This is an optimization exercise on Yosys and OpenROAD, whose aim is small area, a short achievable clock period and few clock cycles, not a production implementation. In this exercise RTL edits were held to simulation tests only and were not proved equivalent to the original. The series may have gaps, and a smaller design here may also do less where the tests do not look. No activity file was given, so power comes from the tool's default toggle rates.

run_1/m4.png
Supply wires on this layer in gray.
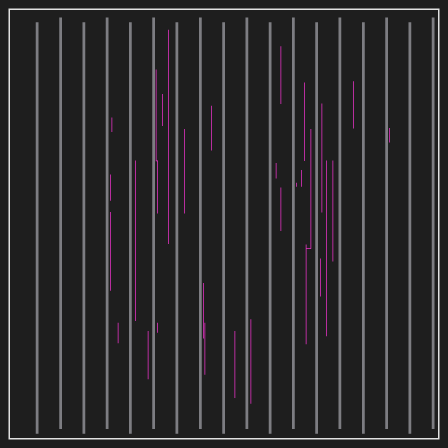
run_1/route_heat.png
The die is cut into 25 by 25 equal tiles; white is low, dark blue is high, scaled to the fullest tile. Values are wire area over tile area, all layers added.
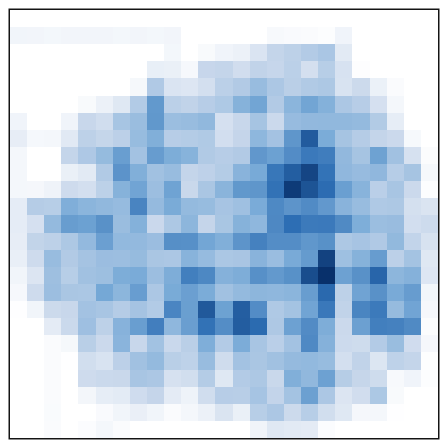
run_1/floorplan.png
Pins as bars on the die edge.
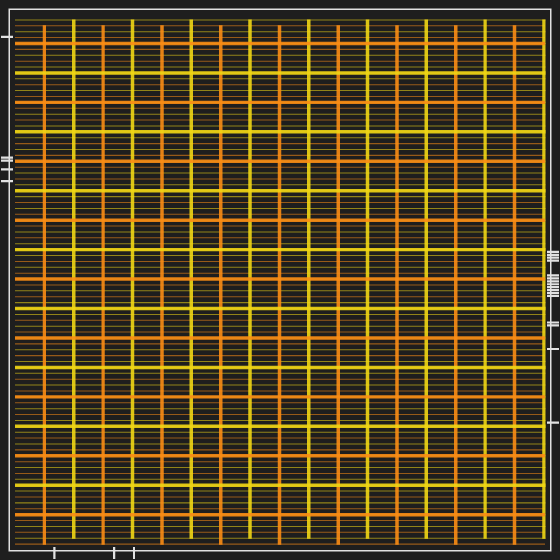
run_1/closeup.png
Window x 100 to 150, y 150 to 200 um. Cells in gray, sequential cells in the stronger gray; small squares are vias.
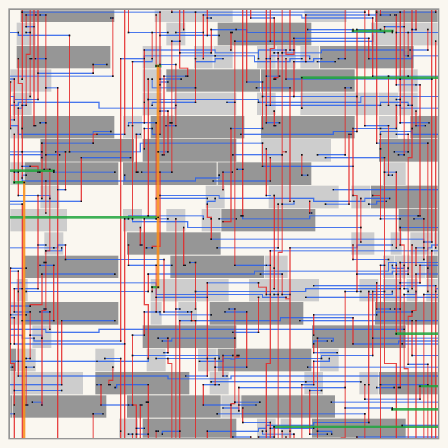
==> design/flow/design.v <==
module lcd_ctrl(clk, reset, datain, cmd, cmd_valid, dataout, output_valid, busy);
input           clk;
input           reset;
input   [7:0]   datain;
input   [2:0]   cmd;
input           cmd_valid;
output  reg     [7:0]dataout;
output  reg     output_valid;
output  reg     busy;
reg   [7:0]buffer[35:0];   
reg   [5:0]count;
reg   [3:0]out_count;
reg   [5:0]origin;
reg   valid;
parameter reflash = 3'd0,
          load = 3'd1,
          right = 3'd2,
          left = 3'd3,
          up = 3'd4,
          down = 3'd5;  
integer i;
always@(posedge clk)
  begin
    if(reset)
      begin
        origin <= 6'd0;
        valid <= 1'b0;
        output_valid <= 1'b0;  
        out_count <= 4'd0; 
        busy <= 1'b0;      
        count <= 6'd0;  
        for(i = 0; i < 36; i = i + 1)
          begin
            buffer[i] <= 0;
        end 
    end
    else
      begin
        if(cmd_valid)
          begin
            if(!busy)
              begin
                busy <= 1'b1;
                case(cmd)
                  reflash:begin
                    origin <= origin;
                    output_valid <= 1'b1;
                  end
                  load:begin          
                    origin <= 6'd14;
                    valid <= 1'b1;  
                    output_valid <= 1'b0; 
                  end
                  right:begin
                    if(origin == 6'd3 || origin == 6'd9 || origin == 6'd15 || origin == 6'd21)
                      origin <= origin;
                    else
                      origin <= origin + 1;
                    output_valid <= 1'b1;
                  end
                  left:begin
                    if(origin == 6'd0 || origin == 6'd6 || origin == 6'd12 || origin == 6'd18)
                      origin <= origin;
                    else
                      origin <= origin - 1;
                    output_valid <= 1'b1;
                  end
                  up:begin
                    if(origin == 6'd0 || origin == 6'd1 || origin == 6'd2 || origin == 6'd3)
                      origin <= origin;
                    else
                      origin <= origin - 6;
                    output_valid <= 1'b1;
                  end
                  down:begin
                    if(origin == 6'd18 || origin == 6'd19 || origin == 6'd20 || origin == 6'd21)
                      origin <= origin;
                    else
                      origin <= origin + 6;
                    output_valid <= 1'b1;
                  end
                  default:begin
                    origin <= origin;
                    output_valid <= 1'b0;
                  end
                endcase
            end
            else
              begin
                origin <= origin;
                valid <= valid;
                output_valid <= output_valid;
            end
        end 
        else
          begin
            output_valid <= output_valid;
            origin <= origin;
            valid <= valid;
            if(valid)
              begin
                busy <= 1'b1;
                if(count == 6'd36)
                  begin
                    count <= count;
                    output_valid <= 1'b1;
                    valid <= 1'b0;
                end
       	        else
                  begin         
                    buffer[count] <= datain;
                    count <= count + 1;
                    output_valid <= 1'b0;
                end
            end
            else
              begin
                if(output_valid)
                  begin  
                    if(out_count == 4'd8)
                      begin                     
                        busy <= 1'b0;
                        output_valid <= 1'b0;
                        out_count <= 4'd0;
                        count <= 6'd0;
                        origin <= origin - 14;
                    end
                    else 
                      begin                       
              	         busy <= 1'b1;
              	         out_count <= out_count + 1'b1;
                        if(out_count == 4'd2 || out_count == 4'd5)
              	           begin
                            origin <= origin + 4;
                        end               	 	 	
                        else
                          begin             
                            origin <= origin + 1; 
                    	   end
                    end
                end
                else
                  begin
                    origin <= origin;
                    valid <= valid;
                   	output_valid <= output_valid;
                end
          	 end
        end
    end
end  
always@(negedge clk)
begin
  if(reset)
      dataout <= 8'd0;     
  else
    begin
    if(valid)
        dataout <= 8'd0;
    else
        dataout <= buffer[origin];
  end 
end                                                                             
endmodule
==> design/flow/run.sh <==
#!/bin/bash
# synth_recipe.tcl (not shown) runs the flow's synth.tcl, then flattens the netlist and writes it again
# the make line also repeats each setting of config.mk as NAME=value (left out here)
make -C /OpenROAD-flow-scripts/flow DESIGN_CONFIG=/design/flow/config.mk WORK_HOME=/design/flow/orfs CLKGATE_MAP_FILE= SYNTH_SCRIPT=/design/flow/synth_recipe.tcl finish
==> design/flow/config.mk <==
export PLATFORM = sky130hd
export DESIGN_NAME = lcd_ctrl
export DESIGN_NICKNAME = lcd_ctrl
export VERILOG_FILES = /design/flow/design.v
export SDC_FILE = /design/flow/constraint.sdc
export NUM_CORES = 4
export LEC_CHECK = 0
export CAP_MARGIN = 20
export CORE_MARGIN = 2
export CORE_UTILIZATION = 40
export SETUP_SLACK_MARGIN = 0.2
export SLEW_MARGIN = 20
==> design/flow/constraint.sdc <==
create_clock -name core_clock -period 5.5 [get_ports {clk}]
set_input_delay 1.1000 -clock core_clock [delete_from_list [all_inputs] [get_ports {clk}]]
set_output_delay 1.1000 -clock core_clock [all_outputs]
set_load 0.01 [all_outputs]
==> reports/qor.yml, run 1 <==
boundaryPins: 24
dp_slack_ns: 0.245
grt_pass1_wl_mm: 90.8
hold_viol: 0
clockBufferDepth: 3
startpoint_type: "flip-flop"
ys_types: 64
setup_violations: 0
synth-seq-cells: 539
drt_pass1_iterations: 5
path_max_fanout: 1
p_per_area_mw_per_mm2: 343
setup.worst_path.start: "dataout[6]"
crit_family: "flip-flops"
hold_start: "out_count[1]"
synth_edf_count: 512
tightest_slew_ns: 0.911
dr.first_iter.drc_count: 1284
numCtsBuffers: 56
fin_nets: 1644
outcome: "finished clean"
reg2reg_depth: 8
globalplace.congestion: 0.871
max_stage_delay_ns: 0.40
syn_to_final_growth_pct: 12.2
synth_top_cell_area_share_pct: 63.8
vias_per_cell: 5.61
power_leakage_uw: 0.00918
slew_viol_final: 0
syn-num-nets: 1599
antenna-diode-count: 0
grt_setup_unrepaired: "no"
clk_pin_slew_ns: 0.06
hp-class: "reg -> reg"
grt_max_degree: 65
portBuffers: 23
yosys.area.top_type: "edfxtp_1"
crit_buf_inv: 1
min_path_cells: 3
timing.final.ws_setup_ns: 0.299
cp_slowest_cell: "dfxtp_1"
fin_tns_setup_ns: 0
max_slew_margin_pct: 39.0
critical_path_arrival_ns: 4.10
Testbench counts for the RTL of run 1, summed over its fixed seeds: cycles 14,476.
Notes on m4.png above:
The layer holds 2.0% of the routed length. The wires run mostly vertical.
vias after detailed routing: 13600
WL final: 60.8 mm

Notes on route_heat.png above:
The mean over all tiles is 0.16. The fullest tile reaches 0.57. The emptiest ninth of the die: top left.
routed len/inst: 25.0 um
total global-route track usage: 19.6%

Notes on floorplan.png above:
VSS: drawn in orange. VDD: drawn in yellow.
The core has 89 rows. 24 signal pins sit on the boundary. 18 straps on met4.
Die X: 249 um
Max IR drop VDD: 282 uV
Die H: 249 um
core area: 0.0592 mm2

Notes on closeup.png above:
M2: drawn in red. M4: drawn in orange. M3: drawn in green. M1: drawn in blue.
100 logic cells have their middle in the window. Most frequent: and2_1 (35), edfxtp_1 (34), or2_2 (7). Netlist names of flops here include buffer (34). Sequential cells in the window: 34.

-- run 1: cell usage after synthesis, types with 19 or more instances --
cell type and n:
or2_2 37, o21ai_0 32, dfxtp_1 27, clkbuf_1 49, mux4_2 101, a221oi_1 21, mux2i_1 52, a21oi_1 43
ha_1 19, nor2_1 90, nand3_1 30, and2_1 289, nand2_1 58, edfxtp_1 512
-- run 1: registers in the layout, summed over array words and instances (netlist names) --
| register | count |
|---|---|
| valid | 1 |
| buffer | 512 |
| out_count | 4 |
| count | 6 |
| busy | 1 |
| dataout | 8 |
| output_valid | 1 |
| origin | 6 |
-- run 1: cells by family (layout without fill, tap and decap cells) --
family,count (synthesis),in the layout,synth area share [%]
buffers and inverters,109,201,2.38
flip-flops,539,539,66.1
AND/OR/NAND/NOR,567,567,13.2
XOR/XNOR,14,14,0.509
multiplexers,160,160,12.4
adder cells (fa/ha/maj),19,19,0.987
AO/OA/AOI/OAI,158,158,4.51
-- run 1: metrics by stage --
step	cell area, um2	util, %
2_1_floorplan	24100	-
3_3_place_gp	25200	42.5
3_5_place_dp	25200	42.5
4_1_cts	27000	45.6
5_1_grt	27000	45.6
6_report	27000	45.6
-- run 1: routing by layer --
layer | wire, um | track usage (%)
met5 | 0 | 0
met4 | 1190 | 5.37
met3 | 3960 | 2.88
met2 | 28800 | 31.1
met1 | 26900 | 28.3
-- run 1: final timing paths --
path                                      to  slack, ns
worst min-delay path            out_count[3]       0.61
worst max-delay path              dataout[6]       0.30
worst min register to register  out_count[3]       0.61
worst max register to register    dataout[2]       0.32
-- run 1: area by class of cell --
class / instances / area, um2 / share of cell area (%)
Tap cell: 773 / 967 / 3.58
Inverter: 13 / 48.8 / 0.181
Clock inverter: 43 / 327 / 1.21
Clock buffer: 70 / 1490 / 5.53
Timing Repair Buffer: 75 / 664 / 2.46
Multi-Input combinational cell: 918 / 7600 / 28.1
Sequential cell: 539 / 15900 / 58.9
-- run 1: power by group --
part           total, uW  switching [uW]  internal, uW
Combinational        885             536           349
Sequential          4630            55.1          4570
Clock               3740            1620          2120
-- run 1: cell usage in the layout, fill, tap and decap left out, drive strengths merged, types with 27 or more instances in the layout --
cell / instances
nand2: 58
mux4: 108
buf: 61
nor2: 92
edfxtp: 512
and2: 289
dfxtp: 27
nand3: 30
o21ai: 33
or2: 38
a21oi: 43
clkbuf: 70
mux2i: 52
--- run 2 (diff from run 1) ---
==> design/flow/design.v (replaced) <==
module lcd_ctrl(clk, reset, datain, cmd, cmd_valid, dataout, output_valid, busy);
input           clk;
input           reset;
input   [7:0]   datain;
input   [2:0]   cmd;
input           cmd_valid;
output  reg [7:0] dataout;
output  reg     output_valid;
output  reg     busy;
reg  [7:0] p [0:35];     
reg        loading;      
reg  [5:0] lcnt;         
reg  [1:0] wr, wc;       
reg  [3:0] pq;           
reg  [1:0] pm;
reg        qv;           
reg        rd;           
reg  [3:0] rcnt;         
reg  [3:0] rq;           
reg  [2:0] uc;           
integer i;
wire acc   = cmd_valid & ~busy;
wire c_ld  = (cmd == 3'd1);
wire c_rt  = (cmd == 3'd2) & (wc != 2'd3);
wire c_lf  = (cmd == 3'd3) & (wc != 2'd0);
wire c_up  = cmd[2] & ~cmd[0] & (wr != 2'd0);
wire c_dn  = cmd[2] &  cmd[0] & (wr != 2'd3);
wire       m0 = (pm == 2'd0);
reg  [1:0] npm;
reg  [3:0] dq;           
always @* begin
  npm = m0 ? 2'd2 : pm - 2'd1;
  dq  = m0 ? 4'd11 : 4'd0;
  if (acc) begin
    if (c_rt) begin
      npm = pm; dq = 4'd0;
    end else if (c_lf) begin
      npm = (pm == 2'd2) ? 2'd0 : pm + 2'd1;
      dq  = (pm == 2'd2) ? 4'd0 : 4'd11;
    end else if (c_up) begin
      dq  = m0 ? 4'd9 : 4'd10;
    end else if (c_dn) begin
      dq  = m0 ? 4'd1 : 4'd2;
    end
  end
end
wire [4:0] qs  = pq + dq;
wire [3:0] npq = (qs >= 5'd12) ? qs[3:0] - 4'd12 : qs[3:0];
wire last   = (rcnt == 4'd8);
wire free   = ~rd | last;
wire start  = qv & free & (pm == 2'd1);
wire ldpulse = loading & ((lcnt == 6'd16) | (lcnt == 6'd17) | (lcnt == 6'd18) |
                          (lcnt == 6'd22) | (lcnt == 6'd23) | (lcnt == 6'd24) |
                          (lcnt == 6'd28) | (lcnt == 6'd29) | (lcnt == 6'd30));
wire       nload = reset ? 1'b0 : (acc & c_ld) ? 1'b1 : (loading & (lcnt == 6'd35)) ? 1'b0 : loading;
wire       nqv   = reset ? 1'b0 : (acc & ~c_ld) ? 1'b1 : start ? 1'b0 : qv;
wire [2:0] nuc   = reset ? 3'd0 :
                   start ? ((pq == 4'd9) ? 3'd5 : (pq == 4'd8 || pq == 4'd10) ? 3'd2 : 3'd0) :
                   (uc != 3'd0) ? uc - 3'd1 : 3'd0;
always @(posedge clk) begin
  for (i = 0; i < 35; i = i + 1)
    p[i] <= p[i+1];
  p[35] <= loading ? datain : p[0];
  dataout <= p[3*rq];
  loading <= nload;
  lcnt    <= (acc & c_ld) ? 6'd0 : lcnt + 6'd1;
  qv      <= nqv;
  uc      <= nuc;
  busy    <= nload | nqv | (nuc != 3'd0);
  output_valid <= ~reset & rd;
  if (acc & c_ld) begin
    wr <= 2'd2; wc <= 2'd2;
    pq <= 4'd4; pm <= 2'd2;
  end else begin
    if (acc & c_rt) wc <= wc + 2'd1;
    if (acc & c_lf) wc <= wc - 2'd1;
    if (acc & c_up) wr <= wr - 2'd1;
    if (acc & c_dn) wr <= wr + 2'd1;
    pq <= npq; pm <= npm;
  end
  if (reset) begin
    rd <= 1'b0;
    rcnt <= 4'd8;
  end else if (start) begin
    rd <= 1'b1;
    rcnt <= 4'd0;
    rq <= pq;
  end else if (rd & ~last) begin
    rcnt <= rcnt + 4'd1;
    if (rcnt == 4'd2 || rcnt == 4'd5)
      rq <= (rq == 4'd11) ? 4'd0 : rq + 4'd1;
  end else begin
    rd <= ldpulse;
    if (ldpulse) rq <= 4'd11;
  end
end
endmodule
run_2/route_heat.png
The die is cut into 33 by 33 equal tiles; white is low, dark blue is high, scaled to the fullest tile. Values are wire area over tile area, all layers added.
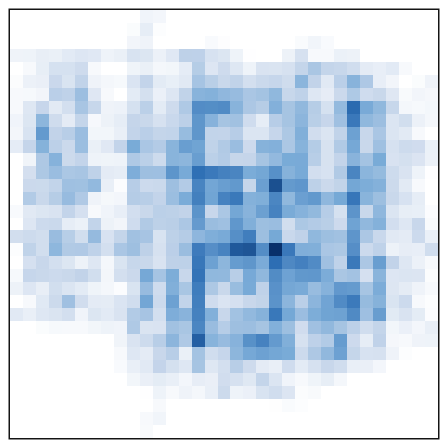
The emptiest ninth of the die: bottom left. The fullest tile reaches 0.77. 9.9% of the tiles are over half the peak. The densest ninth of the die: middle. 26% of the tiles are nearly empty.
total global-route track usage: 20.0%
vias after detailed routing: 7421
routed len/inst: 21.3 um

run_2/closeup.png
Window x 59 to 109, y 92 to 142 um. Cells in gray, sequential cells in the stronger gray; small squares are vias.
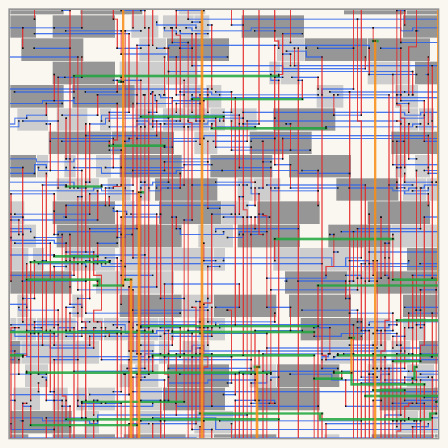
M3: drawn in green. M2: drawn in red. M1: drawn in blue. M4: drawn in orange.
Netlist names of flops here include p (42). Most frequent: dfxtp_1 (42), nand2_1 (12). 133 logic cells have their middle in the window. Sequential cells in the window: 42.

==> run 2 against run 1 <==
Effect of this change: via count is 46% lower; clock-buffer cell count shrank 25; first-iteration DRC count decreased by 47%.
==> reports/qor.yml, run 2 <==
outcome: "finished clean"  # unchanged
p_per_area_mw_per_mm2: 450  # was 343 mW/mm2
fin_tns_setup_ns: 0  # unchanged
clk_pin_slew_ns: 0.06  # about the same
die_h_um: 167  # was 249 um
core_region_area_mm2: 0.0261  # was 0.0592 mm2
dr.first_iter.drc_count: 681  # was 1284
synthTopCellsByCount: "dfxtp_1, nand2_1, a22oi_1"  # was edfxtp_1, and2_1, mux4_2
portBuffers: 23  # unchanged
top_register: "p"  # was buffer
tightest_slew_ns: 1.25  # was 0.911 ns
dieWidth_um: 167  # was 249 um
drt_pass1_iterations: 5  # unchanged
crit_family: "compound AO/OA/AOI/OAI gates"  # was flip-flops
vias_per_cell: 5.63  # was 5.61
yosys.area.top_type: "dfxtp_1"  # was edfxtp_1
synth_edf_count: 4  # was 512
startpoint_type: "flip-flop"  # unchanged
netSwitchingPower_uw: 1400  # was 2220 uW
critical_path_arrival_ns: 4.55  # was 4.10 ns
sw_frac_of_total_pct: 25.1  # was 23.9%
boundaryPins: 24  # unchanged
max_stage_delay_ns: 0.56  # was 0.40 ns
reg_top3: "p x288, dataout x8, lcnt x6"  # was buffer x512, dataout x8
numCtsBuffers: 34  # was 56
combPwrFrac_pct: 11.8  # was 9.6%
max_slew_margin_pct: 15.8  # was 39.0%
mostFrequentLayoutCells: "dfxtp_1, nand2_1, a22oi_1"  # was edfxtp_1, and2_1, mux4_2
grt_pass1_wl_mm: 43.4  # was 90.8 mm
power.clock.fraction_pct: 40.3  # was 40.5%
synth-seq-cells: 328  # was 539
regToRegSetupSlack_ns: 1.34  # was 0.32 ns
antenna_found_initial: 0  # was 3
syn-num-nets: 968  # was 1599
slew_viol_final: 0  # unchanged
cp_slowest_cell: "fa_1"  # was dfxtp_1
yosysMostFrequentCell: "dfxtp_1"  # was edfxtp_1
largest_reg_flops: 288  # was 512
crit_buf_inv: 1  # unchanged
synth_top_cell_area_share_pct: 61.0  # was 63.8%
peakVddDrop_uv: 311  # was 282 uV
setup_violations: 0  # unchanged
power_leakage_uw: 0.00481  # was 0.00918 uW
fin_nets: 1008  # was 1644
hold_viol: 0  # unchanged
routed_wl_mm: 28.1  # was 60.8 mm
ys_types: 81  # was 64
clockBufferDepth: 3  # unchanged
seqPwrFrac_pct: 47.9  # was 50.0%
power.internal_uw: 4190  # was 7040 uW
final_common_cell: "dfxtp_1"  # was edfxtp_1
hp-class: "reg -> reg"  # unchanged
grt_setup_unrepaired: "no"  # unchanged
finalPower_uw: 5590  # was 9260 uW
htree_levels: 2  # unchanged
globalplace.congestion: 0.862  # was 0.871
grt_max_degree: 42  # was 65
path_max_fanout: 12  # was 1
antenna-diode-count: 0  # unchanged
Testbench counts for the RTL of run 2, summed over its fixed seeds: cycles 12,106.
==> run 2: cell types whose count changed after synthesis, sizes merged, moves of 16 or more <==
cell | previous run | this run
edfxtp | 512 | 4
dfxtp | 27 | 324
and2 | 289 | 7
mux4 | 108 | 0
nor2 | 92 | 42
mux2i | 52 | 11
a22oi | 7 | 44
or2 | 38 | 2
buf | 46 | 11
a22o | 1 | 22
o21ai | 33 | 17
==> run 2: worst paths after layout <==
path	from	end	depth (start not counted)
worst max-delay path	rq[1]	dataout[6]	10
worst min register to register	p[22][3]	p[21][3]	0
worst min-delay path	p[22][3]	p[21][3]	0
worst max register to register	rq[1]	dataout[6]	10
==> run 2: cell families (layout without fill, tap and decap cells) <==
kind of cell	Yosys count	count (layout)	share of synthesized area (%)
compound gates	247	247	17.7
xor+xnor	12	12	0.988
flops	328	328	62.1
simple gates	210	210	10.2
mux	23	23	2.45
fa+ha+maj	32	32	3.90
buf+inv	70	132	2.62
==> run 2: final cells by class <==
cell class                 count  area [um2]  share of cell area, %
sequential                   328        6610                   53.2
multi-input combinational    524        3770                   30.4
clock buffer                  45         932                   7.50
timing repair buffer          52         448                   3.61
tap                          335         419                   3.37
clock inverter                13         161                   1.30
inverter                      22        82.6                  0.665
==> run 2: layer usage <==
layer | vias up | track usage (%) | part of all wire (%)
met1 | 3595 | 27.5 | 45
met2 | 285 | 32.0 | 45
li1 | 3481 | - | -
met5 | - | 0 | 0
met3 | 60 | 3.49 | 6.9
met4 | 0 | 6.78 | 2.8
==> run 2: power by group through the flow <==
stage	sequential [uW]	combinational, uW	clock (uW)
3_5_place_dp	2720	648	0
4_1_cts	2680	655	2290
2_1_floorplan	2690	482	0
6_report	2680	660	2250
5_1_grt	2700	736	2390
3_3_place_gp	2730	643	0
==> run 2: worst register-to-register path: stages, from the launching register on <==
cell and delay (ns):
edfxtp_1 0.50, ha_1 0.31, fa_1 0.56, or3b_1 0.46, a211oi_2 0.26, buf_4 0.24, a2111oi_0 0.43, nand2_1 0.16
a2111oi_4 0.45, nand3_4 0.29, mux2_4 0.38
==> run 2: metrics by stage <==
step	setup slack, ns	area (um2)	util (%)
after CTS	1.38	12400	47.7
after global routing	1.07	12400	47.7
after floorplan	1.45	10600	-
after global placement	1.20	11300	43.5
final	1.34	12400	47.7
after detailed placement	1.13	11300	43.5
run_2/floorplan.png
Pins as bars on the die edge.
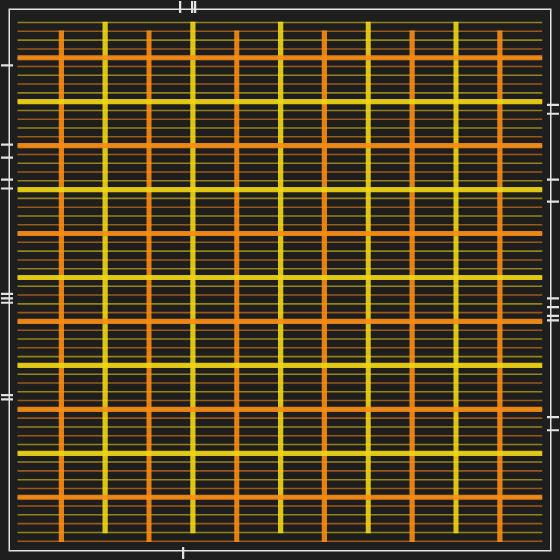

--- run 3 (diff from run 2) ---
--- a/design/flow/design.v
+++ b/design/flow/design.v
@@ -19,6 +19,16 @@
 reg  [3:0] rq;           
 reg  [2:0] uc;           
 integer i;
+reg [7:0] g0, g1, g2, tap;
+always @* begin
+  case (rq[1:0])
+    2'd0: begin g0 = p[0];  g1 = p[12]; g2 = p[24]; end
+    2'd1: begin g0 = p[3];  g1 = p[15]; g2 = p[27]; end
+    2'd2: begin g0 = p[6];  g1 = p[18]; g2 = p[30]; end
+    default: begin g0 = p[9]; g1 = p[21]; g2 = p[33]; end
+  endcase
+  tap = rq[3] ? g2 : rq[2] ? g1 : g0;
+end
 wire acc   = cmd_valid & ~busy;
 wire c_ld  = (cmd == 3'd1);
 wire c_rt  = (cmd == 3'd2) & (wc != 2'd3);
@@ -61,7 +71,7 @@
   for (i = 0; i < 35; i = i + 1)
     p[i] <= p[i+1];
   p[35] <= loading ? datain : p[0];
-  dataout <= p[3*rq];
+  dataout <= tap;
   loading <= nload;
   lcnt    <= (acc & c_ld) ? 6'd0 : lcnt + 6'd1;
   qv      <= nqv;
run_3/floorplan.png
Pins as bars on the die edge.
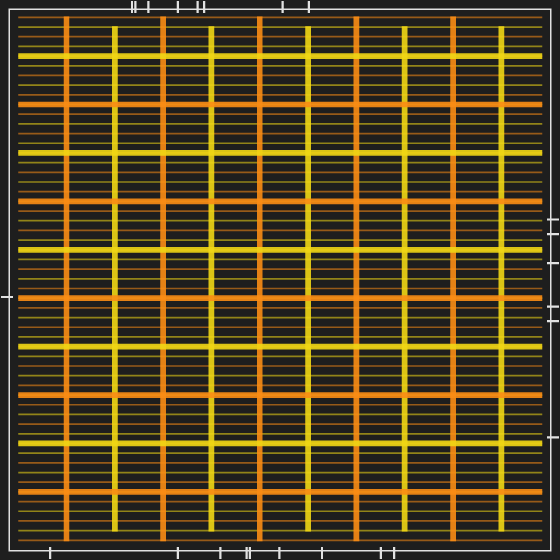
VSS: drawn in orange. VDD: drawn in yellow.
10 straps on met5. 10 straps on met4. The core has 54 rows. 55 met1 rails follow the rows. 24 signal pins sit on the boundary.
Max IR drop VDD: 270 uV
Die X: 152 um
core area: 0.0216 mm2

==> run 3 against run 2 <==
Effect of this change: maximum frequency down 6.1%; non-clock buffer count fell by 25; area after synthesis fell by 18%; wire length decreased by 48%; die area shrank 18%; final cell count decreased by 26%; highest routed layer unchanged; clock skew up 0.00095 ns; first-iteration DRC count down 46%; largest power group unchanged; register-to-register slack improved by 0.46 ns; critical path depth increased by 4.
==> reports/qor.yml, run 3 <==
endpoint_kind: "flip-flop"  # unchanged
drc: 0  # unchanged
slew_viol_final: 0  # unchanged
worstSkewPairLatency_ns: 0.54  # was 0.51 ns
fin_tns_setup_ns: 0  # unchanged
syn-num-nets: 668  # was 968
htree_levels: 1  # was 2
vias_per_cell: 4.66  # was 5.63
clock-root-buffer: "clkbuf_16"  # unchanged
postSynthAreaPerCell_um2: 13.9  # was 11.5 um2
min_path_cells: 0  # unchanged
max_slew_margin_pct: 38.0  # was 15.8%
regToRegSetupSlack_ns: 1.80  # was 1.34 ns
synth-async-reset-ratio_pct: 0  # unchanged
ys.flop_type: "dfxtp_1"  # unchanged
outcome: "finished clean"  # unchanged
synth-seq-area-share_pct: 75.7  # was 62.1%
postSynthCellCount: 629  # was 922
tightest_slew_ns: 0.929  # was 1.25 ns
antenna-diode-count: 0  # unchanged
syn_to_final_growth_pct: 17.6  # was 16.8%
synth.area.top_cells: "dfxtp_1, ha_1, mux2i_1, a222oi_1, edfxtp_1"  # was dfxtp_1, ha_1, a22oi_1, nand2_1, a21oi_1
portBuffers: 23  # unchanged
yosys_warnings: 2  # unchanged
timing.final.crit_share_pct: 80.5  # was 75.6%
hold_viol: 0  # unchanged
drt_pass1_iterations: 5  # unchanged
mostFrequentLayoutCells: "dfxtp_1, clkbuf_16, nor2_1"  # was dfxtp_1, nand2_1, a22oi_1
hp-class: "reg -> reg"  # unchanged
reg_top3: "p x288, dataout x8, lcnt x6"  # unchanged
start_util_pct: 40.3  # was 40.8%
antenna_found_initial: 0  # unchanged
setup_violations: 0  # unchanged
nFillCells: 1900  # was 2338
yosys.area.top_type: "dfxtp_1"  # unchanged
skew_ns: 0.0163  # was 0.0153 ns
period_needed_ns: 4.43  # was 4.16 ns
antenna_left: 0  # unchanged
grt_max_degree: 37  # was 42
clk_pin_slew_ns: 0.06  # about the same
ys_types: 57  # was 81
place_hpwl_mm: 8.66  # was 18.0 mm
clock-sinks: 328  # unchanged
numCtsBuffers: 31  # was 34
boundaryPins: 24  # unchanged
gr-total-overflow: 0  # unchanged
power_leakage_uw: 0.00411  # was 0.00481 uW
grt_pass1_vias: 4704  # was 7402
grt_setup_unrepaired: "no"  # unchanged
fin_nets: 709  # was 1008
finalPower_uw: 5250  # was 5590 uW
final_common_cell: "dfxtp_1"  # unchanged
largest_reg_flops: 288  # unchanged
reg2reg_depth: 14  # was 10
synthTopCellsByCount: "dfxtp_1, nor2_1, mux2i_1"  # was dfxtp_1, nand2_1, a22oi_1
clockBufferDepth: 3  # unchanged
dp_cells: 917  # was 1261
final_cells: 972  # was 1319
critPathKind: "in -> reg"  # was reg -> reg
fmax_mhz: 226  # was 241 MHz
startpoint_type: "input port"  # was flip-flop
globalplace.congestion: 0.826  # was 0.862
yosysMostFrequentCell: "dfxtp_1"  # unchanged
syn_area_mm2: 0.00872  # was 0.0106 mm2
rows: 54  # was 59
synth_top_cell_area_share_pct: 74.4  # was 61.0%
p_per_area_mw_per_mm2: 511  # was 450 mW/mm2
drive_gt1_share_pct: 10.7  # was 11.1%
path_max_fanout: 15  # was 12
post-cts-setup-buffers: 0  # unchanged
critical_path_arrival_ns: 4.83  # was 4.55 ns
post_cts_hold_buffer_count: 0  # unchanged
top_register: "p"  # unchanged
cp.required_ns: 5.91  # was 5.89 ns
cts_resized: 0  # unchanged
synth-seq-cells: 328  # unchanged
synth_edf_count: 4  # unchanged
grt_pass1_wl_mm: 23.9  # was 43.4 mm
dr.first_iter.drc_count: 369  # was 681
cap_violations: 0  # unchanged
Testbench counts for the RTL of run 3, summed over its fixed seeds: cycles 12,106.
run_3/route_heat.png
The die is cut into 30 by 30 equal tiles; white is low, dark blue is high, scaled to the fullest tile. Values are wire area over tile area, all layers added.
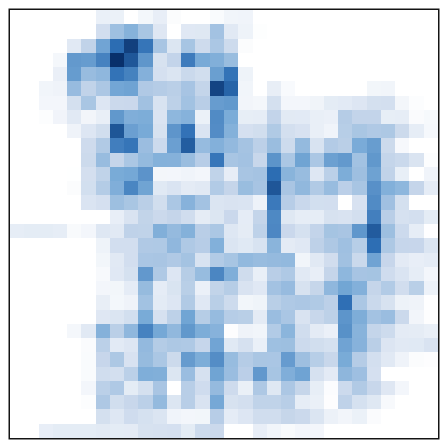
8.6% of the tiles are over half the peak. 29% of the tiles are nearly empty. The fullest tile reaches 0.49. The emptiest ninth of the die: top right.
vias after detailed routing: 4534
WL final: 14.6 mm
total global-route track usage: 13.0%
routed len/inst: 15.0 um

[run 3: worst paths after layout]
| check | from | to |
|---|---|---|
| max | cmd[0] | pq[2] |
| min | p[1][2] | p[0][2] |
| max reg2reg | pm[0] | pq[2] |
| min reg2reg | p[1][2] | p[0][2] |
[run 3: logic make-up after synthesis]
| group | share of synthesized area (%) |
|---|---|
| buf+inv | 1.66 |
| compound gates | 7.82 |
| xor+xnor | 0.803 |
| fa+ha+maj | 3.67 |
| simple gates | 5.97 |
| mux | 4.33 |
| flops | 75.7 |
[run 3: cell type report]
type	count	area (um2)	area share [%]
tap	280	350	3.42
multi-input combinational	265	1970	19.2
clock inverter	13	126	1.23
timing repair buffer	27	260	2.54
inverter	17	63.8	0.622
sequential	328	6610	64.4
clock buffer	42	878	8.56
[run 3: worst max-delay path, cell delays in order]
cell	delay, ns
clkdlybuf4s50_1	0.76
nand3_1	0.14
ha_1	0.34
o21ba_2	0.16
o32a_1	0.28
o22a_1	0.23
fa_1	0.45
xnor2_1	0.28
inv_1	0.08
ha_1	0.20
nor3b_1	0.13
a311oi_1	0.35
and2_1	0.21
o21ai_0	0.09
[run 3: power breakdown]
group	internal (uW)	leakage [uW]	switching (uW)	total, uW
Sequential	2540	0.00267	117	2660
Clock	1210	0.000503	846	2060
Combinational	255	0.000937	277	533
Total	4010	0.00411	1240	5250
[run 3: metrics by stage]
stage	util (%)	hold WS, ns	setup slack [ns]	area [um2]
final	47.4	0.321	1.07	10300
after global routing	47.4	0.330	0.917	10300
after CTS	47.4	0.322	1.16	10300
after detailed placement	42.8	0.312	0.573	9250
after global placement	42.8	0.311	0.850	9250
after floorplan	-	0.310	1.58	8720
[run 3: per-layer routing]
| layer | share of wire [%] | track usage [%] | vias to the layer above | routed length [um] |
|---|---|---|---|---|
| li1 | - | - | 2265 | - |
| met1 | 48 | 17.6 | 2155 | 6940 |
| met2 | 46 | 20.8 | 83 | 6640 |
| met3 | 4.1 | 2.72 | 31 | 597 |
| met4 | 2.5 | 4.54 | 0 | 370 |
| met5 | 0 | 0 | - | 0 |
run_3/m4.png
Supply wires on this layer in gray.
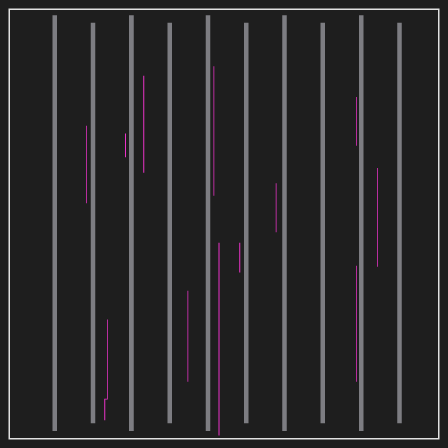

--- run 4 (diff from run 3) ---
--- a/design/flow/config.mk
+++ b/design/flow/config.mk
@@ -8,5 +8,7 @@
 export CAP_MARGIN = 20
 export CORE_MARGIN = 2
 export CORE_UTILIZATION = 40
+export CTS_BUF_LIST = sky130_fd_sc_hd__clkbuf_8
+export CTS_CLUSTER_SIZE = 30
 export SETUP_SLACK_MARGIN = 0.2
 export SLEW_MARGIN = 20
run_4/m4.png
Supply wires on this layer in gray.
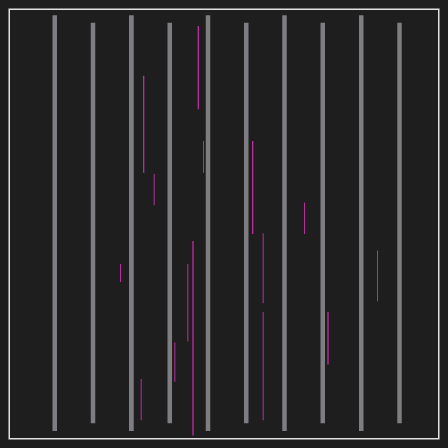
The layer holds 2.4% of the routed length. The layer carries 357 um of wire. The longest straight run is 68.7 um. 7 nets have wire on it. The wires run mostly vertical.
vias after detailed routing: 4662
WL final: 14.9 mm

run_4/route_heat.png
The die is cut into 30 by 30 equal tiles; white is low, dark blue is high, scaled to the fullest tile. Values are wire area over tile area, all layers added.
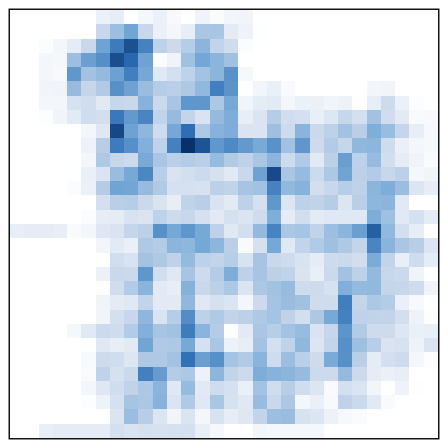
The emptiest ninth of the die: top right. 28% of the tiles are nearly empty. 8.4% of the tiles are over half the peak. The fullest tile reaches 0.51. The densest ninth of the die: middle. The mean over all tiles is 0.10.
total global-route track usage: 13.4%
routed len/inst: 14.8 um

==> run 4 against run 3 <==
Effect of this change: still clean on timing, DRC and antenna; critical path depth unchanged; clock-buffer cell count up 18; clock skew up 0.0028 ns; combinational power about the same; critical endpoint unchanged; largest power group unchanged.
==> reports/qor.yml, run 4 <==
hold_viol: 0  # unchanged
outcome: "finished clean"  # unchanged
fin_tns_setup_ns: 0  # unchanged
skew_ns: 0.0191  # was 0.0163 ns
numCtsBuffers: 49  # was 31
cp_slowest_cell: "clkdlybuf4s50_1"  # unchanged
hp-class: "reg -> reg"  # unchanged
r2r-start: "pm[0]"  # unchanged
boundaryPins: 24  # unchanged
dp_cells: 917  # unchanged
path_max_fanout: 15  # unchanged
finalPower_uw: 5090  # was 5250 uW
start_util_pct: 40.3  # unchanged
post_dp_cell_area_mm2: 0.00925  # unchanged
grt_pass1_wl_mm: 24.3  # was 23.9 mm
syn_area_mm2: 0.00872  # unchanged
r2r-end: "pq[2]"  # unchanged
min_path_cells: 0  # unchanged
synth.area.top_cells: "dfxtp_1, ha_1, mux2i_1, a222oi_1, edfxtp_1"  # unchanged
dieWidth_um: 152  # unchanged
syn-num-nets: 668  # unchanged
reg2reg_depth: 14  # unchanged
grt_max_degree: 37  # unchanged
critPathMostFrequentCell: "ha_1"  # unchanged
mostFrequentLayoutCells: "dfxtp_1, clkbuf_8, inv_1, nor2_1, mux2i_1"  # was dfxtp_1, clkbuf_16, nor2_1
drc: 0  # unchanged
grt_pass1_vias: 4862  # was 4704
reg_top3: "p x288, dataout x8, lcnt x6"  # unchanged
synthTopCellsByCount: "dfxtp_1, nor2_1, mux2i_1"  # unchanged
worstSkewPairLatency_ns: 0.55  # was 0.54 ns
portBuffers: 23  # unchanged
antenna-diode-count: 0  # unchanged
postSynthCellCount: 629  # unchanged
fin_nets: 727  # was 709
post_cts_hold_buffer_count: 0  # unchanged
gr-total-overflow: 0  # unchanged
cap_violations: 0  # unchanged
synth-seq-cells: 328  # unchanged
max_slew_margin_pct: 39.4  # was 38.0%
antenna_found_initial: 0  # unchanged
max_stage_delay_ns: 0.76  # about the same
clock-root-buffer: "clkbuf_8"  # was clkbuf_16
postSynthAreaPerCell_um2: 13.9  # unchanged
place_hpwl_mm: 8.66  # unchanged
power_leakage_uw: 0.00417  # was 0.00411 uW
yosys_warnings: 2  # unchanged
period_needed_ns: 4.42  # was 4.43 ns
setup.worst_path.start: "cmd[0]"  # unchanged
critPathKind: "in -> reg"  # unchanged
setup_violations: 0  # unchanged
ys.flop_type: "dfxtp_1"  # unchanged
dr.first_iter.drc_count: 306  # was 369
htree_levels: 2  # was 1
critical_path_arrival_ns: 4.82  # was 4.83 ns
endpoint_kind: "flip-flop"  # unchanged
yosysMostFrequentCell: "dfxtp_1"  # unchanged
final_common_cell: "dfxtp_1"  # unchanged
top_register: "p"  # unchanged
clk_pin_slew_ns: 0.06  # about the same
clock-sinks: 328  # unchanged
startpoint_type: "input port"  # unchanged
synth-async-reset-ratio_pct: 0  # unchanged
final_cells: 1002  # was 972
hold_start: "p[16][4]"  # was p[1][2]
[run 4: worst max-delay path by stage]
stage                        to  slack, ns
after detailed placement  pq[2]       0.57
after floorplan           pq[2]       1.58
after global routing      pq[2]       0.92
after CTS                 pq[2]       1.16
final                     pq[2]       1.08
after global placement    pq[2]       0.85
[run 4: kinds of logic after synthesis]
family / after synthesis / share of synthesized area, %
DFF: 328 / 75.7
and+or+nand+nor: 101 / 5.97
adders and majority gates: 25 / 3.67
muxes: 36 / 4.33
xor gates and xnor gates: 8 / 0.803
buffers and inverters: 36 / 1.66
AOI/OAI and AO/OA: 95 / 7.82
[run 4: through the flow]
stage	setup slack, ns	util, %
finish	1.08	47.3
global route	0.922	47.3
detailed placement	0.573	42.8
CTS	1.16	47.3
floorplan	1.58	-
global placement	0.850	42.8
[run 4: where the power goes]
part           internal, uW  switching (uW)  leakage, uW  total (uW)
logic                   255             279     0.000937         534
clock network          1040             860     0.000563        1900
registers              2540             117      0.00267        2660
[run 4: cell type report]
type	count	area, um2
sequential	328	6610
timing repair buffer	27	260
tap	280	350
multi-input combinational	265	1970
fill	1903	11400
inverter	17	63.8
clock buffer	60	826
clock inverter	25	151
[run 4: critical path: cells and delay by family]
kind / cells / cell delay, ns
AOI/OAI and AO/OA: 5 / 1.12
and+or+nand+nor: 3 / 0.48
adders and majority gates: 3 / 0.99
xor gates and xnor gates: 1 / 0.28
buffers and inverters: 2 / 0.84
[run 4: metal layers]
layer	up-vias	GRT usage, %	share of wire (%)
met1	2219	17.8	48
li1	2312	-	-
met5	-	0	0
met4	0	5.19	2.4
met3	35	3.92	4.9
met2	96	20.8	45
run_4/closeup.png
Window x 51 to 101, y 81 to 131 um. Cells in gray, sequential cells in the stronger gray; small squares are vias.
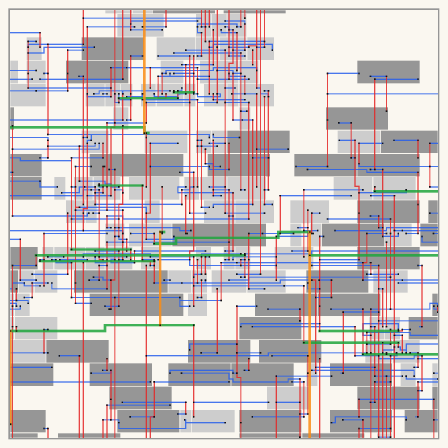

--- run 5 (diff from run 4) ---
==> design/flow/design.v (replaced) <==
module lcd_ctrl(clk, reset, datain, cmd, cmd_valid, dataout, output_valid, busy);
input           clk;
input           reset;
input   [7:0]   datain;
input   [2:0]   cmd;
input           cmd_valid;
output  reg [7:0] dataout;
output  reg     output_valid;
output  reg     busy;
reg  [7:0] p [0:35];     
reg        loading;      
reg  [1:0] wr, wc;       
reg  [3:0] pq;           
reg  [1:0] pm;
reg        qv;           
reg        rd;           
reg  [3:0] rcnt;         
reg  [3:0] rq;           
reg  [2:0] uc;           
integer i;
reg [7:0] g0, g1, g2, tap;
always @* begin
  case (rq[1:0])
    2'd0: begin g0 = p[0];  g1 = p[12]; g2 = p[24]; end
    2'd1: begin g0 = p[3];  g1 = p[15]; g2 = p[27]; end
    2'd2: begin g0 = p[6];  g1 = p[18]; g2 = p[30]; end
    default: begin g0 = p[9]; g1 = p[21]; g2 = p[33]; end
  endcase
  tap = rq[3] ? g2 : rq[2] ? g1 : g0;
end
wire       m0  = (pm == 2'd0);
wire       m2  = (pm == 2'd2);
wire [3:0] qm1 = (pq == 4'd0) ? 4'd11 : pq - 4'd1;
wire [3:0] qm2 = (pq <  4'd2) ? pq + 4'd10 : pq - 4'd2;
wire [3:0] qm3 = (pq <  4'd3) ? pq + 4'd9  : pq - 4'd3;
wire [3:0] qp1 = (pq == 4'd11) ? 4'd0 : pq + 4'd1;
wire [3:0] qp2 = (pq >= 4'd10) ? pq - 4'd10 : pq + 4'd2;
wire [1:0] pm_dec = m0 ? 2'd2 : pm - 2'd1;
wire [3:0] pq_dec = m0 ? qm1 : pq;
wire [1:0] pm_lf  = m2 ? 2'd0 : pm + 2'd1;
wire [3:0] pq_lf  = m2 ? pq : qm1;
wire [3:0] pq_up  = m0 ? qm3 : qm2;
wire [3:0] pq_dn  = m0 ? qp1 : qp2;
wire acc   = cmd_valid & ~busy;
wire s_ld  = acc & (cmd == 3'd1);
wire s_rt  = acc & (cmd == 3'd2) & (wc != 2'd3);
wire s_lf  = acc & (cmd == 3'd3) & (wc != 2'd0);
wire s_up  = acc & cmd[2] & ~cmd[0] & (wr != 2'd0);
wire s_dn  = acc & cmd[2] &  cmd[0] & (wr != 2'd3);
wire s_st  = ~(s_ld | s_rt | s_lf | s_up | s_dn);
wire [3:0] npq = ({4{s_ld}} & 4'd4) | ({4{s_rt}} & pq) | ({4{s_lf}} & pq_lf) |
                 ({4{s_up}} & pq_up) | ({4{s_dn}} & pq_dn) | ({4{s_st}} & pq_dec);
wire [1:0] npm = ({2{s_ld}} & 2'd2) | ({2{s_rt}} & pm) | ({2{s_lf}} & pm_lf) |
                 ({2{s_up | s_dn | s_st}} & pm_dec);
wire last    = (rcnt == 4'd8);
wire free    = ~rd | last;
wire start   = qv & free & (pm == 2'd1);
wire ldpulse = loading & (((pq == 4'd11) & ~m2) | ((pq == 4'd10) & m2) |
                          ((pq == 4'd9)  & ~m2) | ((pq == 4'd8)  & m2) |
                          ((pq == 4'd7)  & ~m2) | ((pq == 4'd6)  & m2));
wire ldend   = (pq == 4'd5) & m0;
wire       nload = ~reset & (s_ld | (loading & ~ldend));
wire       nqv   = ~reset & ((acc & ~(cmd == 3'd1)) | (qv & ~start));
wire [2:0] nuc   = reset ? 3'd0 :
                   start ? ((pq == 4'd9) ? 3'd5 : (pq == 4'd8 || pq == 4'd10) ? 3'd2 : 3'd0) :
                   (uc != 3'd0) ? uc - 3'd1 : 3'd0;
always @(posedge clk) begin
  for (i = 0; i < 35; i = i + 1)
    p[i] <= p[i+1];
  p[35] <= loading ? datain : p[0];
  dataout <= tap;
  loading <= nload;
  qv      <= nqv;
  uc      <= nuc;
  busy    <= nload | nqv | (nuc != 3'd0);
  output_valid <= ~reset & rd;
  pq <= npq;
  pm <= npm;
  if (s_ld) begin
    wr <= 2'd2; wc <= 2'd2;
  end else begin
    if (s_rt) wc <= wc + 2'd1;
    if (s_lf) wc <= wc - 2'd1;
    if (s_up) wr <= wr - 2'd1;
    if (s_dn) wr <= wr + 2'd1;
  end
  if (reset) begin
    rd <= 1'b0;
    rcnt <= 4'd8;
  end else if (start) begin
    rd <= 1'b1;
    rcnt <= 4'd0;
    rq <= pq;
  end else if (rd & ~last) begin
    rcnt <= rcnt + 4'd1;
    if (rcnt == 4'd2 || rcnt == 4'd5)
      rq <= (rq == 4'd11) ? 4'd0 : rq + 4'd1;
  end else begin
    rd <= ldpulse;
    if (ldpulse) rq <= 4'd11;
  end
end
endmodule
--- a/design/flow/config.mk
+++ b/design/flow/config.mk
@@ -8,7 +8,5 @@
 export CAP_MARGIN = 20
 export CORE_MARGIN = 2
 export CORE_UTILIZATION = 40
-export CTS_BUF_LIST = sky130_fd_sc_hd__clkbuf_8
-export CTS_CLUSTER_SIZE = 30
 export SETUP_SLACK_MARGIN = 0.2
 export SLEW_MARGIN = 20
run_5/closeup.png
Window x 51 to 101, y 82 to 132 um. Cells in gray, sequential cells in the stronger gray; small squares are vias.
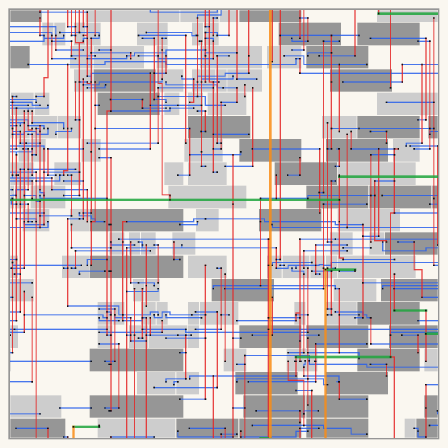
M3: drawn in green. M2: drawn in red. M1: drawn in blue. M4: drawn in orange.
Most frequent: dfxtp_1 (32), ha_1 (9). Netlist names of flops here include p (28), rq (4), rcnt (2). Sequential cells in the window: 36. 122 logic cells have their middle in the window.

run_5/floorplan.png
Pins as bars on the die edge.
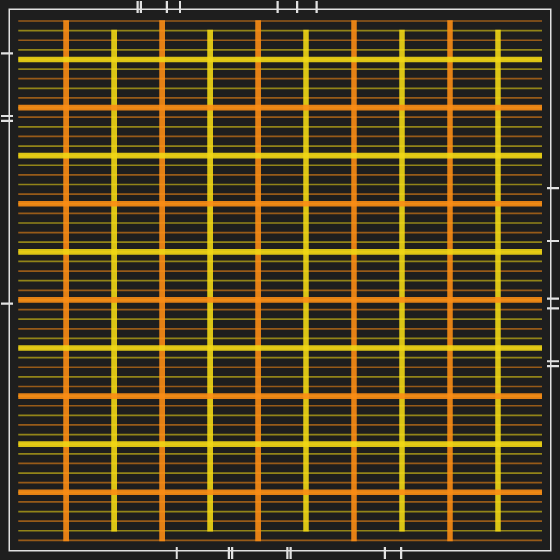
VSS: drawn in orange. VDD: drawn in yellow.
10 straps on met5. 24 signal pins sit on the boundary. 55 met1 rails follow the rows.
Max IR drop VDD: 281 uV
Die X: 153 um
core area: 0.0218 mm2
Die H: 153 um

==> run 5 against run 4 <==
Effect of this change: still clean on timing, DRC and antenna; maximum frequency up 58%; clock power up 21%; total power up 7.8%; critical path type is now reg -> reg.
==> reports/qor.yml, run 5 <==
final_common_cell: "dfxtp_1"  # unchanged
ys.flop_type: "dfxtp_1"  # unchanged
mostFrequentLayoutCells: "dfxtp_1, nand2_1, clkbuf_16"  # was dfxtp_1, clkbuf_8, inv_1, nor2_1, mux2i_1
largest_reg_flops: 288  # unchanged
power_leakage_uw: 0.00418  # was 0.00417 uW
clk_pin_slew_ns: 0.07  # was 0.06 ns
syn_area_mm2: 0.00885  # was 0.00872 mm2
fin_nets: 745  # was 727
max_slew_margin_pct: 43.2  # was 39.4%
hp-class: "reg -> reg"  # unchanged
numCtsBuffers: 31  # was 49
drive_gt1_share_pct: 11.3  # was 13.3%
syn_to_final_growth_pct: 18.8  # was 17.3%
cp_slowest_cell: "dfxtp_1"  # was clkdlybuf4s50_1
timing.final.crit_share_pct: 50.7  # was 80.4%
reg_top3: "p x288, dataout x8"  # was p x288, dataout x8, lcnt x6
grt_max_degree: 37  # unchanged
fmax_mhz: 359  # was 226 MHz
synth_top_cell_area_share_pct: 72.0  # was 74.4%
period_needed_ns: 2.79  # was 4.42 ns
track_usage_pct: 13.6  # was 13.4%
yosys.area.top_type: "dfxtp_1"  # unchanged
postSynthAreaPerCell_um2: 13.1  # was 13.9 um2
cts_resized: 0  # unchanged
synth-seq-cells: 322  # was 328
critPathKind: "reg -> reg"  # was in -> reg
clock-sinks: 322  # was 328
nFillCells: 1894  # was 1903
grt_pass1_wl_mm: 26.0  # was 24.3 mm
synth.area.top_cells: "dfxtp_1, ha_1, mux2i_1, a222oi_1, a21oi_1"  # was dfxtp_1, ha_1, mux2i_1, a222oi_1, edfxtp_1
synth_edf_count: 4  # unchanged
grt_setup_unrepaired: "no"  # unchanged
tightest_slew_ns: 0.851  # was 0.909 ns
ys_types: 55  # was 57
drc: 0  # unchanged
clockBufferDepth: 3  # unchanged
post-cts-setup-buffers: 0  # unchanged
reg2reg_depth: 6  # was 14
antenna_left: 0  # unchanged
crit_chain: "clkinv_1 -> ha_1 -> a21boi_0 -> o21ai_0 -> a32oi_1 -> nand4_1"  # was clkdlybuf4s50_1 -> nand3_1 -> ha_1 -> o21ba_2 -> o32a_1 -> o22a_1 -> fa_1 -> xnor2_1 -> inv_1 -> ha_1 -> nor3b_1 -> a311oi_1 -> and2_1 -> o21ai_0
post_cts_hold_buffer_count: 0  # unchanged
use_met2_pct: 22.0  # was 20.8%
wire_per_inst_um: 15.8  # was 14.8 um
synth-async-reset-ratio_pct: 0  # unchanged
whs_endpoint: "p[27][2]"  # was p[15][4]
setup_violations: 0  # unchanged
dr.first_iter.drc_count: 384  # was 306
regToRegSetupSlack_ns: 2.71  # was 1.81 ns
whs_ns: 0.321  # was 0.312 ns
cap_violations: 0  # unchanged
rows: 54  # unchanged
drt_pass1_iterations: 5  # unchanged
antenna_found_initial: 0  # unchanged
grt_use_met3_pct: 2.90  # was 3.92%
endpoint_kind: "flip-flop"  # unchanged
cp.required_ns: 5.92  # was 5.90 ns
yosys_warnings: 2  # unchanged
top_register: "p"  # unchanged
p_per_area_mw_per_mm2: 522  # was 498 mW/mm2
vias_per_cell: 4.84  # was 4.65
met1_usage_pct: 18.1  # was 17.8%
start_util_pct: 40.7  # was 40.3%
r2r-start: "pq[2]"  # was pm[0]
hold_start: "p[28][2]"  # was p[16][4]
syn-num-nets: 711  # was 668
worstSkewPairLatency_ns: 0.55  # about the same
synth-seq-area-share_pct: 73.3  # was 75.7%
max_stage_delay_ns: 0.77  # was 0.76 ns
skew_ns: 0.0127  # was 0.0191 ns
routed_wl_mm: 15.9  # was 14.9 mm
outcome: "finished clean"  # unchanged
grt_pass1_vias: 5100  # was 4862
postSynthCellCount: 673  # was 629
startpoint_type: "flip-flop"  # was input port
fin_tns_setup_ns: 0  # unchanged
r2r-end: "pq[3]"  # was pq[2]
htree_levels: 1  # was 2
globalplace.congestion: 0.861  # was 0.826
gr-total-overflow: 0  # unchanged
min_path_cells: 0  # unchanged
place_hpwl_mm: 9.37  # was 8.66 mm
boundaryPins: 24  # unchanged
portBuffers: 23  # unchanged
via_count: 4897  # was 4662
path_max_fanout: 20  # was 15
critical_path_arrival_ns: 3.21  # was 4.82 ns
yosysMostFrequentCell: "dfxtp_1"  # unchanged
slew_viol_final: 0  # unchanged
synthTopCellsByCount: "dfxtp_1, nand2_1, a21oi_1"  # was dfxtp_1, nor2_1, mux2i_1
clock-root-buffer: "clkbuf_16"  # was clkbuf_8
Testbench counts for the RTL of run 5, summed over its fixed seeds: cycles 12,106.
-- run 5: worst max-delay path: cells and delay by family (launching register included) --
kind,cells,cell delay [ns]
AOI/OAI and AO/OA,3,0.93
and+or+nand+nor,1,0.10
adders and majority gates,1,0.33
DFF,1,0.77
buffers and inverters,1,0.52
-- run 5: cell families after synthesis --
logic type,after synthesis,share of synthesized area [%]
buffers and inverters,48,2.15
AO/OA/AOI/OAI,130,10.3
AND/OR/NAND/NOR,108,6.08
multiplexers,37,4.33
adder cells (fa/ha/maj),24,3.39
XOR/XNOR,4,0.396
flip-flops,322,73.3
-- run 5: report_power, final --
part	leakage, uW	switching (uW)	internal [uW]
Combinational	0.00100	364	254
Sequential	0.00262	126	2460
Clock	0.000565	878	1410
-- run 5: how the worst max path moves through the flow --
stage | from | endpoint | slack [ns] | cells after the start
floorplan | cmd[0] | pq[0] | 3.37 | 5
global placement | cmd[0] | pq[0] | 2.29 | 6
detailed placement | cmd[0] | pq[0] | 2.25 | 6
CTS | pq[2] | pq[2] | 2.81 | 7
global route | pq[2] | pq[2] | 2.51 | 7
finish | pq[2] | pq[3] | 2.71 | 6
-- run 5: final cells by class --
cell class | instances | area, um2 | share of cell area [%]
clock buffer | 42 | 917 | 8.73
timing repair buffer | 28 | 268 | 2.55
tap | 280 | 350 | 3.33
multi-input combinational | 303 | 2170 | 20.7
clock inverter | 16 | 236 | 2.25
inverter | 21 | 78.8 | 0.750
sequential | 322 | 6490 | 61.7
-- run 5: through the flow --
stage | instances | power [uW] | area (um2) | utilization (%) | worst slack [ns]
3_5_place_dp | 954 | 3230 | 9350 | 43.0 | 2.25
6_report | 1012 | 5490 | 10500 | 48.3 | 2.71
3_3_place_gp | 954 | 3220 | 9350 | 43.0 | 2.29
5_1_grt | 1012 | 5730 | 10500 | 48.3 | 2.51
4_1_cts | 1012 | 5520 | 10500 | 48.3 | 2.81
2_1_floorplan | 673 | 3070 | 8850 | - | 3.37
-- run 5: routing by layer --
layer | part of all wire [%] | wire [um] | up-vias
met5 | 0 | 0 | -
met4 | 1.9 | 303 | 0
met3 | 5.0 | 797 | 23
met2 | 46 | 7350 | 108
met1 | 47 | 7490 | 2342
li1 | - | - | 2424
--- run 6 (diff from run 5) ---
--- a/design/flow/config.mk
+++ b/design/flow/config.mk
@@ -5,8 +5,9 @@
 export SDC_FILE = /design/flow/constraint.sdc
 export NUM_CORES = 4
 export LEC_CHECK = 0
+export ABC_CLOCK_PERIOD_IN_PS = 2500
 export CAP_MARGIN = 20
 export CORE_MARGIN = 2
 export CORE_UTILIZATION = 40
-export SETUP_SLACK_MARGIN = 0.2
+export SETUP_SLACK_MARGIN = 2.5
 export SLEW_MARGIN = 20
run_6/m4.png
Supply wires on this layer in gray.
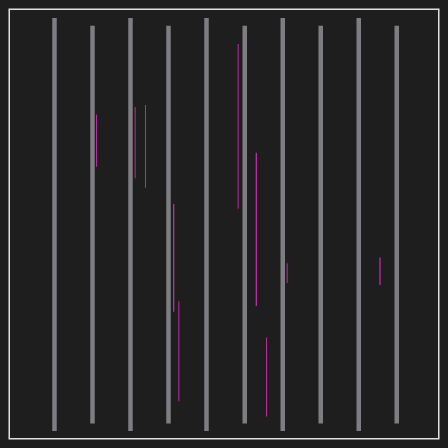
The layer holds 1.9% of the routed length. The wires run mostly vertical. The longest straight run is 58.5 um. The layer carries 303 um of wire.
vias after detailed routing: 4897
WL final: 15.9 mm

==> run 6 against run 5 <==
Effect of this change: still clean on timing, DRC and antenna; clock-buffer cell count is the same; final area is the same; final cell count is the same; total power is the same; clock power is essentially flat; critical path type unchanged.
==> reports/qor.yml, run 6 <==
dp_cells: 954  # unchanged
power.clock.fraction_pct: 41.7  # about the same
synthTopCellsByCount: "dfxtp_1, nand2_1, a21oi_1"  # unchanged
outcome: "finished clean"  # unchanged
grt_pass1_vias: 5100  # unchanged
syn-num-nets: 711  # unchanged
numCtsBuffers: 31  # unchanged
clk_pin_slew_ns: 0.07  # about the same
synth-async-reset-ratio_pct: 0  # unchanged
antenna-diode-count: 0  # unchanged
boundaryPins: 24  # unchanged
place_hpwl_mm: 9.37  # unchanged
clockBufferDepth: 3  # unchanged
synthAdderAreaFrac_pct: 3.39  # unchanged
setup_violations: 0  # unchanged
max_stage_delay_ns: 0.77  # about the same
peakVddDrop_uv: 281  # unchanged
top_register: "p"  # unchanged
period_needed_ns: 2.79  # unchanged
hp-class: "reg -> reg"  # unchanged
clock-root-buffer: "clkbuf_16"  # unchanged
synthXorXnorAreaFrac_pct: 0.396  # unchanged
clock-sinks: 322  # unchanged
yosys.area_share.simple_pct: 6.08  # unchanged
drt_pass1_iterations: 5  # unchanged
rows: 54  # unchanged
whs_ns: 0.321  # unchanged
crit_family: "compound AO/OA/AOI/OAI gates"  # unchanged
start_util_pct: 40.7  # unchanged
cp.required_ns: 5.92  # about the same
power_leakage_uw: 0.00418  # unchanged
synth-seq-area-share_pct: 73.3  # unchanged
seqPwrFrac_pct: 47.1  # about the same
timing.final.crit_share_pct: 50.7  # unchanged
largest_reg_flops: 288  # unchanged
synth.area.mux_share_pct: 4.33  # unchanged
endpoint_kind: "flip-flop"  # unchanged
critical_path_arrival_ns: 3.21  # about the same
fin_tns_setup_ns: 0  # unchanged
drive_gt1_share_pct: 11.3  # unchanged
crit_buf_inv: 1  # unchanged
skew_ns: 0.0127  # unchanged
grt_setup_unrepaired: "no"  # unchanged
final_common_cell: "dfxtp_1"  # unchanged
mostFrequentLayoutCells: "dfxtp_1, nand2_1, clkbuf_16"  # unchanged
ys.flop_type: "dfxtp_1"  # unchanged
hold_viol: 0  # unchanged
tightest_slew_ns: 0.851  # unchanged
synth.area.top_cells: "dfxtp_1, ha_1, mux2i_1, a222oi_1, a21oi_1"  # unchanged
fmax_mhz: 359  # unchanged
crit_chain: "clkinv_1 -> ha_1 -> a21boi_0 -> o21ai_0 -> a32oi_1 -> nand4_1"  # unchanged
core_region_area_mm2: 0.0218  # unchanged
post_cts_hold_buffer_count: 0  # unchanged
post_dp_cell_area_mm2: 0.00935  # unchanged
grt_max_degree: 37  # unchanged
vias_per_cell: 4.84  # unchanged
grt_pass1_wl_mm: 26.0  # unchanged
syn_area_mm2: 0.00885  # unchanged
final_cells: 1012  # unchanged
htree_levels: 1  # unchanged
synth_top_cell_area_share_pct: 72.0  # unchanged
antenna_found_initial: 0  # unchanged
fin_nets: 745  # unchanged
dr.first_iter.drc_count: 384  # unchanged
p_per_area_mw_per_mm2: 522  # unchanged
startpoint_type: "flip-flop"  # unchanged
cts_resized: 0  # unchanged
ys_types: 55  # unchanged
combPwrFrac_pct: 11.3  # about the same
power.internal_uw: 4120  # unchanged
run_6/route_heat.png
The die is cut into 31 by 31 equal tiles; white is low, dark blue is high, scaled to the fullest tile. Values are wire area over tile area, all layers added.
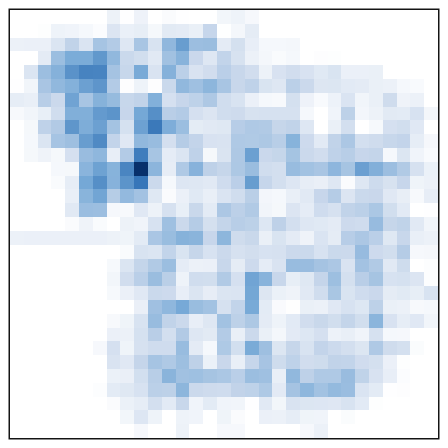
The emptiest ninth of the die: bottom left. 3.5% of the tiles are over half the peak. The mean over all tiles is 0.11. The fullest tile reaches 0.66. The densest ninth of the die: top left. 27% of the tiles are nearly empty.
routed len/inst: 15.8 um
total global-route track usage: 13.6%

run 6: cell counts after synthesis:
Identical to the previous run, type by type.
run 6: area by class of cell:
cell class,instances,area [um2]
multi-input combinational,303,2170
fill,1894,11200
timing repair buffer,28,268
inverter,21,78.8
sequential,322,6490
clock buffer,42,917
tap,280,350
clock inverter,16,236
run 6: path summary, 6_finish.rpt:
path | start | to | cells after the start
max | pq[2] | pq[3] | 6
min | p[28][2] | p[27][2] | 0
max reg2reg | pq[2] | pq[3] | 6
min reg2reg | p[28][2] | p[27][2] | 0
run 6: power groups by stage:
stage / clock [uW] / combinational (uW) / sequential (uW)
global route: 2440 / 685 / 2600
floorplan: 0 / 507 / 2560
global placement: 0 / 591 / 2630
detailed placement: 0 / 602 / 2630
CTS: 2340 / 607 / 2580
finish: 2290 / 618 / 2580
run 6: per-layer routing:
layer | track usage [%] | vias to the layer above | routed length (um)
met1 | 18.1 | 2342 | 7490
met5 | 0 | - | 0
met2 | 22.0 | 108 | 7350
li1 | - | 2424 | -
met4 | 4.63 | 0 | 303
met3 | 2.90 | 23 | 797
run 6: cells by family (layout without fill, tap and decap cells):
| logic type | count (synthesis) | after routing |
|---|---|---|
| flip-flops | 322 | 322 |
| AO/OA/AOI/OAI | 130 | 130 |
| XOR/XNOR | 4 | 4 |
| multiplexers | 37 | 37 |
| AND/OR/NAND/NOR | 108 | 108 |
| buffers and inverters | 48 | 107 |
| adder cells (fa/ha/maj) | 24 | 24 |
run 6: worst reg2reg max path, cell delays in order (launching register included):
cell,delay (ns)
dfxtp_1,0.77
clkinv_1,0.52
ha_1,0.33
a21boi_0,0.50
o21ai_0,0.19
a32oi_1,0.24
nand4_1,0.10
run 6: metrics by stage:
step	setup slack [ns]	utilization, %
6_report	2.71	48.3
5_1_grt	2.51	48.3
4_1_cts	2.81	48.3
3_5_place_dp	2.25	43.0
3_3_place_gp	2.29	43.0
2_1_floorplan	3.37	-
--- run 7 (diff from run 6) ---
==> design/flow/config.mk (replaced) <==
export PLATFORM = sky130hd
export DESIGN_NAME = lcd_ctrl
export DESIGN_NICKNAME = lcd_ctrl
export VERILOG_FILES = /design/flow/design.v
export SDC_FILE = /design/flow/constraint.sdc
export NUM_CORES = 4
export LEC_CHECK = 0
export ABC_CLOCK_PERIOD_IN_PS = 2000
export CAP_MARGIN = 20
export CORE_MARGIN = 2
export CORE_UTILIZATION = 40
export SETUP_SLACK_MARGIN = 3.3
export SLEW_MARGIN = 20
run_7/route_heat.png
The die is cut into 31 by 31 equal tiles; white is low, dark blue is high, scaled to the fullest tile. Values are wire area over tile area, all layers added.
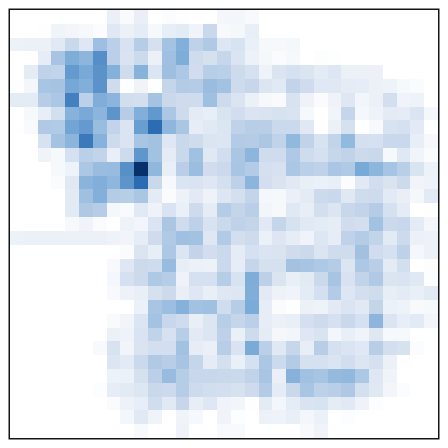
The emptiest ninth of the die: bottom left. 1.9% of the tiles are over half the peak. 27% of the tiles are nearly empty. The fullest tile reaches 0.72.
vias after detailed routing: 4924
WL final: 16.0 mm
total global-route track usage: 13.6%
routed len/inst: 15.7 um

==> run 7 against run 6 <==
Effect of this change: still clean on timing, DRC and antenna; total power up 0.31%; highest routed layer unchanged; final cell count up 0.40%; clock power about the same; hold slack worse by 0.00074 ns; synthesized cell count unchanged; area after synthesis unchanged; final area up 0.21%; largest power group unchanged; clock-buffer cell count unchanged.
==> reports/qor.yml, run 7 <==
cp.required_ns: 5.93  # was 5.92 ns
fin_util_pct: 48.4  # was 48.3%
ys_types: 55  # unchanged
skew_ns: 0.0135  # was 0.0127 ns
whs_ns: 0.320  # was 0.321 ns
start_util_pct: 40.7  # unchanged
synth-seq-area-share_pct: 73.3  # unchanged
fin_area_mm2: 0.0105  # about the same
portBuffers: 23  # unchanged
globalplace.congestion: 0.861  # unchanged
clock-root-buffer: "clkbuf_16"  # unchanged
yosys_warnings: 2  # unchanged
die_h_um: 153  # unchanged
antenna_left: 0  # unchanged
boundaryPins: 24  # unchanged
hold_viol: 0  # unchanged
synth.area.top_cells: "dfxtp_1, ha_1, mux2i_1, a222oi_1, a21oi_1"  # unchanged
top_register: "p"  # unchanged
synthTopCellsByCount: "dfxtp_1, nand2_1, a21oi_1"  # unchanged
dp_slack_ns: 2.25  # unchanged
peakVddDrop_uv: 281  # about the same
ys.flop_type: "dfxtp_1"  # unchanged
max_slew_margin_pct: 43.4  # was 43.2%
synth_top_cell_area_share_pct: 72.0  # unchanged
core_region_area_mm2: 0.0218  # unchanged
nFillCells: 1895  # was 1894
vias_per_cell: 4.85  # was 4.84
worstSkewPairLatency_ns: 0.56  # was 0.55 ns
cap_violations: 0  # unchanged
antenna-diode-count: 0  # unchanged
crit_end: "pq[0]"  # was pq[3]
grt_pass1_wl_mm: 26.1  # was 26.0 mm
drc: 0  # unchanged
postSynthCellCount: 673  # unchanged
synth-async-reset-ratio_pct: 0  # unchanged
fin_nets: 749  # was 745
r2r-start: "pq[0]"  # was pq[2]
power_leakage_uw: 0.00423  # was 0.00418 uW
setup.worst_path.start: "cmd_valid"  # was pq[2]
antenna_found_initial: 0  # unchanged
yosys.area.top_type: "dfxtp_1"  # unchanged
synth_edf_count: 4  # unchanged
setup_violations: 0  # unchanged
postSynthAreaPerCell_um2: 13.1  # unchanged
clk_pin_slew_ns: 0.07  # about the same
post_dp_cell_area_mm2: 0.00935  # unchanged
endpoint_kind: "flip-flop"  # unchanged
synth-seq-cells: 322  # unchanged
place_hpwl_mm: 9.37  # unchanged
critical_path_arrival_ns: 2.57  # was 3.21 ns
numCtsBuffers: 31  # unchanged
grt_pass1_vias: 5135  # was 5100
path_max_fanout: 6  # was 20
post_cts_hold_buffer_count: 0  # unchanged
yosysMostFrequentCell: "dfxtp_1"  # unchanged
drive_gt1_share_pct: 15.4  # was 11.3%
clock-sinks: 322  # unchanged
timing.final.crit_share_pct: 38.8  # was 50.7%
rows: 54  # unchanged
fin_tns_setup_ns: 0  # unchanged
final_common_cell: "dfxtp_1"  # unchanged
r2r-end: "pq[2]"  # was pq[3]
syn_area_mm2: 0.00885  # unchanged
regToRegSetupSlack_ns: 3.44  # was 2.71 ns
p_per_area_mw_per_mm2: 523  # was 522 mW/mm2
startpoint_type: "input port"  # was flip-flop
timing.final.ws_setup_ns: 3.36  # was 2.71 ns
period_needed_ns: 2.14  # was 2.79 ns
dieWidth_um: 153  # unchanged
reg2reg_depth: 7  # was 6
outcome: "finished clean"  # unchanged
critPathKind: "in -> reg"  # was reg -> reg
run_7/closeup.png
Window x 51 to 101, y 82 to 132 um. Cells in gray, sequential cells in the stronger gray; small squares are vias.
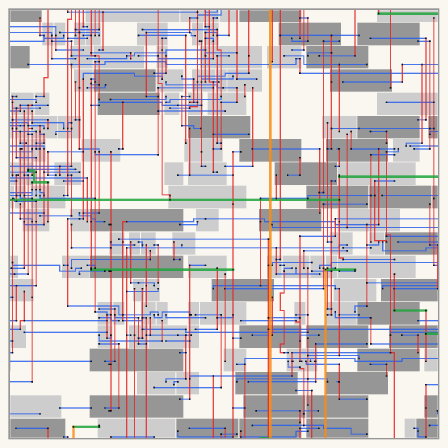
M2: drawn in red. M3: drawn in green. M1: drawn in blue. M4: drawn in orange.
Most frequent: dfxtp_1 (32), ha_1 (8), a21oi_1 (7). Sequential cells in the window: 36. 122 logic cells have their middle in the window. Netlist names of flops here include p (28), rq (4), rcnt (2).

run 7: timing repair:
action,in CTS,in global routing
setup endpoints to repair,23,20
resized for setup,48,18
setup buffers,2,2
endpoints found under the hold margin,0,0
pin swaps,2,2
run 7: power breakdown:
part / internal (uW) / switching, uW / total [uW]
Sequential: 2460 / 129 / 2590
Clock: 1410 / 880 / 2290
Combinational: 257 / 367 / 624
run 7: area by class of cell:
cell class / instances / area, um2 / share of cell area, %
tap: 280 / 350 / 3.33
sequential: 322 / 6500 / 61.7
clock inverter: 16 / 236 / 2.25
multi-input combinational: 303 / 2190 / 20.8
timing repair buffer: 32 / 250 / 2.38
clock buffer: 42 / 917 / 8.71
inverter: 21 / 82.6 / 0.784
run 7: kinds of logic after synthesis:
logic type / Yosys count / synth area share [%]
flip-flops: 322 / 73.3
AO/OA/AOI/OAI: 130 / 10.3
AND/OR/NAND/NOR: 108 / 6.08
buffers and inverters: 48 / 2.15
multiplexers: 37 / 4.33
adder cells (fa/ha/maj): 24 / 3.39
XOR/XNOR: 4 / 0.396
run 7: worst max-delay path: stages:
cell	delay (ns)
clkdlybuf4s50_1	0.52
nor3b_4	0.26
nand2_2	0.11
o32a_1	0.28
a21bo_2	0.23
nand3_1	0.07
run 7: worst min-delay path by stage:
stage               slack, ns  depth (start not counted)        to
floorplan                0.31                          0   p[0][0]
global placement         0.31                          0  p[25][0]
detailed placement       0.31                          0  p[19][5]
CTS                      0.33                          0   p[1][0]
global route             0.33                          0  p[30][7]
finish                   0.32                          0  p[27][2]
run 7: per-stage QoR:
step           power [uW]  std cells
2_1_floorplan        3070        673
3_3_place_gp         3220        954
3_5_place_dp         3230        954
4_1_cts              5530       1014
5_1_grt              5740       1016
6_report             5500       1016
run 7: routing by layer:
layer	GRT usage [%]	up-vias	wire (um)
met5	0	-	0
met4	4.63	0	293
met3	2.90	23	796
met2	22.1	116	7360
met1	18.1	2354	7540
li1	-	2431	-
run_7/m4.png
Supply wires on this layer in gray.
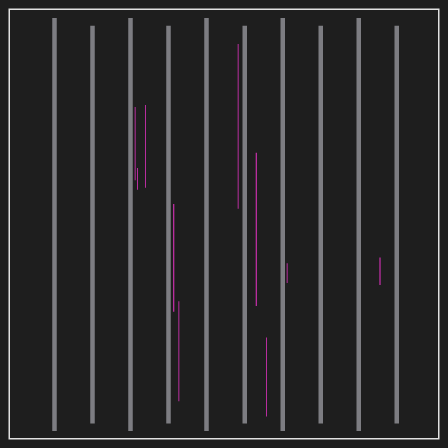

--- run 8 (diff from run 7) ---
--- a/design/flow/config.mk
+++ b/design/flow/config.mk
@@ -9,5 +9,5 @@
 export CAP_MARGIN = 20
 export CORE_MARGIN = 2
 export CORE_UTILIZATION = 40
-export SETUP_SLACK_MARGIN = 3.3
+export SETUP_SLACK_MARGIN = 3.7
 export SLEW_MARGIN = 20
run_8/m4.png
Supply wires on this layer in gray.
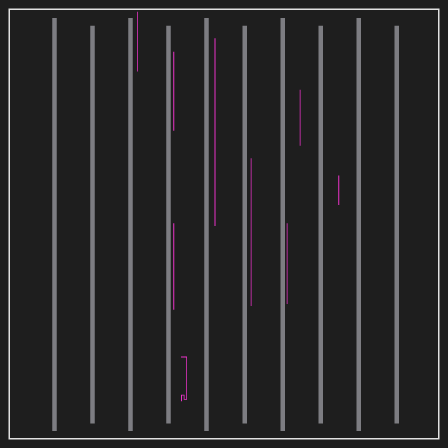
The layer holds 1.6% of the routed length. The wires run mostly vertical. 5 nets have wire on it.
WL final: 17.4 mm
vias after detailed routing: 5153

==> run 8 against run 7 <==
Effect of this change: largest cell class unchanged; flip-flop and latch count did not move; clock power fell by 3%; maximum frequency rose by 2.1%; largest power group unchanged; setup slack improved by 0.043 ns; global-route usage rose by 0.69 points; total power rose by 2.7%; core utilization rose by 3.0 points; still clean; hold slack got worse by 0.014 ns.
==> reports/qor.yml, run 8 <==
final_common_cell: "dfxtp_1"  # unchanged
track_usage_pct: 14.3  # was 13.6%
largest_reg_flops: 288  # unchanged
post_cts_hold_buffer_count: 0  # unchanged
grt_setup_unrepaired: "yes"  # unchanged
top_register: "p"  # unchanged
postSynthCellCount: 673  # unchanged
path_max_fanout: 2  # was 6
r2r-end: "dataout[7]"  # was pq[2]
postSynthAreaPerCell_um2: 13.1  # unchanged
critPathKind: "reg -> out"  # was in -> reg
synth_edf_count: 4  # unchanged
start_util_pct: 40.7  # unchanged
htree_levels: 1  # unchanged
slew_viol_final: 0  # unchanged
multi_input_area_mm2: 0.00241  # was 0.00219 mm2
reg_top3: "p x288, dataout x8"  # unchanged
grt_pass1_wl_mm: 27.0  # was 26.1 mm
numCtsBuffers: 30  # was 31
fin_tns_setup_ns: 0  # unchanged
crit_chain: "buf_6"  # was clkdlybuf4s50_1 -> nor3b_4 -> nand2_2 -> o32a_1 -> a21bo_2 -> nand3_1
r2r-start: "rq[1]"  # was pq[0]
antenna_found_initial: 0  # unchanged
cp_slowest_cell: "dfxtp_4"  # was clkdlybuf4s50_1
yosysMostFrequentCell: "dfxtp_1"  # unchanged
max_stage_delay_ns: 0.34  # was 0.52 ns
critical_path_arrival_ns: 0.99  # was 2.57 ns
tightest_slew_ns: 0.789  # was 0.848 ns
yosys_warnings: 2  # unchanged
syn-num-nets: 711  # unchanged
mostFrequentLayoutCells: "dfxtp_1, clkbuf_16, nand2_1"  # was dfxtp_1, nand2_1, clkbuf_16
drive_gt1_share_pct: 23.4  # was 15.4%
fmax_mhz: 478  # was 468 MHz
gr-total-overflow: 0  # unchanged
grt_pass1_vias: 5111  # was 5135
antenna_left: 0  # unchanged
synth-seq-area-share_pct: 73.3  # unchanged
dieWidth_um: 153  # unchanged
hp-class: "reg -> reg"  # unchanged
yosys.area.top_type: "dfxtp_1"  # unchanged
startpoint_type: "flip-flop"  # was input port
wire_per_inst_um: 16.6  # was 15.7 um
grt_max_degree: 37  # unchanged
clockBufferDepth: 3  # unchanged
endpoint_kind: "output port"  # was flip-flop
synth-seq-cells: 322  # unchanged
fin_nets: 781  # was 749
dr.first_iter.drc_count: 322  # was 380
dp_cells: 954  # unchanged
place_hpwl_mm: 9.08  # was 9.37 mm
final_cells: 1046  # was 1016
clk_pin_slew_ns: 0.06  # was 0.07 ns
hold_viol: 0  # unchanged
portBuffers: 23  # unchanged
clock-sinks: 322  # unchanged
synth.area.top_cells: "dfxtp_1, ha_1, mux2i_1, a222oi_1, a21oi_1"  # unchanged
ys_types: 55  # unchanged
synthTopCellsByCount: "dfxtp_1, nand2_1, a21oi_1"  # unchanged
synth-async-reset-ratio_pct: 0  # unchanged
power_leakage_uw: 0.00447  # was 0.00423 uW
cp.required_ns: 4.40  # was 5.93 ns
power.clock.fraction_pct: 39.4  # was 41.6%
core_region_area_mm2: 0.0218  # unchanged
drc: 0  # unchanged
period_needed_ns: 2.09  # was 2.14 ns
seqPwrFrac_pct: 45.9  # was 47.1%
hold_start: "p[16][2]"  # was p[28][2]
skew_ns: 0.0311  # was 0.0135 ns
reg2reg_depth: 8  # was 7
min_path_cells: 0  # unchanged
setup_violations: 0  # unchanged
synth_top_cell_area_share_pct: 72.0  # unchanged
ys.flop_type: "dfxtp_1"  # unchanged
die_h_um: 153  # unchanged
cap_violations: 0  # unchanged
sw_frac_of_total_pct: 25.3  # was 25.0%
max_slew_margin_pct: 47.3  # was 43.4%
drt_pass1_iterations: 5  # was 6
netSwitchingPower_uw: 1430  # was 1380 uW
syn_area_mm2: 0.00885  # unchanged
vias_per_cell: 4.93  # was 4.85
syn_to_final_growth_pct: 26.5  # was 19.0%
crit_buf_inv: 1  # unchanged
boundaryPins: 24  # unchanged
p_per_area_mw_per_mm2: 505  # was 523 mW/mm2
antenna-diode-count: 0  # unchanged
power.internal_uw: 4220  # was 4130 uW
combPwrFrac_pct: 14.7  # was 11.3%
crit_family: "flip-flops"  # was buffers and inverters
whs_endpoint: "p[15][2]"  # was p[27][2]
timing.final.crit_share_pct: 38.1  # was 38.8%
seq_area_mm2: 0.00652  # was 0.00650 mm2
clock-root-buffer: "clkbuf_16"  # unchanged
globalplace.congestion: 0.781  # was 0.861
rows: 54  # unchanged
worstSkewPairLatency_ns: 0.56  # about the same
outcome: "finished clean"  # unchanged
run_8/floorplan.png
Pins as bars on the die edge.
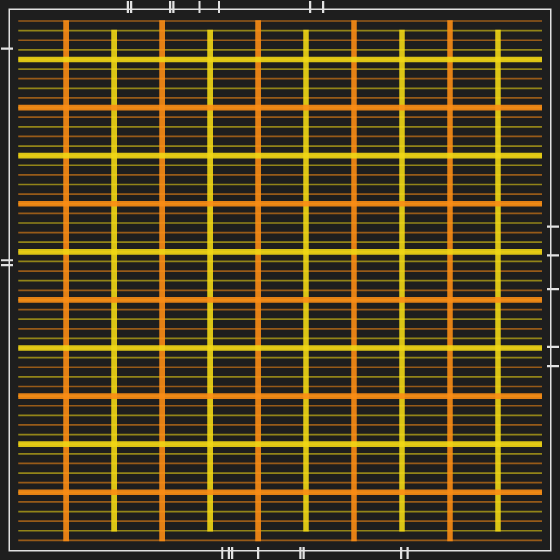
VSS: drawn in orange. VDD: drawn in yellow.
55 met1 rails follow the rows. 24 signal pins sit on the boundary.
Max IR drop VDD: 219 uV

## run 8: cell counts after synthesis
Identical to the previous run, type by type.
## run 8: routing by layer
layer  vias up  global-route usage, %  routed length, um
met4         0                   4.45                279
met1      2521                   19.4               8090
met3        20                   2.45                795
li1       2502                      -                  -
met5         -                      0                  0
met2       110                   23.5               8190
## run 8: worst max path at each step
stage                    start         end  cells after the start
finish                    busy        busy                      1
global route        dataout[4]  dataout[4]                      1
CTS                 dataout[4]  dataout[4]                      1
detailed placement      cmd[0]       pq[0]                      6
global placement        cmd[0]       pq[0]                      6
floorplan               cmd[0]       pq[0]                      6
## run 8: timing repair
| item | 4_1_cts | 5_1_grt |
|---|---|---|
| gates resized for setup | 120 | 49 |
| setup endpoints to repair | 36 | 35 |
| gates cloned | 4 | 2 |
| buffers inserted | 16 | 15 |
| pin swaps | 18 | 16 |
## run 8: power groups by stage
stage | combinational, uW | clock, uW | sequential [uW]
2_1_floorplan | 514 | 0 | 2560
6_report | 831 | 2230 | 2590
5_1_grt | 907 | 2370 | 2610
3_3_place_gp | 597 | 0 | 2630
4_1_cts | 719 | 2270 | 2590
3_5_place_dp | 603 | 0 | 2630
## run 8: area by class of cell
class                           count  share of cell area (%)
Timing Repair Buffer               65                    6.22
Clock inverter                     13                    2.03
Multi-Input combinational cell    303                    21.6
Inverter                           21                   0.906
Clock buffer                       42                    7.93
Sequential cell                   322                    58.2
Tap cell                          280                    3.13
## run 8: cells by family (layout without fill, tap and decap cells)
| group | count (synthesis) | after routing | synth area share, % |
|---|---|---|---|
| flip-flops | 322 | 322 | 73.3 |
| AO/OA/AOI/OAI | 130 | 130 | 10.3 |
| multiplexers | 37 | 37 | 4.33 |
| AND/OR/NAND/NOR | 108 | 108 | 6.08 |
| buffers and inverters | 48 | 141 | 2.15 |
| XOR/XNOR | 4 | 4 | 0.396 |
| adder cells (fa/ha/maj) | 24 | 24 | 3.39 |
## run 8: metrics by stage
stage                     worst slack [ns]  power (uW)  util [%]  hold slack, ns  cell area, um2
after floorplan                       3.41        3070         -           0.310            8900
after global placement                2.29        3230      43.2           0.311            9390
after detailed placement              2.25        3230      43.2           0.312            9390
after CTS                             3.39        5580      50.0           0.309           10900
after global routing                  3.36        5880      51.4           0.310           11200
final                                 3.41        5650      51.4           0.307           11200
run_8/route_heat.png
The die is cut into 31 by 31 equal tiles; white is low, dark blue is high, scaled to the fullest tile. Values are wire area over tile area, all layers added.
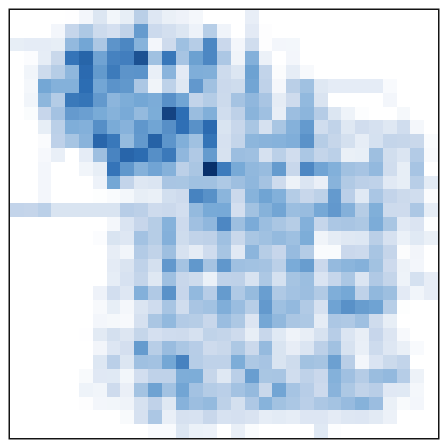

--- run 9 (diff from run 8) ---
--- a/design/flow/design.v
+++ b/design/flow/design.v
@@ -30,14 +30,19 @@
 end
 wire       m0  = (pm == 2'd0);
 wire       m2  = (pm == 2'd2);
-wire [3:0] qm1 = (pq == 4'd0) ? 4'd11 : pq - 4'd1;
-wire [3:0] qm2 = (pq <  4'd2) ? pq + 4'd10 : pq - 4'd2;
-wire [3:0] qm3 = (pq <  4'd3) ? pq + 4'd9  : pq - 4'd3;
-wire [3:0] qp1 = (pq == 4'd11) ? 4'd0 : pq + 4'd1;
-wire [3:0] qp2 = (pq >= 4'd10) ? pq - 4'd10 : pq + 4'd2;
-wire [1:0] pm_dec = m0 ? 2'd2 : pm - 2'd1;
+reg [3:0] qm1, qm2, qm3, qp1, qp2;
+integer k;
+always @* begin
+  qm1 = 4'd0; qm2 = 4'd0; qm3 = 4'd0; qp1 = 4'd0; qp2 = 4'd0;
+  for (k = 0; k < 12; k = k + 1)
+    if (pq == k) begin
+      qm1 = (k + 11) % 12; qm2 = (k + 10) % 12; qm3 = (k + 9) % 12;
+      qp1 = (k + 1) % 12;  qp2 = (k + 2) % 12;
+    end
+end
+wire [1:0] pm_dec = m0 ? 2'd2 : {1'b0, pm[1]};           
 wire [3:0] pq_dec = m0 ? qm1 : pq;
-wire [1:0] pm_lf  = m2 ? 2'd0 : pm + 2'd1;
+wire [1:0] pm_lf  = {pm[0], ~pm[1] & ~pm[0]};          
 wire [3:0] pq_lf  = m2 ? pq : qm1;
 wire [3:0] pq_up  = m0 ? qm3 : qm2;
 wire [3:0] pq_dn  = m0 ? qp1 : qp2;
@@ -52,6 +57,15 @@
                  ({4{s_up}} & pq_up) | ({4{s_dn}} & pq_dn) | ({4{s_st}} & pq_dec);
 wire [1:0] npm = ({2{s_ld}} & 2'd2) | ({2{s_rt}} & pm) | ({2{s_lf}} & pm_lf) |
                  ({2{s_up | s_dn | s_st}} & pm_dec);
+reg [3:0] rq_inc, rcnt_inc;
+always @* begin
+  rq_inc = 4'd0; rcnt_inc = 4'd0;
+  for (k = 0; k < 12; k = k + 1)
+    if (rq == k) rq_inc = (k + 1) % 12;
+  for (k = 0; k < 8; k = k + 1)
+    if (rcnt == k) rcnt_inc = k + 1;
+end
+wire [2:0] uc_dec = {uc[2] & (uc[1] | uc[0]), (uc[1] & uc[0]) | (uc[2] & ~uc[1] & ~uc[0]), uc[1] & ~uc[0] | uc[2] & ~uc[0]};
 wire last    = (rcnt == 4'd8);
 wire free    = ~rd | last;
 wire start   = qv & free & (pm == 2'd1);
@@ -63,7 +77,7 @@
 wire       nqv   = ~reset & ((acc & ~(cmd == 3'd1)) | (qv & ~start));
 wire [2:0] nuc   = reset ? 3'd0 :
                    start ? ((pq == 4'd9) ? 3'd5 : (pq == 4'd8 || pq == 4'd10) ? 3'd2 : 3'd0) :
-                   (uc != 3'd0) ? uc - 3'd1 : 3'd0;
+                   uc_dec;
 always @(posedge clk) begin
   for (i = 0; i < 35; i = i + 1)
     p[i] <= p[i+1];
@@ -79,10 +93,10 @@
   if (s_ld) begin
     wr <= 2'd2; wc <= 2'd2;
   end else begin
-    if (s_rt) wc <= wc + 2'd1;
-    if (s_lf) wc <= wc - 2'd1;
-    if (s_up) wr <= wr - 2'd1;
-    if (s_dn) wr <= wr + 2'd1;
+    if (s_rt) wc <= {wc[1] ^ wc[0], ~wc[0]};
+    if (s_lf) wc <= {wc[1] ^ ~wc[0], ~wc[0]};
+    if (s_up) wr <= {wr[1] ^ ~wr[0], ~wr[0]};
+    if (s_dn) wr <= {wr[1] ^ wr[0], ~wr[0]};
   end
   if (reset) begin
     rd <= 1'b0;
@@ -92,9 +106,9 @@
     rcnt <= 4'd0;
     rq <= pq;
   end else if (rd & ~last) begin
-    rcnt <= rcnt + 4'd1;
+    rcnt <= rcnt_inc;
     if (rcnt == 4'd2 || rcnt == 4'd5)
-      rq <= (rq == 4'd11) ? 4'd0 : rq + 4'd1;
+      rq <= rq_inc;
   end else begin
     rd <= ldpulse;
     if (ldpulse) rq <= 4'd11;
--- a/design/flow/config.mk
+++ b/design/flow/config.mk
@@ -9,5 +9,5 @@
 export CAP_MARGIN = 20
 export CORE_MARGIN = 2
 export CORE_UTILIZATION = 40
-export SETUP_SLACK_MARGIN = 3.7
+export SETUP_SLACK_MARGIN = 3.3
 export SLEW_MARGIN = 20
run_9/route_heat.png
The die is cut into 30 by 30 equal tiles; white is low, dark blue is high, scaled to the fullest tile. Values are wire area over tile area, all layers added.
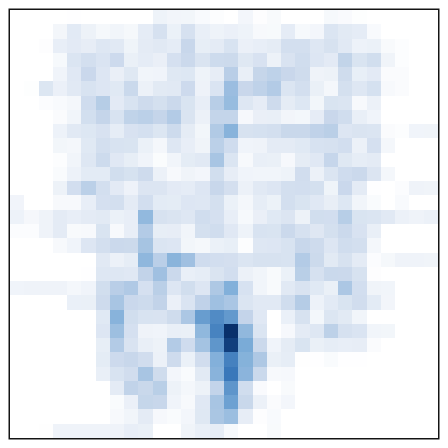
31% of the tiles are nearly empty. The densest ninth of the die: bottom middle. The fullest tile reaches 0.84. 1.2% of the tiles are over half the peak. The mean over all tiles is 0.094. The emptiest ninth of the die: bottom right.
WL final: 13.3 mm
routed len/inst: 14.7 um
total global-route track usage: 12.2%
vias after detailed routing: 4235

run_9/floorplan.png
Pins as bars on the die edge.
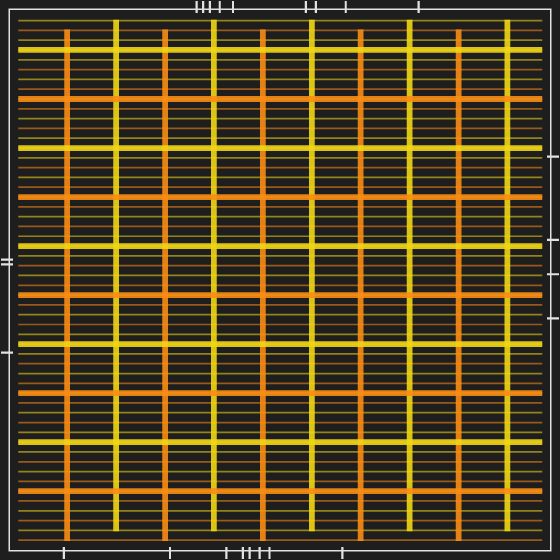
VSS: drawn in orange. VDD: drawn in yellow.
The core has 53 rows. 10 straps on met4. 54 met1 rails follow the rows. 10 straps on met5.
Max IR drop VDD: 231 uV
Die H: 150 um

==> run 9 against run 8 <==
Effect of this change: final area down 11%; largest cell class unchanged; highest routed layer unchanged; register-to-register slack lost 0.26 ns; setup slack got worse by 0.069 ns; critical endpoint is now dataout[5]; still clean on timing, DRC and antenna.
==> reports/qor.yml, run 9 <==
place_hpwl_mm: 7.89  # was 9.08 mm
drive_gt1_share_pct: 18.1  # was 23.4%
yosys_warnings: 2  # unchanged
syn_to_final_growth_pct: 16.9  # was 26.5%
gr-total-overflow: 0  # unchanged
numCtsBuffers: 29  # was 30
multi_input_area_mm2: 0.00192  # was 0.00241 mm2
dr.first_iter.drc_count: 251  # was 322
synth_edf_count: 4  # unchanged
max_slew_margin_pct: 44.6  # was 47.3%
cp.required_ns: 4.40  # about the same
synth-seq-area-share_pct: 76.3  # was 73.3%
cts_tree: "yes"  # unchanged
fin_nets: 623  # was 781
crit_buf_inv: 1  # unchanged
ys.flop_type: "dfxtp_1"  # unchanged
final_common_cell: "dfxtp_1"  # unchanged
clock-root-buffer: "clkbuf_16"  # unchanged
dieArea_mm2: 0.0224  # was 0.0233 mm2
yosys.area.top_type: "dfxtp_1"  # unchanged
crit_family: "flip-flops"  # unchanged
syn-num-nets: 593  # was 711
p_per_area_mw_per_mm2: 492  # was 505 mW/mm2
dieWidth_um: 150  # was 153 um
reg_top3: "p x288, dataout x8"  # unchanged
grt_pass1_vias: 4409  # was 5111
postSynthCellCount: 579  # was 673
seq_area_mm2: 0.00649  # was 0.00652 mm2
htree_levels: 1  # unchanged
setup_violations: 0  # unchanged
endpoint_kind: "output port"  # unchanged
hold_viol: 0  # unchanged
cp_slowest_cell: "dfxtp_1"  # was dfxtp_4
synth.area.top_cells: "dfxtp_1, mux4_2, edfxtp_1, a21oi_1, mux2_2"  # was dfxtp_1, ha_1, mux2i_1, a222oi_1, a21oi_1
syn_area_mm2: 0.00850  # was 0.00885 mm2
portBuffers: 23  # unchanged
clockBufferDepth: 3  # unchanged
power_leakage_uw: 0.00380  # was 0.00447 uW
post-cts-setup-buffers: 0  # was 16
top_register: "p"  # unchanged
path_max_fanout: 1  # was 2
fin_tns_setup_ns: 0  # unchanged
skew_ns: 0.0137  # was 0.0311 ns
antenna_left: 0  # unchanged
clock-sinks: 322  # unchanged
finalPower_uw: 4890  # was 5650 uW
drc: 0  # unchanged
drt_pass1_iterations: 4  # was 5
antenna-diode-count: 0  # unchanged
synth_top_cell_area_share_pct: 74.9  # was 72.0%
crit_chain: "clkdlybuf4s15_2"  # was buf_6
cap_violations: 0  # unchanged
ys_types: 59  # was 55
fin_util_pct: 47.4  # was 51.4%
fmax_mhz: 462  # was 478 MHz
globalplace.congestion: 0.822  # was 0.781
slew_viol_final: 0  # unchanged
critical_path_arrival_ns: 1.06  # was 0.99 ns
core_region_area_mm2: 0.0210  # was 0.0218 mm2
startpoint_type: "flip-flop"  # unchanged
start_util_pct: 40.6  # was 40.7%
vias_per_cell: 4.67  # was 4.93
synthTopCellsByCount: "dfxtp_1, mux4_2, a21oi_1"  # was dfxtp_1, nand2_1, a21oi_1
tightest_slew_ns: 0.831  # was 0.789 ns
whs_ns: 0.315  # was 0.307 ns
grt_setup_unrepaired: "no"  # was yes
largest_reg_flops: 288  # unchanged
critPathKind: "reg -> out"  # unchanged
timing.final.crit_share_pct: 39.3  # was 38.1%
nFillCells: 1844  # was 1836
hp-class: "reg -> reg"  # unchanged
yosysMostFrequentCell: "dfxtp_1"  # unchanged
grt_max_degree: 27  # was 37
grt_pass1_wl_mm: 22.1  # was 27.0 mm
regToRegSetupSlack_ns: 3.46  # was 3.72 ns
period_needed_ns: 2.16  # was 2.09 ns
rows: 53  # was 54
antenna_found_initial: 0  # unchanged
synth-async-reset-ratio_pct: 0  # unchanged
synth-seq-cells: 322  # unchanged
worstSkewPairLatency_ns: 0.54  # was 0.56 ns
boundaryPins: 24  # unchanged
postSynthAreaPerCell_um2: 14.7  # was 13.1 um2
clk_pin_slew_ns: 0.06  # about the same
mostFrequentLayoutCells: "dfxtp_1, clkbuf_16, mux4_2"  # was dfxtp_1, clkbuf_16, nand2_1
outcome: "finished clean"  # unchanged
max_stage_delay_ns: 0.31  # was 0.34 ns
Testbench counts for the RTL of run 9, summed over its fixed seeds: cycles 12,106.
==> run 9: path summary, 6_finish.rpt <==
path,start,endpoint,cells past startpoint
worst max-delay path,dataout[5],dataout[5],1
worst min-delay path,p[28][2],p[27][2],0
worst max register to register,rcnt[0],rq[1],4
worst min register to register,p[28][2],p[27][2],0
==> run 9: per-layer routing <==
metal	track usage (%)	up-vias	wire, um
met5	0	-	0
met4	4.86	0	357
met3	2.35	36	590
met2	19.5	90	6010
met1	16.4	2018	6350
li1	-	2091	-
==> run 9: repair_timing <==
item / 4_1_cts / 5_1_grt
hold buffers: 0 / 0
resized for setup: 33 / 12
setup endpoints to repair: 23 / 19
==> run 9: where the power goes <==
| group | switching [uW] | leakage (uW) | internal (uW) |
|---|---|---|---|
| sequential | 145 | 0.00262 | 2450 |
| combinational | 165 | 0.000717 | 164 |
| clock | 847 | 0.000472 | 1120 |
==> run 9: metrics by stage <==
stage               area, um2  std cells  setup slack, ns
floorplan                8540        579             3.26
global placement         8990        853             2.57
detailed placement       8990        853             2.45
CTS                      9980        906             3.22
global route             9940        906             3.30
finish                   9940        906             3.34
==> run 9: logic make-up after synthesis <==
family          count (synthesis)  synth area share (%)
flops                         322                  76.3
simple gates                   92                  6.06
compound gates                 82                  6.55
mux                            43                  8.72
buf+inv                        34                  1.78
xor+xnor                        6                 0.618
==> run 9: cell type report <==
class | count | share of cell area (%)
clock buffers | 41 | 8.37
clock inverters | 12 | 1.27
inverters | 8 | 0.302
multi-input cells | 223 | 19.3
flip-flops and latches | 322 | 65.3
well taps | 275 | 3.46
repair buffers | 25 | 2.03
run_9/m4.png
Supply wires on this layer in gray.
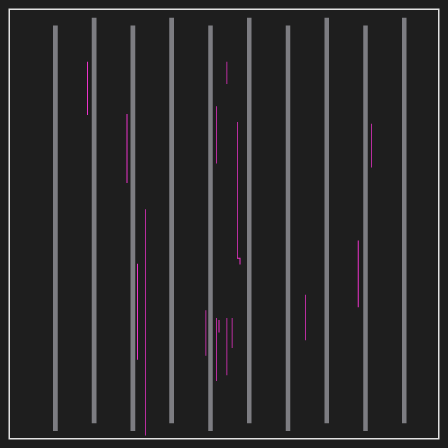

--- run 10 (diff from run 9) ---
--- a/design/flow/config.mk
+++ b/design/flow/config.mk
@@ -5,6 +5,7 @@
 export SDC_FILE = /design/flow/constraint.sdc
 export NUM_CORES = 4
 export LEC_CHECK = 0
+export ABC_AREA = 1
 export ABC_CLOCK_PERIOD_IN_PS = 2000
 export CAP_MARGIN = 20
 export CORE_MARGIN = 2
run_10/m4.png
Supply wires on this layer in gray.
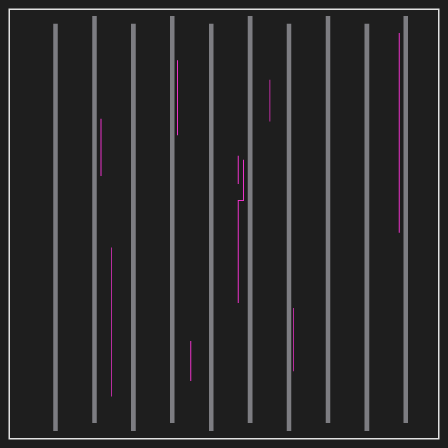
The wires run mostly vertical. The layer carries 277 um of wire. 5 nets have wire on it.
vias after detailed routing: 4825
WL final: 14.5 mm

==> run 10 against run 9 <==
Effect of this change: wire length up 9.0%; sequential share of layout area down 0.24 points; hold slack worse by 0.0014 ns; area after synthesis down 0.79%; register-to-register slack better by 0.08 ns; maximum frequency up 2.3%; total power up 6.0%; clock-buffer cell count down 4; critical path type unchanged; non-clock buffer count up 1; clock skew up 0.0040 ns; die area down 0.77%; still clean on timing, DRC and antenna; sequential power about the same.
==> reports/qor.yml, run 10 <==
post-cts-setup-buffers: 0  # unchanged
outcome: "finished clean"  # unchanged
antenna_found_initial: 0  # unchanged
grt_pass1_vias: 4598  # was 4409
cp.required_ns: 4.40  # about the same
rows: 53  # unchanged
endpoint_kind: "output port"  # unchanged
clk_pin_slew_ns: 0.06  # about the same
postSynthAreaPerCell_um2: 11.3  # was 14.7 um2
crit_buf_inv: 1  # unchanged
ys_types: 35  # was 59
setup_violations: 0  # unchanged
finalPower_uw: 5190  # was 4890 uW
peakVddDrop_uv: 208  # was 231 uV
reg_top3: "p x288, dataout x8"  # unchanged
antenna-diode-count: 0  # unchanged
ys.flop_type: "dfxtp_1"  # unchanged
track_usage_pct: 13.3  # was 12.2%
dr.first_iter.drc_count: 311  # was 251
grt_max_degree: 25  # was 27
power_leakage_uw: 0.00425  # was 0.00380 uW
wire_per_inst_um: 13.3  # was 14.7 um
start_util_pct: 40.4  # was 40.6%
dieWidth_um: 149  # was 150 um
whs_ns: 0.314  # was 0.315 ns
synth-seq-cells: 322  # unchanged
multi_input_area_mm2: 0.00170  # was 0.00192 mm2
crit_chain: "buf_2"  # was clkdlybuf4s15_2
top_register: "p"  # unchanged
fin_tns_setup_ns: 0  # unchanged
clock-sinks: 322  # unchanged
seq_area_mm2: 0.00649  # unchanged
period_needed_ns: 2.11  # was 2.16 ns
synth_top_cell_area_share_pct: 75.5  # was 74.9%
die_h_um: 149  # was 150 um
max_stage_delay_ns: 0.35  # was 0.31 ns
hold_viol: 0  # unchanged
dp_cells: 1036  # was 853
netSwitchingPower_uw: 1260  # was 1160 uW
drive_gt1_share_pct: 12.4  # was 18.1%
run_10/closeup.png
Window x 50 to 100, y 79 to 129 um. Cells in gray, sequential cells in the stronger gray; small squares are vias.
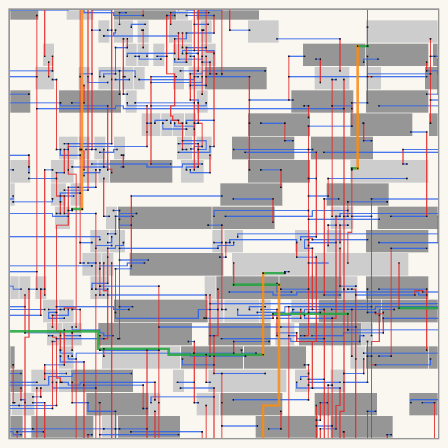
M2: drawn in red. M1: drawn in blue. M3: drawn in green. M4: drawn in orange.
Sequential cells in the window: 39. Netlist names of flops here include p (32), rq (4), rcnt (2). 124 logic cells have their middle in the window. Most frequent: dfxtp_1 (35), nand2_1 (15), inv_1 (12).

run 10: metrics by stage:
| step | setup WS [ns] | cell area [um2] | utilization (%) |
|---|---|---|---|
| after floorplan | 3.56 | 8440 | - |
| after global placement | 2.91 | 8960 | 42.9 |
| after detailed placement | 2.86 | 8960 | 42.9 |
| after CTS | 3.27 | 10000 | 48.0 |
| after global routing | 3.30 | 9970 | 47.8 |
| final | 3.39 | 9970 | 47.8 |
run 10: what timing repair did:
| action | CTS | global route |
|---|---|---|
| endpoints found under the setup margin | 10 | 13 |
| gates cloned | 0 | 0 |
| endpoints found under the hold margin | 0 | 0 |
| resized for setup | 28 | 11 |
run 10: worst paths after layout:
check | from | end | slack (ns) | cells after the start
hold reg to reg | p[1][4] | p[0][4] | 0.31 | 0
hold / removal | p[1][4] | p[0][4] | 0.31 | 0
setup / recovery | busy | busy | 3.39 | 1
setup reg to reg | rq[0] | dataout[7] | 3.54 | 7
run 10: metal layers:
layer	wire length (um)	share of wire (%)	GRT usage, %
met1	7280	50	18.8
met2	6390	44	21.0
met3	556	3.8	2.23
met4	277	1.9	4.24
met5	0	0	0
run 10: logic make-up after synthesis:
| group | synth area share [%] |
|---|---|
| compound gates | 3.80 |
| xor+xnor | 0.104 |
| mux | 0.801 |
| flops | 76.9 |
| simple gates | 15.4 |
| buf+inv | 3.06 |
run 10: area by class of cell:
type,instances,share of cell area (%)
flip-flops and latches,322,65.0
multi-input cells,365,17.0
clock buffers,37,8.39
well taps,275,3.45
clock inverters,18,2.21
repair buffers,26,2.03
inverters,48,1.83
run 10: power by group through the flow:
stage	registers (uW)	clock network [uW]	logic, uW
floorplan	2610	0	356
global placement	2650	0	468
detailed placement	2650	0	470
CTS	2600	2170	469
global route	2620	2260	533
finish	2600	2120	468
run_10/route_heat.png
The die is cut into 30 by 30 equal tiles; white is low, dark blue is high, scaled to the fullest tile. Values are wire area over tile area, all layers added.
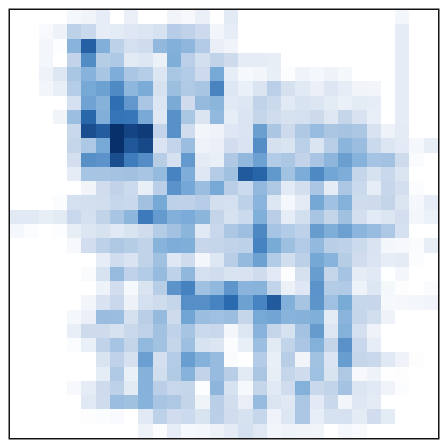

--- run 11 (diff from run 10) ---
==> design/flow/flow/run.sh (new file) <==
#!/bin/bash
set -euo pipefail
export CTS_ARGS="-sink_clustering_enable -repair_clock_nets -dont_use_dummy_load"
bash standard.sh > standard.log 2>&1
==> design/flow/standard.sh (new file) <==
#!/bin/bash
# synth_recipe.tcl (not shown) runs the flow's synth.tcl, then flattens the netlist and writes it again
# the make line also repeats each setting of config.mk as NAME=value (left out here)
make -C /OpenROAD-flow-scripts/flow DESIGN_CONFIG=/design/flow/config.mk WORK_HOME=/design/flow/orfs CLKGATE_MAP_FILE= SYNTH_SCRIPT=/design/flow/synth_recipe.tcl "${@:-finish}"
--- a/design/flow/config.mk
+++ b/design/flow/config.mk
@@ -5,7 +5,6 @@
 export SDC_FILE = /design/flow/constraint.sdc
 export NUM_CORES = 4
 export LEC_CHECK = 0
-export ABC_AREA = 1
 export ABC_CLOCK_PERIOD_IN_PS = 2000
 export CAP_MARGIN = 20
 export CORE_MARGIN = 2
removed: design/flow/run.sh
run_11/route_heat.png
The die is cut into 30 by 30 equal tiles; white is low, dark blue is high, scaled to the fullest tile. Values are wire area over tile area, all layers added.
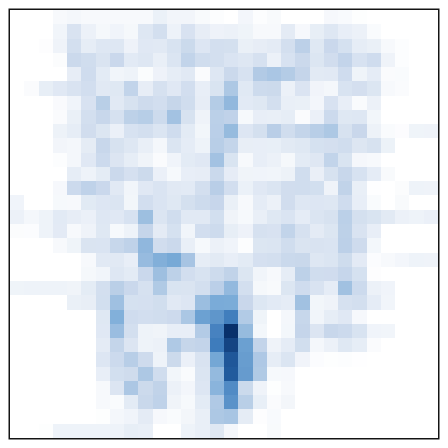
1.8% of the tiles are over half the peak. The fullest tile reaches 0.80. The densest ninth of the die: bottom middle. The mean over all tiles is 0.094. The emptiest ninth of the die: bottom right.
vias after detailed routing: 4249
WL final: 13.3 mm
routed len/inst: 15.1 um
total global-route track usage: 12.3%

==> run 11 against run 10 <==
Effect of this change: still clean on timing, DRC and antenna; flip-flop and latch count stayed put; sequential share of layout area is 1.3 points higher; synthesized cell count is 22% lower; final area is 2.0% lower; sequential power hardly changed; critical path type unchanged; critical endpoint is now dataout[7]; largest power group unchanged; highest routed layer unchanged.
==> reports/qor.yml, run 11 <==
outcome: "finished clean"  # unchanged
htree_levels: 1  # unchanged
clk_pin_slew_ns: 0.06  # about the same
fmax_mhz: 464  # was 473 MHz
start_util_pct: 40.6  # was 40.4%
antenna_found_initial: 0  # unchanged
antenna-diode-count: 0  # unchanged
dieWidth_um: 150  # was 149 um
boundaryPins: 24  # unchanged
largest_reg_flops: 288  # unchanged
grt_pass1_vias: 4377  # was 4598
synth-seq-area-share_pct: 76.3  # was 76.9%
place_hpwl_mm: 7.89  # was 8.89 mm
synth-seq-cells: 322  # unchanged
synth_top_family_by_area: "multiplexers"  # was simple AND/OR/NAND/NOR gates
synth_top_cell_area_share_pct: 74.9  # was 75.5%
power.internal_uw: 3540  # was 3930 uW
ys.flop_type: "dfxtp_1"  # unchanged
crit_chain: "clkdlybuf4s15_2"  # was buf_2
timing.final.crit_share_pct: 39.2  # was 38.4%
synth.area.top_cells: "dfxtp_1, mux4_2, edfxtp_1, a21oi_1, mux2_2"  # was dfxtp_1, nand2_1, nand3_1, inv_1, nand4_1
portBuffers: 23  # unchanged
cp.required_ns: 4.40  # about the same
postSynthCellCount: 579  # was 747
sw_frac_of_total_pct: 22.8  # was 24.3%
startpoint_type: "flip-flop"  # unchanged
cts_tree: "yes"  # unchanged
dieArea_mm2: 0.0224  # was 0.0223 mm2
cp_slowest_cell: "dfxtp_1"  # was dfxtp_2
post_cts_hold_buffer_count: 0  # unchanged
grt_pass1_wl_mm: 22.1  # was 23.6 mm
fin_nets: 624  # was 807
grt_max_degree: 27  # was 25
clock-root-buffer: "clkbuf_16"  # unchanged
max_slew_margin_pct: 44.6  # was 43.6%
grt_setup_unrepaired: "yes"  # was no
yosys.area_share.simple_pct: 6.06  # was 15.4%
power.clock.fraction_pct: 35.9  # was 40.9%
synthAdderAreaFrac_pct: 0  # unchanged
endpoint_kind: "output port"  # unchanged
antenna_left: 0  # unchanged
drive_gt1_share_pct: 15.8  # was 12.4%
regToRegSetupSlack_ns: 3.48  # was 3.54 ns
synth_edf_count: 4  # unchanged
power_leakage_uw: 0.00371  # was 0.00425 uW
crit_buf_inv: 1  # unchanged
synth_compound_area_share_pct: 6.55  # was 3.80%
cap_violations: 0  # unchanged
period_needed_ns: 2.16  # was 2.11 ns
syn_area_mm2: 0.00850  # was 0.00844 mm2
crit_family: "flip-flops"  # unchanged
combPwrFrac_pct: 7.4  # was 9.0%
slew_viol_final: 0  # unchanged
ys_types: 59  # was 35
clock-sinks: 322  # unchanged
final_common_cell: "dfxtp_1"  # unchanged
path_max_fanout: 1  # was 3
globalplace.congestion: 0.822  # was 0.857
mostFrequentLayoutCells: "dfxtp_1, clkbuf_16, mux4_2"  # was dfxtp_1, nand2_1, nand3_1
rows: 53  # unchanged
yosys.area.top_type: "dfxtp_1"  # unchanged
drt_pass1_iterations: 4  # unchanged
syn_to_final_growth_pct: 15.0  # was 18.2%
skew_ns: 0.0551  # was 0.0177 ns
synth.area.mux_share_pct: 8.72  # was 0.801%
yosys_warnings: 2  # unchanged
critPathKind: "reg -> out"  # unchanged
synthXorXnorAreaFrac_pct: 0.618  # was 0.104%
setup_violations: 0  # unchanged
hp-class: "reg -> reg"  # unchanged
max_stage_delay_ns: 0.31  # was 0.35 ns
p_per_area_mw_per_mm2: 469  # was 520 mW/mm2
syn-num-nets: 593  # was 761
peakVddDrop_uv: 229  # was 208 uV
reg_top3: "p x288, dataout x8"  # unchanged
yosysMostFrequentCell: "dfxtp_1"  # unchanged
vias_per_cell: 4.81  # was 4.42
numCtsBuffers: 29  # was 30
seqPwrFrac_pct: 56.8  # was 50.1%
fin_tns_setup_ns: 0  # unchanged
critical_path_arrival_ns: 1.06  # was 1.01 ns
drc: 0  # unchanged
core_region_area_mm2: 0.0210  # was 0.0209 mm2
netSwitchingPower_uw: 1040  # was 1260 uW
top_register: "p"  # unchanged
fin_util_pct: 46.7  # was 47.8%
clockBufferDepth: 3  # unchanged
tightest_slew_ns: 0.831  # was 0.842 ns
nFillCells: 1845  # was 1899
die_h_um: 150  # was 149 um
synth-async-reset-ratio_pct: 0  # unchanged
postSynthAreaPerCell_um2: 14.7  # was 11.3 um2
gr-total-overflow: 0  # unchanged
synthTopCellsByCount: "dfxtp_1, mux4_2, a21oi_1"  # was dfxtp_1, nand2_1, nand3_1
dr.first_iter.drc_count: 246  # was 311
hold_viol: 0  # unchanged
worstSkewPairLatency_ns: 0.53  # was 0.55 ns
run_11/closeup.png
Window x 50 to 100, y 80 to 130 um. Cells in gray, sequential cells in the stronger gray; small squares are vias.
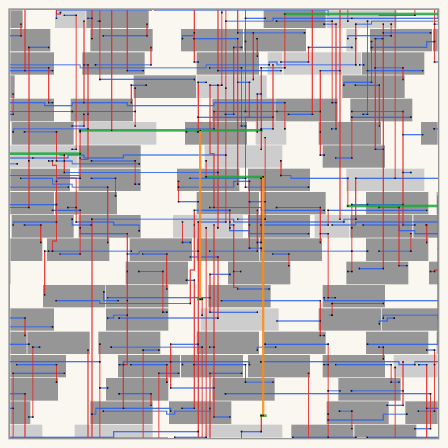
M4: drawn in orange. M1: drawn in blue. M2: drawn in red. M3: drawn in green.
Sequential cells in the window: 73. 90 logic cells have their middle in the window. Netlist names of flops here include p (73). Most frequent: dfxtp_1 (73), clkbuf_16 (7), mux4_2 (5).

## run 11: cell count changes after synthesis, moves of 6 or more
cell	change
nand2b_1	+8
clkbuf_1	+13
inv_1	-27
nand3_1	-37
mux2i_1	+10
nand2_1	-170
nor2_2	-6
inv_2	-11
nor3_1	+6
mux4_2	+24
o21ai_1	-6
nor2_1	-13
nand4_1	-13
## run 11: layout make-up
cell class	count	area, um2	area share (%)
Clock buffer	29	726	7.42
Tap cell	275	344	3.52
Multi-Input combinational cell	223	1950	20.0
Timing Repair Buffer	26	240	2.46
Inverter	8	30.0	0.307
Sequential cell	322	6490	66.3
## run 11: per-layer routing
metal,track usage (%),vias up,share of wire (%)
li1,-,2063,-
met1,16.1,2036,47
met2,19.7,111,46
met3,2.50,39,4.5
met4,5.09,0,2.8
met5,0,-,0
## run 11: final timing paths
path                      to  cells past startpoint       start
hold reg to reg     p[33][1]                      0    p[34][1]
hold / removal      p[33][1]                      0    p[34][1]
setup / recovery  dataout[7]                      1  dataout[7]
setup reg to reg       rq[2]                      4       pm[0]
## run 11: stage by stage
stage | hold WS [ns] | setup slack [ns] | std cells | total power, uW | instance area (um2)
after floorplan | 0.310 | 3.26 | 579 | 2870 | 8540
after global routing | 0.274 | 3.30 | 883 | 4770 | 9780
after CTS | 0.270 | 3.21 | 883 | 4620 | 9760
after detailed placement | 0.312 | 2.45 | 853 | 2970 | 8990
after global placement | 0.311 | 2.57 | 853 | 2960 | 8990
final | 0.269 | 3.34 | 883 | 4580 | 9780
## run 11: power groups by stage
stage / Sequential [uW] / Combinational [uW] / Clock [uW]
5_1_grt: 2620 / 370 / 1780
3_3_place_gp: 2640 / 321 / 0
3_5_place_dp: 2640 / 328 / 0
2_1_floorplan: 2540 / 329 / 0
4_1_cts: 2590 / 330 / 1700
6_report: 2600 / 337 / 1640
## run 11: cell families after synthesis
| logic type | count (synthesis) |
|---|---|
| XOR/XNOR | 6 |
| flip-flops | 322 |
| buffers and inverters | 34 |
| AND/OR/NAND/NOR | 92 |
| AO/OA/AOI/OAI | 82 |
| multiplexers | 43 |
## run 11: what timing repair did
item / in CTS / in global routing
resized for setup: 32 / 14
pin swaps: 1 / 2
endpoints found under the setup margin: 24 / 15
cloned: 0 / 0
setup buffers: 1 / 0
run_11/m4.png
Supply wires on this layer in gray.
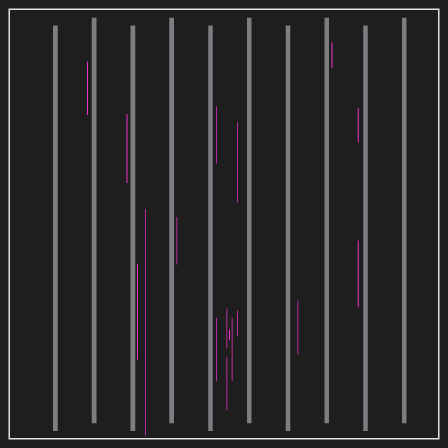

--- run 12 (diff from run 11) ---
==> design/flow/flow/run.sh (replaced) <==
#!/bin/bash
set -euo pipefail
export CTS_ARGS="-sink_clustering_enable -repair_clock_nets -dont_use_dummy_load -buf_list sky130_fd_sc_hd__clkbuf_8 -sink_clustering_size 25"
bash standard.sh > standard.log 2>&1
run_12/m4.png
Supply wires on this layer in gray.
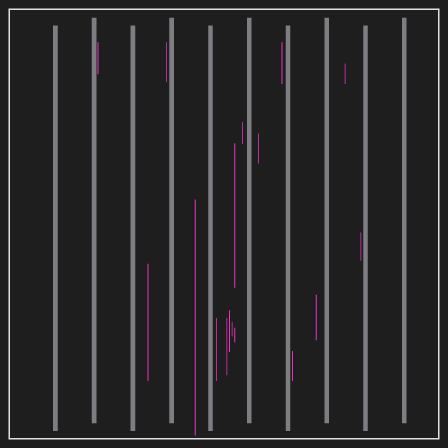
The layer carries 337 um of wire. The wires run mostly vertical. The longest straight run is 82.3 um.
vias after detailed routing: 4300
WL final: 13.4 mm

run_12/route_heat.png
The die is cut into 30 by 30 equal tiles; white is low, dark blue is high, scaled to the fullest tile. Values are wire area over tile area, all layers added.
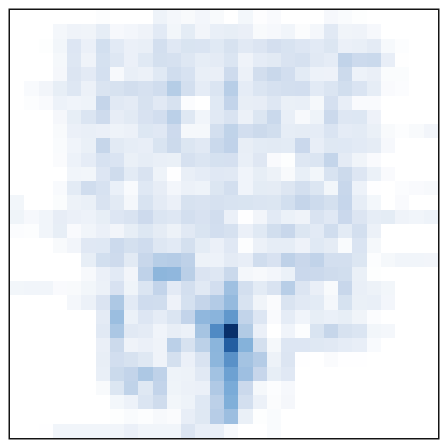
The fullest tile reaches 0.95. The mean over all tiles is 0.096. 0.70% of the tiles are over half the peak. 31% of the tiles are nearly empty. The emptiest ninth of the die: bottom right.
routed len/inst: 14.9 um
total global-route track usage: 12.6%

==> run 12 against run 11 <==
Effect of this change: still clean; via count rose by 1.2%; die area did not move; sequential share of layout area rose by 0.93 points; clock-buffer cell count rose by 19; total power fell by 3.4%; final area fell by 1.4%; clock skew fell by 0.0010 ns; first-iteration DRC count rose by 2.8%.
==> reports/qor.yml, run 12 <==
outcome: "finished clean"  # unchanged
endpoint_kind: "output port"  # unchanged
dieArea_mm2: 0.0224  # unchanged
use_met2_pct: 19.6  # was 19.7%
postSynthAreaPerCell_um2: 14.7  # unchanged
clk_pin_slew_ns: 0.05  # was 0.06 ns
hold_viol: 0  # unchanged
ys_types: 59  # unchanged
startpoint_type: "flip-flop"  # unchanged
finalPower_uw: 4430  # was 4580 uW
final_cells: 901  # was 883
power.clock.fraction_pct: 33.8  # was 35.9%
cts_tree: "yes"  # unchanged
place_hpwl_mm: 7.89  # unchanged
post-cts-setup-buffers: 0  # was 1
timing.final.ws_setup_ns: 3.31  # was 3.34 ns
gr-total-overflow: 0  # unchanged
boundaryPins: 24  # unchanged
clock-root-buffer: "clkbuf_8"  # was clkbuf_16
timing.final.crit_share_pct: 39.8  # was 39.2%
syn-num-nets: 593  # unchanged
rows: 53  # unchanged
yosys.area.top_type: "dfxtp_1"  # unchanged
drt_pass1_iterations: 4  # unchanged
crit_chain: "clkdlybuf4s15_1"  # was clkdlybuf4s15_2
top_register: "p"  # unchanged
dp_slack_ns: 2.45  # unchanged
cp_slowest_cell: "dfxtp_2"  # was dfxtp_1
syn_to_final_growth_pct: 13.4  # was 15.0%
postSynthCellCount: 579  # unchanged
tightest_slew_ns: 0.852  # was 0.831 ns
worstSkewPairLatency_ns: 0.54  # was 0.53 ns
p_per_area_mw_per_mm2: 459  # was 469 mW/mm2
yosys_warnings: 2  # unchanged
synth-async-reset-ratio_pct: 0  # unchanged
grt_use_met3_pct: 3.66  # was 2.50%
grt_setup_unrepaired: "yes"  # unchanged
crit_buf_inv: 1  # unchanged
peakVddDrop_uv: 189  # was 229 uV
antenna-diode-count: 0  # unchanged
synth-seq-area-share_pct: 76.3  # unchanged
start_util_pct: 40.6  # unchanged
hp-class: "reg -> reg"  # unchanged
synth_edf_count: 4  # unchanged
grt_max_degree: 27  # unchanged
grt_pass1_wl_mm: 22.4  # was 22.1 mm
crit_family: "flip-flops"  # unchanged
skew_ns: 0.0541  # was 0.0551 ns
antenna_left: 0  # unchanged
fin_nets: 642  # was 624
grt_pass1_vias: 4529  # was 4377
max_stage_delay_ns: 0.36  # was 0.31 ns
cp.required_ns: 4.40  # about the same
synth.area.top_cells: "dfxtp_1, mux4_2, edfxtp_1, a21oi_1, mux2_2"  # unchanged
syn_area_mm2: 0.00850  # unchanged
sw_frac_of_total_pct: 23.5  # was 22.8%
met1_usage_pct: 16.0  # was 16.1%
portBuffers: 23  # unchanged
combPwrFrac_pct: 7.5  # was 7.4%
seqPwrFrac_pct: 58.7  # was 56.8%
top_usage_layer: "met2"  # unchanged
drc: 0  # unchanged
fin_util_pct: 46.0  # was 46.7%
drive_gt1_share_pct: 18.2  # was 15.8%
power.internal_uw: 3390  # was 3540 uW
run 12: cell counts after synthesis:
Identical to the previous run, type by type.
run 12: stage by stage:
step	hold WS (ns)	cell area (um2)
finish	0.278	9640
floorplan	0.310	8540
CTS	0.278	9670
global placement	0.311	8990
global route	0.281	9640
detailed placement	0.312	8990
run 12: metal layers:
layer / up-vias / part of all wire (%)
met1: 2054 / 46
li1: 2086 / -
met3: 37 / 5.4
met2: 123 / 46
met5: - / 0
met4: 0 / 2.5
run 12: path summary, 6_finish.rpt:
path                  from       end  slack, ns  cells after the start
setup reg to reg     pm[0]     rq[2]       3.42                      4
hold reg to reg   p[31][0]  p[30][0]       0.28                      0
setup / recovery      busy      busy       3.31                      1
hold / removal    p[31][0]  p[30][0]       0.28                      0
run 12: timing repair:
action,4_1_cts,5_1_grt
gates resized for setup,34,10
endpoints found under the setup margin,23,18
hold buffers,0,0
run 12: logic make-up (layout without fill, tap and decap cells):
logic type             Yosys count  after routing  share of synthesized area [%]
flip-flops                     322            322                           76.3
AND/OR/NAND/NOR                 92             92                           6.06
AO/OA/AOI/OAI                   82             82                           6.55
multiplexers                    43             43                           8.72
buffers and inverters           34             81                           1.78
XOR/XNOR                         6              6                          0.618
run 12: area by class of cell:
type                       instances  area [um2]
tap                              275         344
fill                            1850       11300
inverter                           8        30.0
clock buffer                      48         661
sequential                       322        6490
multi-input combinational        223        1920
timing repair buffer              25         205
run 12: power groups by stage:
stage          registers [uW]  clock network (uW)  logic, uW
4_1_cts                  2590                1560        329
6_report                 2600                1500        331
3_3_place_gp             2640                   0        321
2_1_floorplan            2540                   0        329
3_5_place_dp             2640                   0        328
5_1_grt                  2620                1650        365
run_12/closeup.png
Window x 50 to 100, y 80 to 130 um. Cells in gray, sequential cells in the stronger gray; small squares are vias.
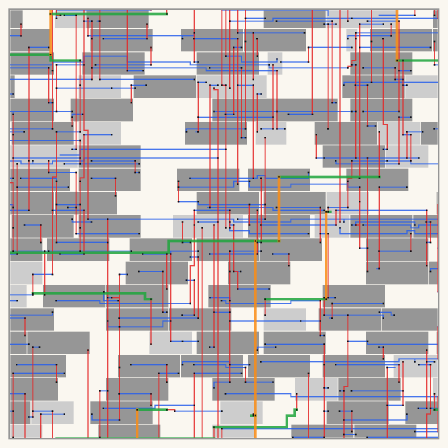

--- run 13 (diff from run 12) ---
--- a/design/flow/design.v
+++ b/design/flow/design.v
@@ -16,7 +16,6 @@
 reg        rd;           
 reg  [3:0] rcnt;         
 reg  [3:0] rq;           
-reg  [2:0] uc;           
 integer i;
 reg [7:0] g0, g1, g2, tap;
 always @* begin
@@ -65,7 +64,6 @@
   for (k = 0; k < 8; k = k + 1)
     if (rcnt == k) rcnt_inc = k + 1;
 end
-wire [2:0] uc_dec = {uc[2] & (uc[1] | uc[0]), (uc[1] & uc[0]) | (uc[2] & ~uc[1] & ~uc[0]), uc[1] & ~uc[0] | uc[2] & ~uc[0]};
 wire last    = (rcnt == 4'd8);
 wire free    = ~rd | last;
 wire start   = qv & free & (pm == 2'd1);
@@ -73,11 +71,31 @@
                           ((pq == 4'd9)  & ~m2) | ((pq == 4'd8)  & m2) |
                           ((pq == 4'd7)  & ~m2) | ((pq == 4'd6)  & m2));
 wire ldend   = (pq == 4'd5) & m0;
+reg        nrd;
+reg  [3:0] nrcnt, nrq;
+always @* begin
+  nrd = rd; nrcnt = rcnt; nrq = rq;
+  if (reset) begin
+    nrd = 1'b0;
+    nrcnt = 4'd8;
+  end else if (start) begin
+    nrd = 1'b1;
+    nrcnt = 4'd0;
+    nrq = pq;
+  end else if (rd & ~last) begin
+    nrcnt = rcnt_inc;
+    if (rcnt == 4'd2 || rcnt == 4'd5)
+      nrq = rq_inc;
+  end else begin
+    nrd = ldpulse;
+    if (ldpulse) nrq = 4'd11;
+  end
+end
+wire unsafe = nrd & (((nrq == 4'd8)  & (nrcnt < 4'd2)) |
+                     ((nrq == 4'd9)  & (nrcnt < 4'd3)) |
+                     ((nrq == 4'd10) & ((nrcnt < 4'd2) | (nrcnt == 4'd3) | (nrcnt == 4'd4))));
 wire       nload = ~reset & (s_ld | (loading & ~ldend));
 wire       nqv   = ~reset & ((acc & ~(cmd == 3'd1)) | (qv & ~start));
-wire [2:0] nuc   = reset ? 3'd0 :
-                   start ? ((pq == 4'd9) ? 3'd5 : (pq == 4'd8 || pq == 4'd10) ? 3'd2 : 3'd0) :
-                   uc_dec;
 always @(posedge clk) begin
   for (i = 0; i < 35; i = i + 1)
     p[i] <= p[i+1];
@@ -85,8 +103,7 @@
   dataout <= tap;
   loading <= nload;
   qv      <= nqv;
-  uc      <= nuc;
-  busy    <= nload | nqv | (nuc != 3'd0);
+  busy    <= nload | nqv | unsafe;
   output_valid <= ~reset & rd;
   pq <= npq;
   pm <= npm;
@@ -98,20 +115,8 @@
     if (s_up) wr <= {wr[1] ^ ~wr[0], ~wr[0]};
     if (s_dn) wr <= {wr[1] ^ wr[0], ~wr[0]};
   end
-  if (reset) begin
-    rd <= 1'b0;
-    rcnt <= 4'd8;
-  end else if (start) begin
-    rd <= 1'b1;
-    rcnt <= 4'd0;
-    rq <= pq;
-  end else if (rd & ~last) begin
-    rcnt <= rcnt_inc;
-    if (rcnt == 4'd2 || rcnt == 4'd5)
-      rq <= rq_inc;
-  end else begin
-    rd <= ldpulse;
-    if (ldpulse) rq <= 4'd11;
-  end
+  rd   <= nrd;
+  rcnt <= nrcnt;
+  rq   <= nrq;
 end
 endmodule
==> design/flow/flow/run.sh (replaced) <==
#!/bin/bash
set -euo pipefail
export CTS_ARGS="-sink_clustering_enable -repair_clock_nets -dont_use_dummy_load -buf_list sky130_fd_sc_hd__clkbuf_16 -sink_clustering_size 30 -sink_clustering_max_diameter 200 -sink_buffer_max_cap_derate 0.12"
bash standard.sh > standard.log 2>&1
run_13/closeup.png
Window x 49 to 99, y 79 to 129 um. Cells in gray, sequential cells in the stronger gray; small squares are vias.
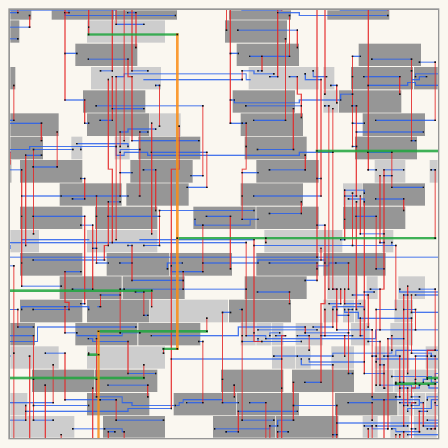
M4: drawn in orange. M2: drawn in red. M1: drawn in blue. M3: drawn in green.
Sequential cells in the window: 52. Most frequent: dfxtp_1 (52), clkbuf_16 (5). Netlist names of flops here include p (51), rq (1). 97 logic cells have their middle in the window.

run_13/floorplan.png
Pins as bars on the die edge.
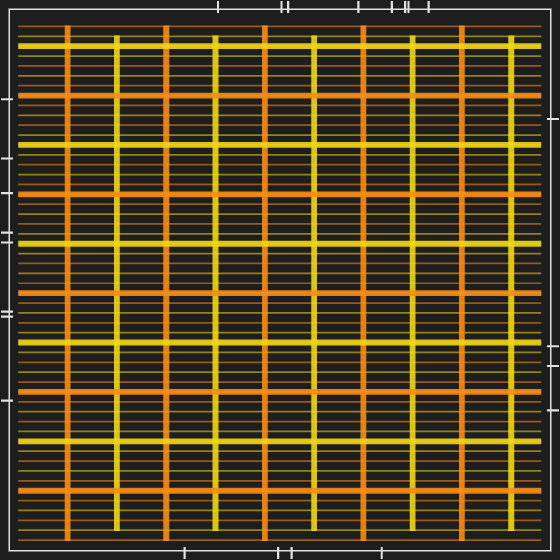
VDD: drawn in yellow. VSS: drawn in orange.
10 straps on met4. The core has 52 rows. 10 straps on met5.
Die X: 149 um
Max IR drop VDD: 261 uV
Die H: 149 um
core area: 0.0204 mm2

==> run 13 against run 12 <==
Effect of this change: maximum frequency is 0.83% higher; non-clock buffer count is 10 higher; clock skew is 0.024 ns lower; register-to-register slack hardly changed; first-iteration DRC count is 23% lower; total power is 5.0% lower; final cell count is 2.3% lower; critical path depth is 6 higher; flip-flop and latch count is 3 lower; combinational power is 47% higher; still clean on timing, DRC and antenna; synthesized cell count is 0.52% higher.
==> reports/qor.yml, run 13 <==
outcome: "finished clean"  # unchanged
tightest_slew_ns: 0.879  # was 0.852 ns
crit_chain: "dlygate4sd2_1 -> nand3b_1 -> nor3_4 -> or4_4 -> a22oi_2 -> nor2_1 -> a21oi_1"  # was clkdlybuf4s15_1
combPwrFrac_pct: 11.5  # was 7.5%
ys.flop_type: "dfxtp_1"  # unchanged
worstSkewPairLatency_ns: 0.47  # was 0.54 ns
rows: 52  # was 53
fin_tns_setup_ns: 0  # unchanged
hold_viol: 0  # unchanged
synth_top_cell_area_share_pct: 76.3  # was 74.9%
post_dp_cell_area_mm2: 0.00886  # was 0.00899 mm2
cp_slowest_cell: "or4_4"  # was dfxtp_2
syn_to_final_growth_pct: 11.5  # was 13.4%
yosysMostFrequentCell: "dfxtp_1"  # unchanged
cp.required_ns: 5.92  # was 4.40 ns
regToRegSetupSlack_ns: 3.43  # was 3.42 ns
drt_pass1_iterations: 4  # unchanged
power.clock.fraction_pct: 25.8  # was 33.8%
clock-root-buffer: "clkbuf_16"  # was clkbuf_8
critical_path_arrival_ns: 2.59  # was 1.09 ns
max_stage_delay_ns: 0.55  # was 0.36 ns
endpoint_kind: "flip-flop"  # was output port
post_cts_hold_buffer_count: 0  # unchanged
start_util_pct: 41.1  # was 40.6%
path_max_fanout: 6  # unchanged
timing.final.crit_share_pct: 39.5  # was 39.8%
reg2reg_depth: 6  # was 4
fin_util_pct: 45.8  # was 46.0%
syn-num-nets: 596  # was 593
yosys.area.top_type: "dfxtp_1"  # unchanged
hp-class: "reg -> reg"  # unchanged
fin_nets: 626  # was 642
yosys_warnings: 2  # unchanged
mostFrequentLayoutCells: "dfxtp_1, o21ai_0, nor2_1"  # was dfxtp_1, clkbuf_8, mux4_2
postSynthCellCount: 582  # was 579
clock-sinks: 319  # was 322
seqPwrFrac_pct: 62.7  # was 58.7%
crit_end: "pq[0]"  # was busy
grt_pass1_vias: 4240  # was 4529
fmax_mhz: 460  # was 456 MHz
grt_use_met3_pct: 2.33  # was 3.66%
dieArea_mm2: 0.0221  # was 0.0224 mm2
period_needed_ns: 2.17  # was 2.19 ns
crit_family: "simple AND/OR/NAND/NOR gates"  # was flip-flops
fin_area_mm2: 0.00933  # was 0.00964 mm2
synth-seq-cells: 319  # was 322
track_usage_pct: 12.1  # was 12.6%
setup_violations: 0  # unchanged
place_hpwl_mm: 8.04  # was 7.89 mm
critPathKind: "in -> reg"  # was reg -> out
met1_usage_pct: 17.0  # was 16.0%
cap_violations: 0  # unchanged
setup.worst_path.start: "cmd_valid"  # was busy
use_met2_pct: 19.6  # about the same
drive_gt1_share_pct: 13.9  # was 18.2%
crit_buf_inv: 1  # unchanged
grt_setup_unrepaired: "yes"  # unchanged
skew_ns: 0.0303  # was 0.0541 ns
synth_edf_count: 0  # was 4
reg_top3: "p x288, dataout x8"  # unchanged
synth.area.top_cells: "dfxtp_1, mux4_2, o21ai_0, mux2i_1, mux2_2"  # was dfxtp_1, mux4_2, edfxtp_1, a21oi_1, mux2_2
clockBufferDepth: 3  # unchanged
antenna_left: 0  # unchanged
startpoint_type: "input port"  # was flip-flop
grt_max_degree: 34  # was 27
boundaryPins: 24  # unchanged
antenna-diode-count: 0  # unchanged
portBuffers: 23  # unchanged
numCtsBuffers: 14  # was 48
cts_tree: "yes"  # unchanged
postSynthAreaPerCell_um2: 14.4  # was 14.7 um2
synthTopCellsByCount: "dfxtp_1, o21ai_0, nor2_1"  # was dfxtp_1, mux4_2, a21oi_1
vias_per_cell: 4.80  # was 4.77
antenna_found_initial: 0  # unchanged
r2r-start: "rq[3]"  # was pm[0]
htree_levels: 1  # was 2
top_usage_layer: "met2"  # unchanged
globalplace.congestion: 0.776  # was 0.822
power_leakage_uw: 0.00358  # was 0.00368 uW
synth-async-reset-ratio_pct: 0  # unchanged
path_depth: 7  # was 1
netSwitchingPower_uw: 1070  # was 1040 uW
slew_viol_final: 0  # unchanged
ys_types: 56  # was 59
via_count: 4224  # was 4300
power.internal_uw: 3130  # was 3390 uW
synth-seq-area-share_pct: 76.3  # about the same
gr-total-overflow: 0  # unchanged
clk_pin_slew_ns: 0.11  # was 0.05 ns
max_slew_margin_pct: 41.3  # was 43.2%
sw_frac_of_total_pct: 25.5  # was 23.5%
dp_cells: 855  # was 853
final_cells: 880  # was 901
final_common_cell: "dfxtp_1"  # unchanged
wire_per_inst_um: 15.0  # was 14.9 um
grt_pass1_wl_mm: 21.9  # was 22.4 mm
p_per_area_mw_per_mm2: 451  # was 459 mW/mm2
dr.first_iter.drc_count: 196  # was 253
Testbench counts for the RTL of run 13, summed over its fixed seeds: cycles 12,106.
-- run 13: changes by cell type after synthesis, sizes merged, moves of 6 or more --
cell    delta
a22oi      +6
nor2       +8
nand2      +7
o21ai     +13
o211ai     -7
-- run 13: metal layers --
layer | share of wire, % | wire length [um]
met1 | 48 | 6380
met2 | 46 | 6130
met3 | 3.8 | 507
met4 | 1.7 | 220
met5 | 0 | 0
-- run 13: cell type report --
class,instances,area [um2]
clock buffers,14,350
multi-input cells,230,1900
repair buffers,35,300
flip-flops and latches,319,6390
well taps,270,338
fillers,1801,11000
inverters,12,48.8
-- run 13: worst min-delay path by stage --
stage | startpoint | endpoint | cells after the start
6_report | p[2][0] | p[1][0] | 0
5_1_grt | p[2][0] | p[1][0] | 0
4_1_cts | p[2][0] | p[1][0] | 0
3_5_place_dp | p[1][4] | p[0][4] | 0
3_3_place_gp | p[1][5] | p[0][5] | 0
2_1_floorplan | p[1][0] | p[0][0] | 0
-- run 13: what timing repair did --
action | in CTS | in global routing
resized for setup | 28 | 24
setup buffers | 7 | 4
setup endpoints to repair | 21 | 18
pin swaps | 3 | 2
endpoints found under the hold margin | 0 | 0
-- run 13: kinds of logic after synthesis --
logic type,Yosys count,synth area share [%]
AO/OA/AOI/OAI,89,6.98
flip-flops,319,76.3
AND/OR/NAND/NOR,94,5.75
multiplexers,43,8.56
XOR/XNOR,4,0.419
buffers and inverters,33,2.00
-- run 13: stage by stage --
stage / total power (uW) / worst slack [ns] / hold WS, ns
3_3_place_gp: 3140 / 2.39 / 0.310
5_1_grt: 4410 / 3.29 / 0.305
2_1_floorplan: 2980 / 3.01 / 0.310
4_1_cts: 4230 / 3.30 / 0.304
6_report: 4210 / 3.33 / 0.299
3_5_place_dp: 3150 / 2.36 / 0.312
-- run 13: worst register-to-register path: cells and delay by family (launching register included) --
family | cells | cell delay, ns
mux | 1 | 0.12
compound gates | 5 | 0.98
flops | 1 | 0.91
-- run 13: power groups by stage --
stage | clock network, uW | logic (uW) | registers [uW]
after detailed placement | 0 | 457 | 2690
final | 1090 | 485 | 2640
after floorplan | 0 | 442 | 2540
after global routing | 1220 | 528 | 2670
after CTS | 1130 | 461 | 2640
after global placement | 0 | 459 | 2680

[re-timing with driven ports]
Ports are ideal in the flow. The routed layouts listed here were re-timed in OpenROAD.
Step 1 assumes that a clkbuf_16 drives the clock port and a buf_2 every other input.
Step 2 times the ports against the registers' clock, not the clock port: input delays grow and output delays shrink by t, the midpoint of the rising clock arrivals with the driver on.
Slacks: ideal ports / drivers / drivers and shift; pairs: ideal ports / drivers.
run | shift t [ns] | slack for setup (ns) | worst hold slack (ns) | worst setup path at the end
run 2 | 0.550 | 1.343 / 1.343 / 1.079 | 0.335 / 0.335 / 0.335 | input to register
run 3 | 0.579 | 1.074 / 1.093 / 0.514 | 0.321 / 0.321 / 0.321 | input to register
run 4 | 0.580 | 1.081 / 1.096 / 0.516 | 0.312 / 0.312 / 0.312 | input to register
run 5 | 0.595 | 2.711 / 2.711 / 2.230 | 0.321 / 0.321 / 0.321 | input to register
run 6 | 0.595 | 2.711 / 2.711 / 2.230 | 0.321 / 0.321 / 0.321 | input to register
run 7 | 0.595 | 3.364 / 3.338 / 2.785 | 0.320 / 0.320 / 0.320 | input to register
run 8 | 0.598 | 3.407 / 3.357 / 3.061 | 0.307 / 0.307 / 0.307 | input to register
run 9 | 0.577 | 3.338 / 3.294 / 2.805 | 0.315 / 0.315 / 0.315 | input to register
run 10 | 0.585 | 3.386 / 3.340 / 2.869 | 0.314 / 0.314 / 0.314 | input to register
run 11 | 0.551 | 3.344 / 3.301 / 2.844 | 0.269 / 0.269 / 0.269 | input to register
run 12 | 0.548 | 3.308 / 3.270 / 2.790 | 0.278 / 0.278 / 0.278 | input to register
run 13 | 0.502 | 3.326 / 3.328 / 2.846 | 0.299 / 0.299 / 0.299 | input to register
After both steps setup and hold are still met in every run listed. The setup slack of run 7, which loses most, moves by -0.026 ns with the drivers and by -0.579 ns with both steps.
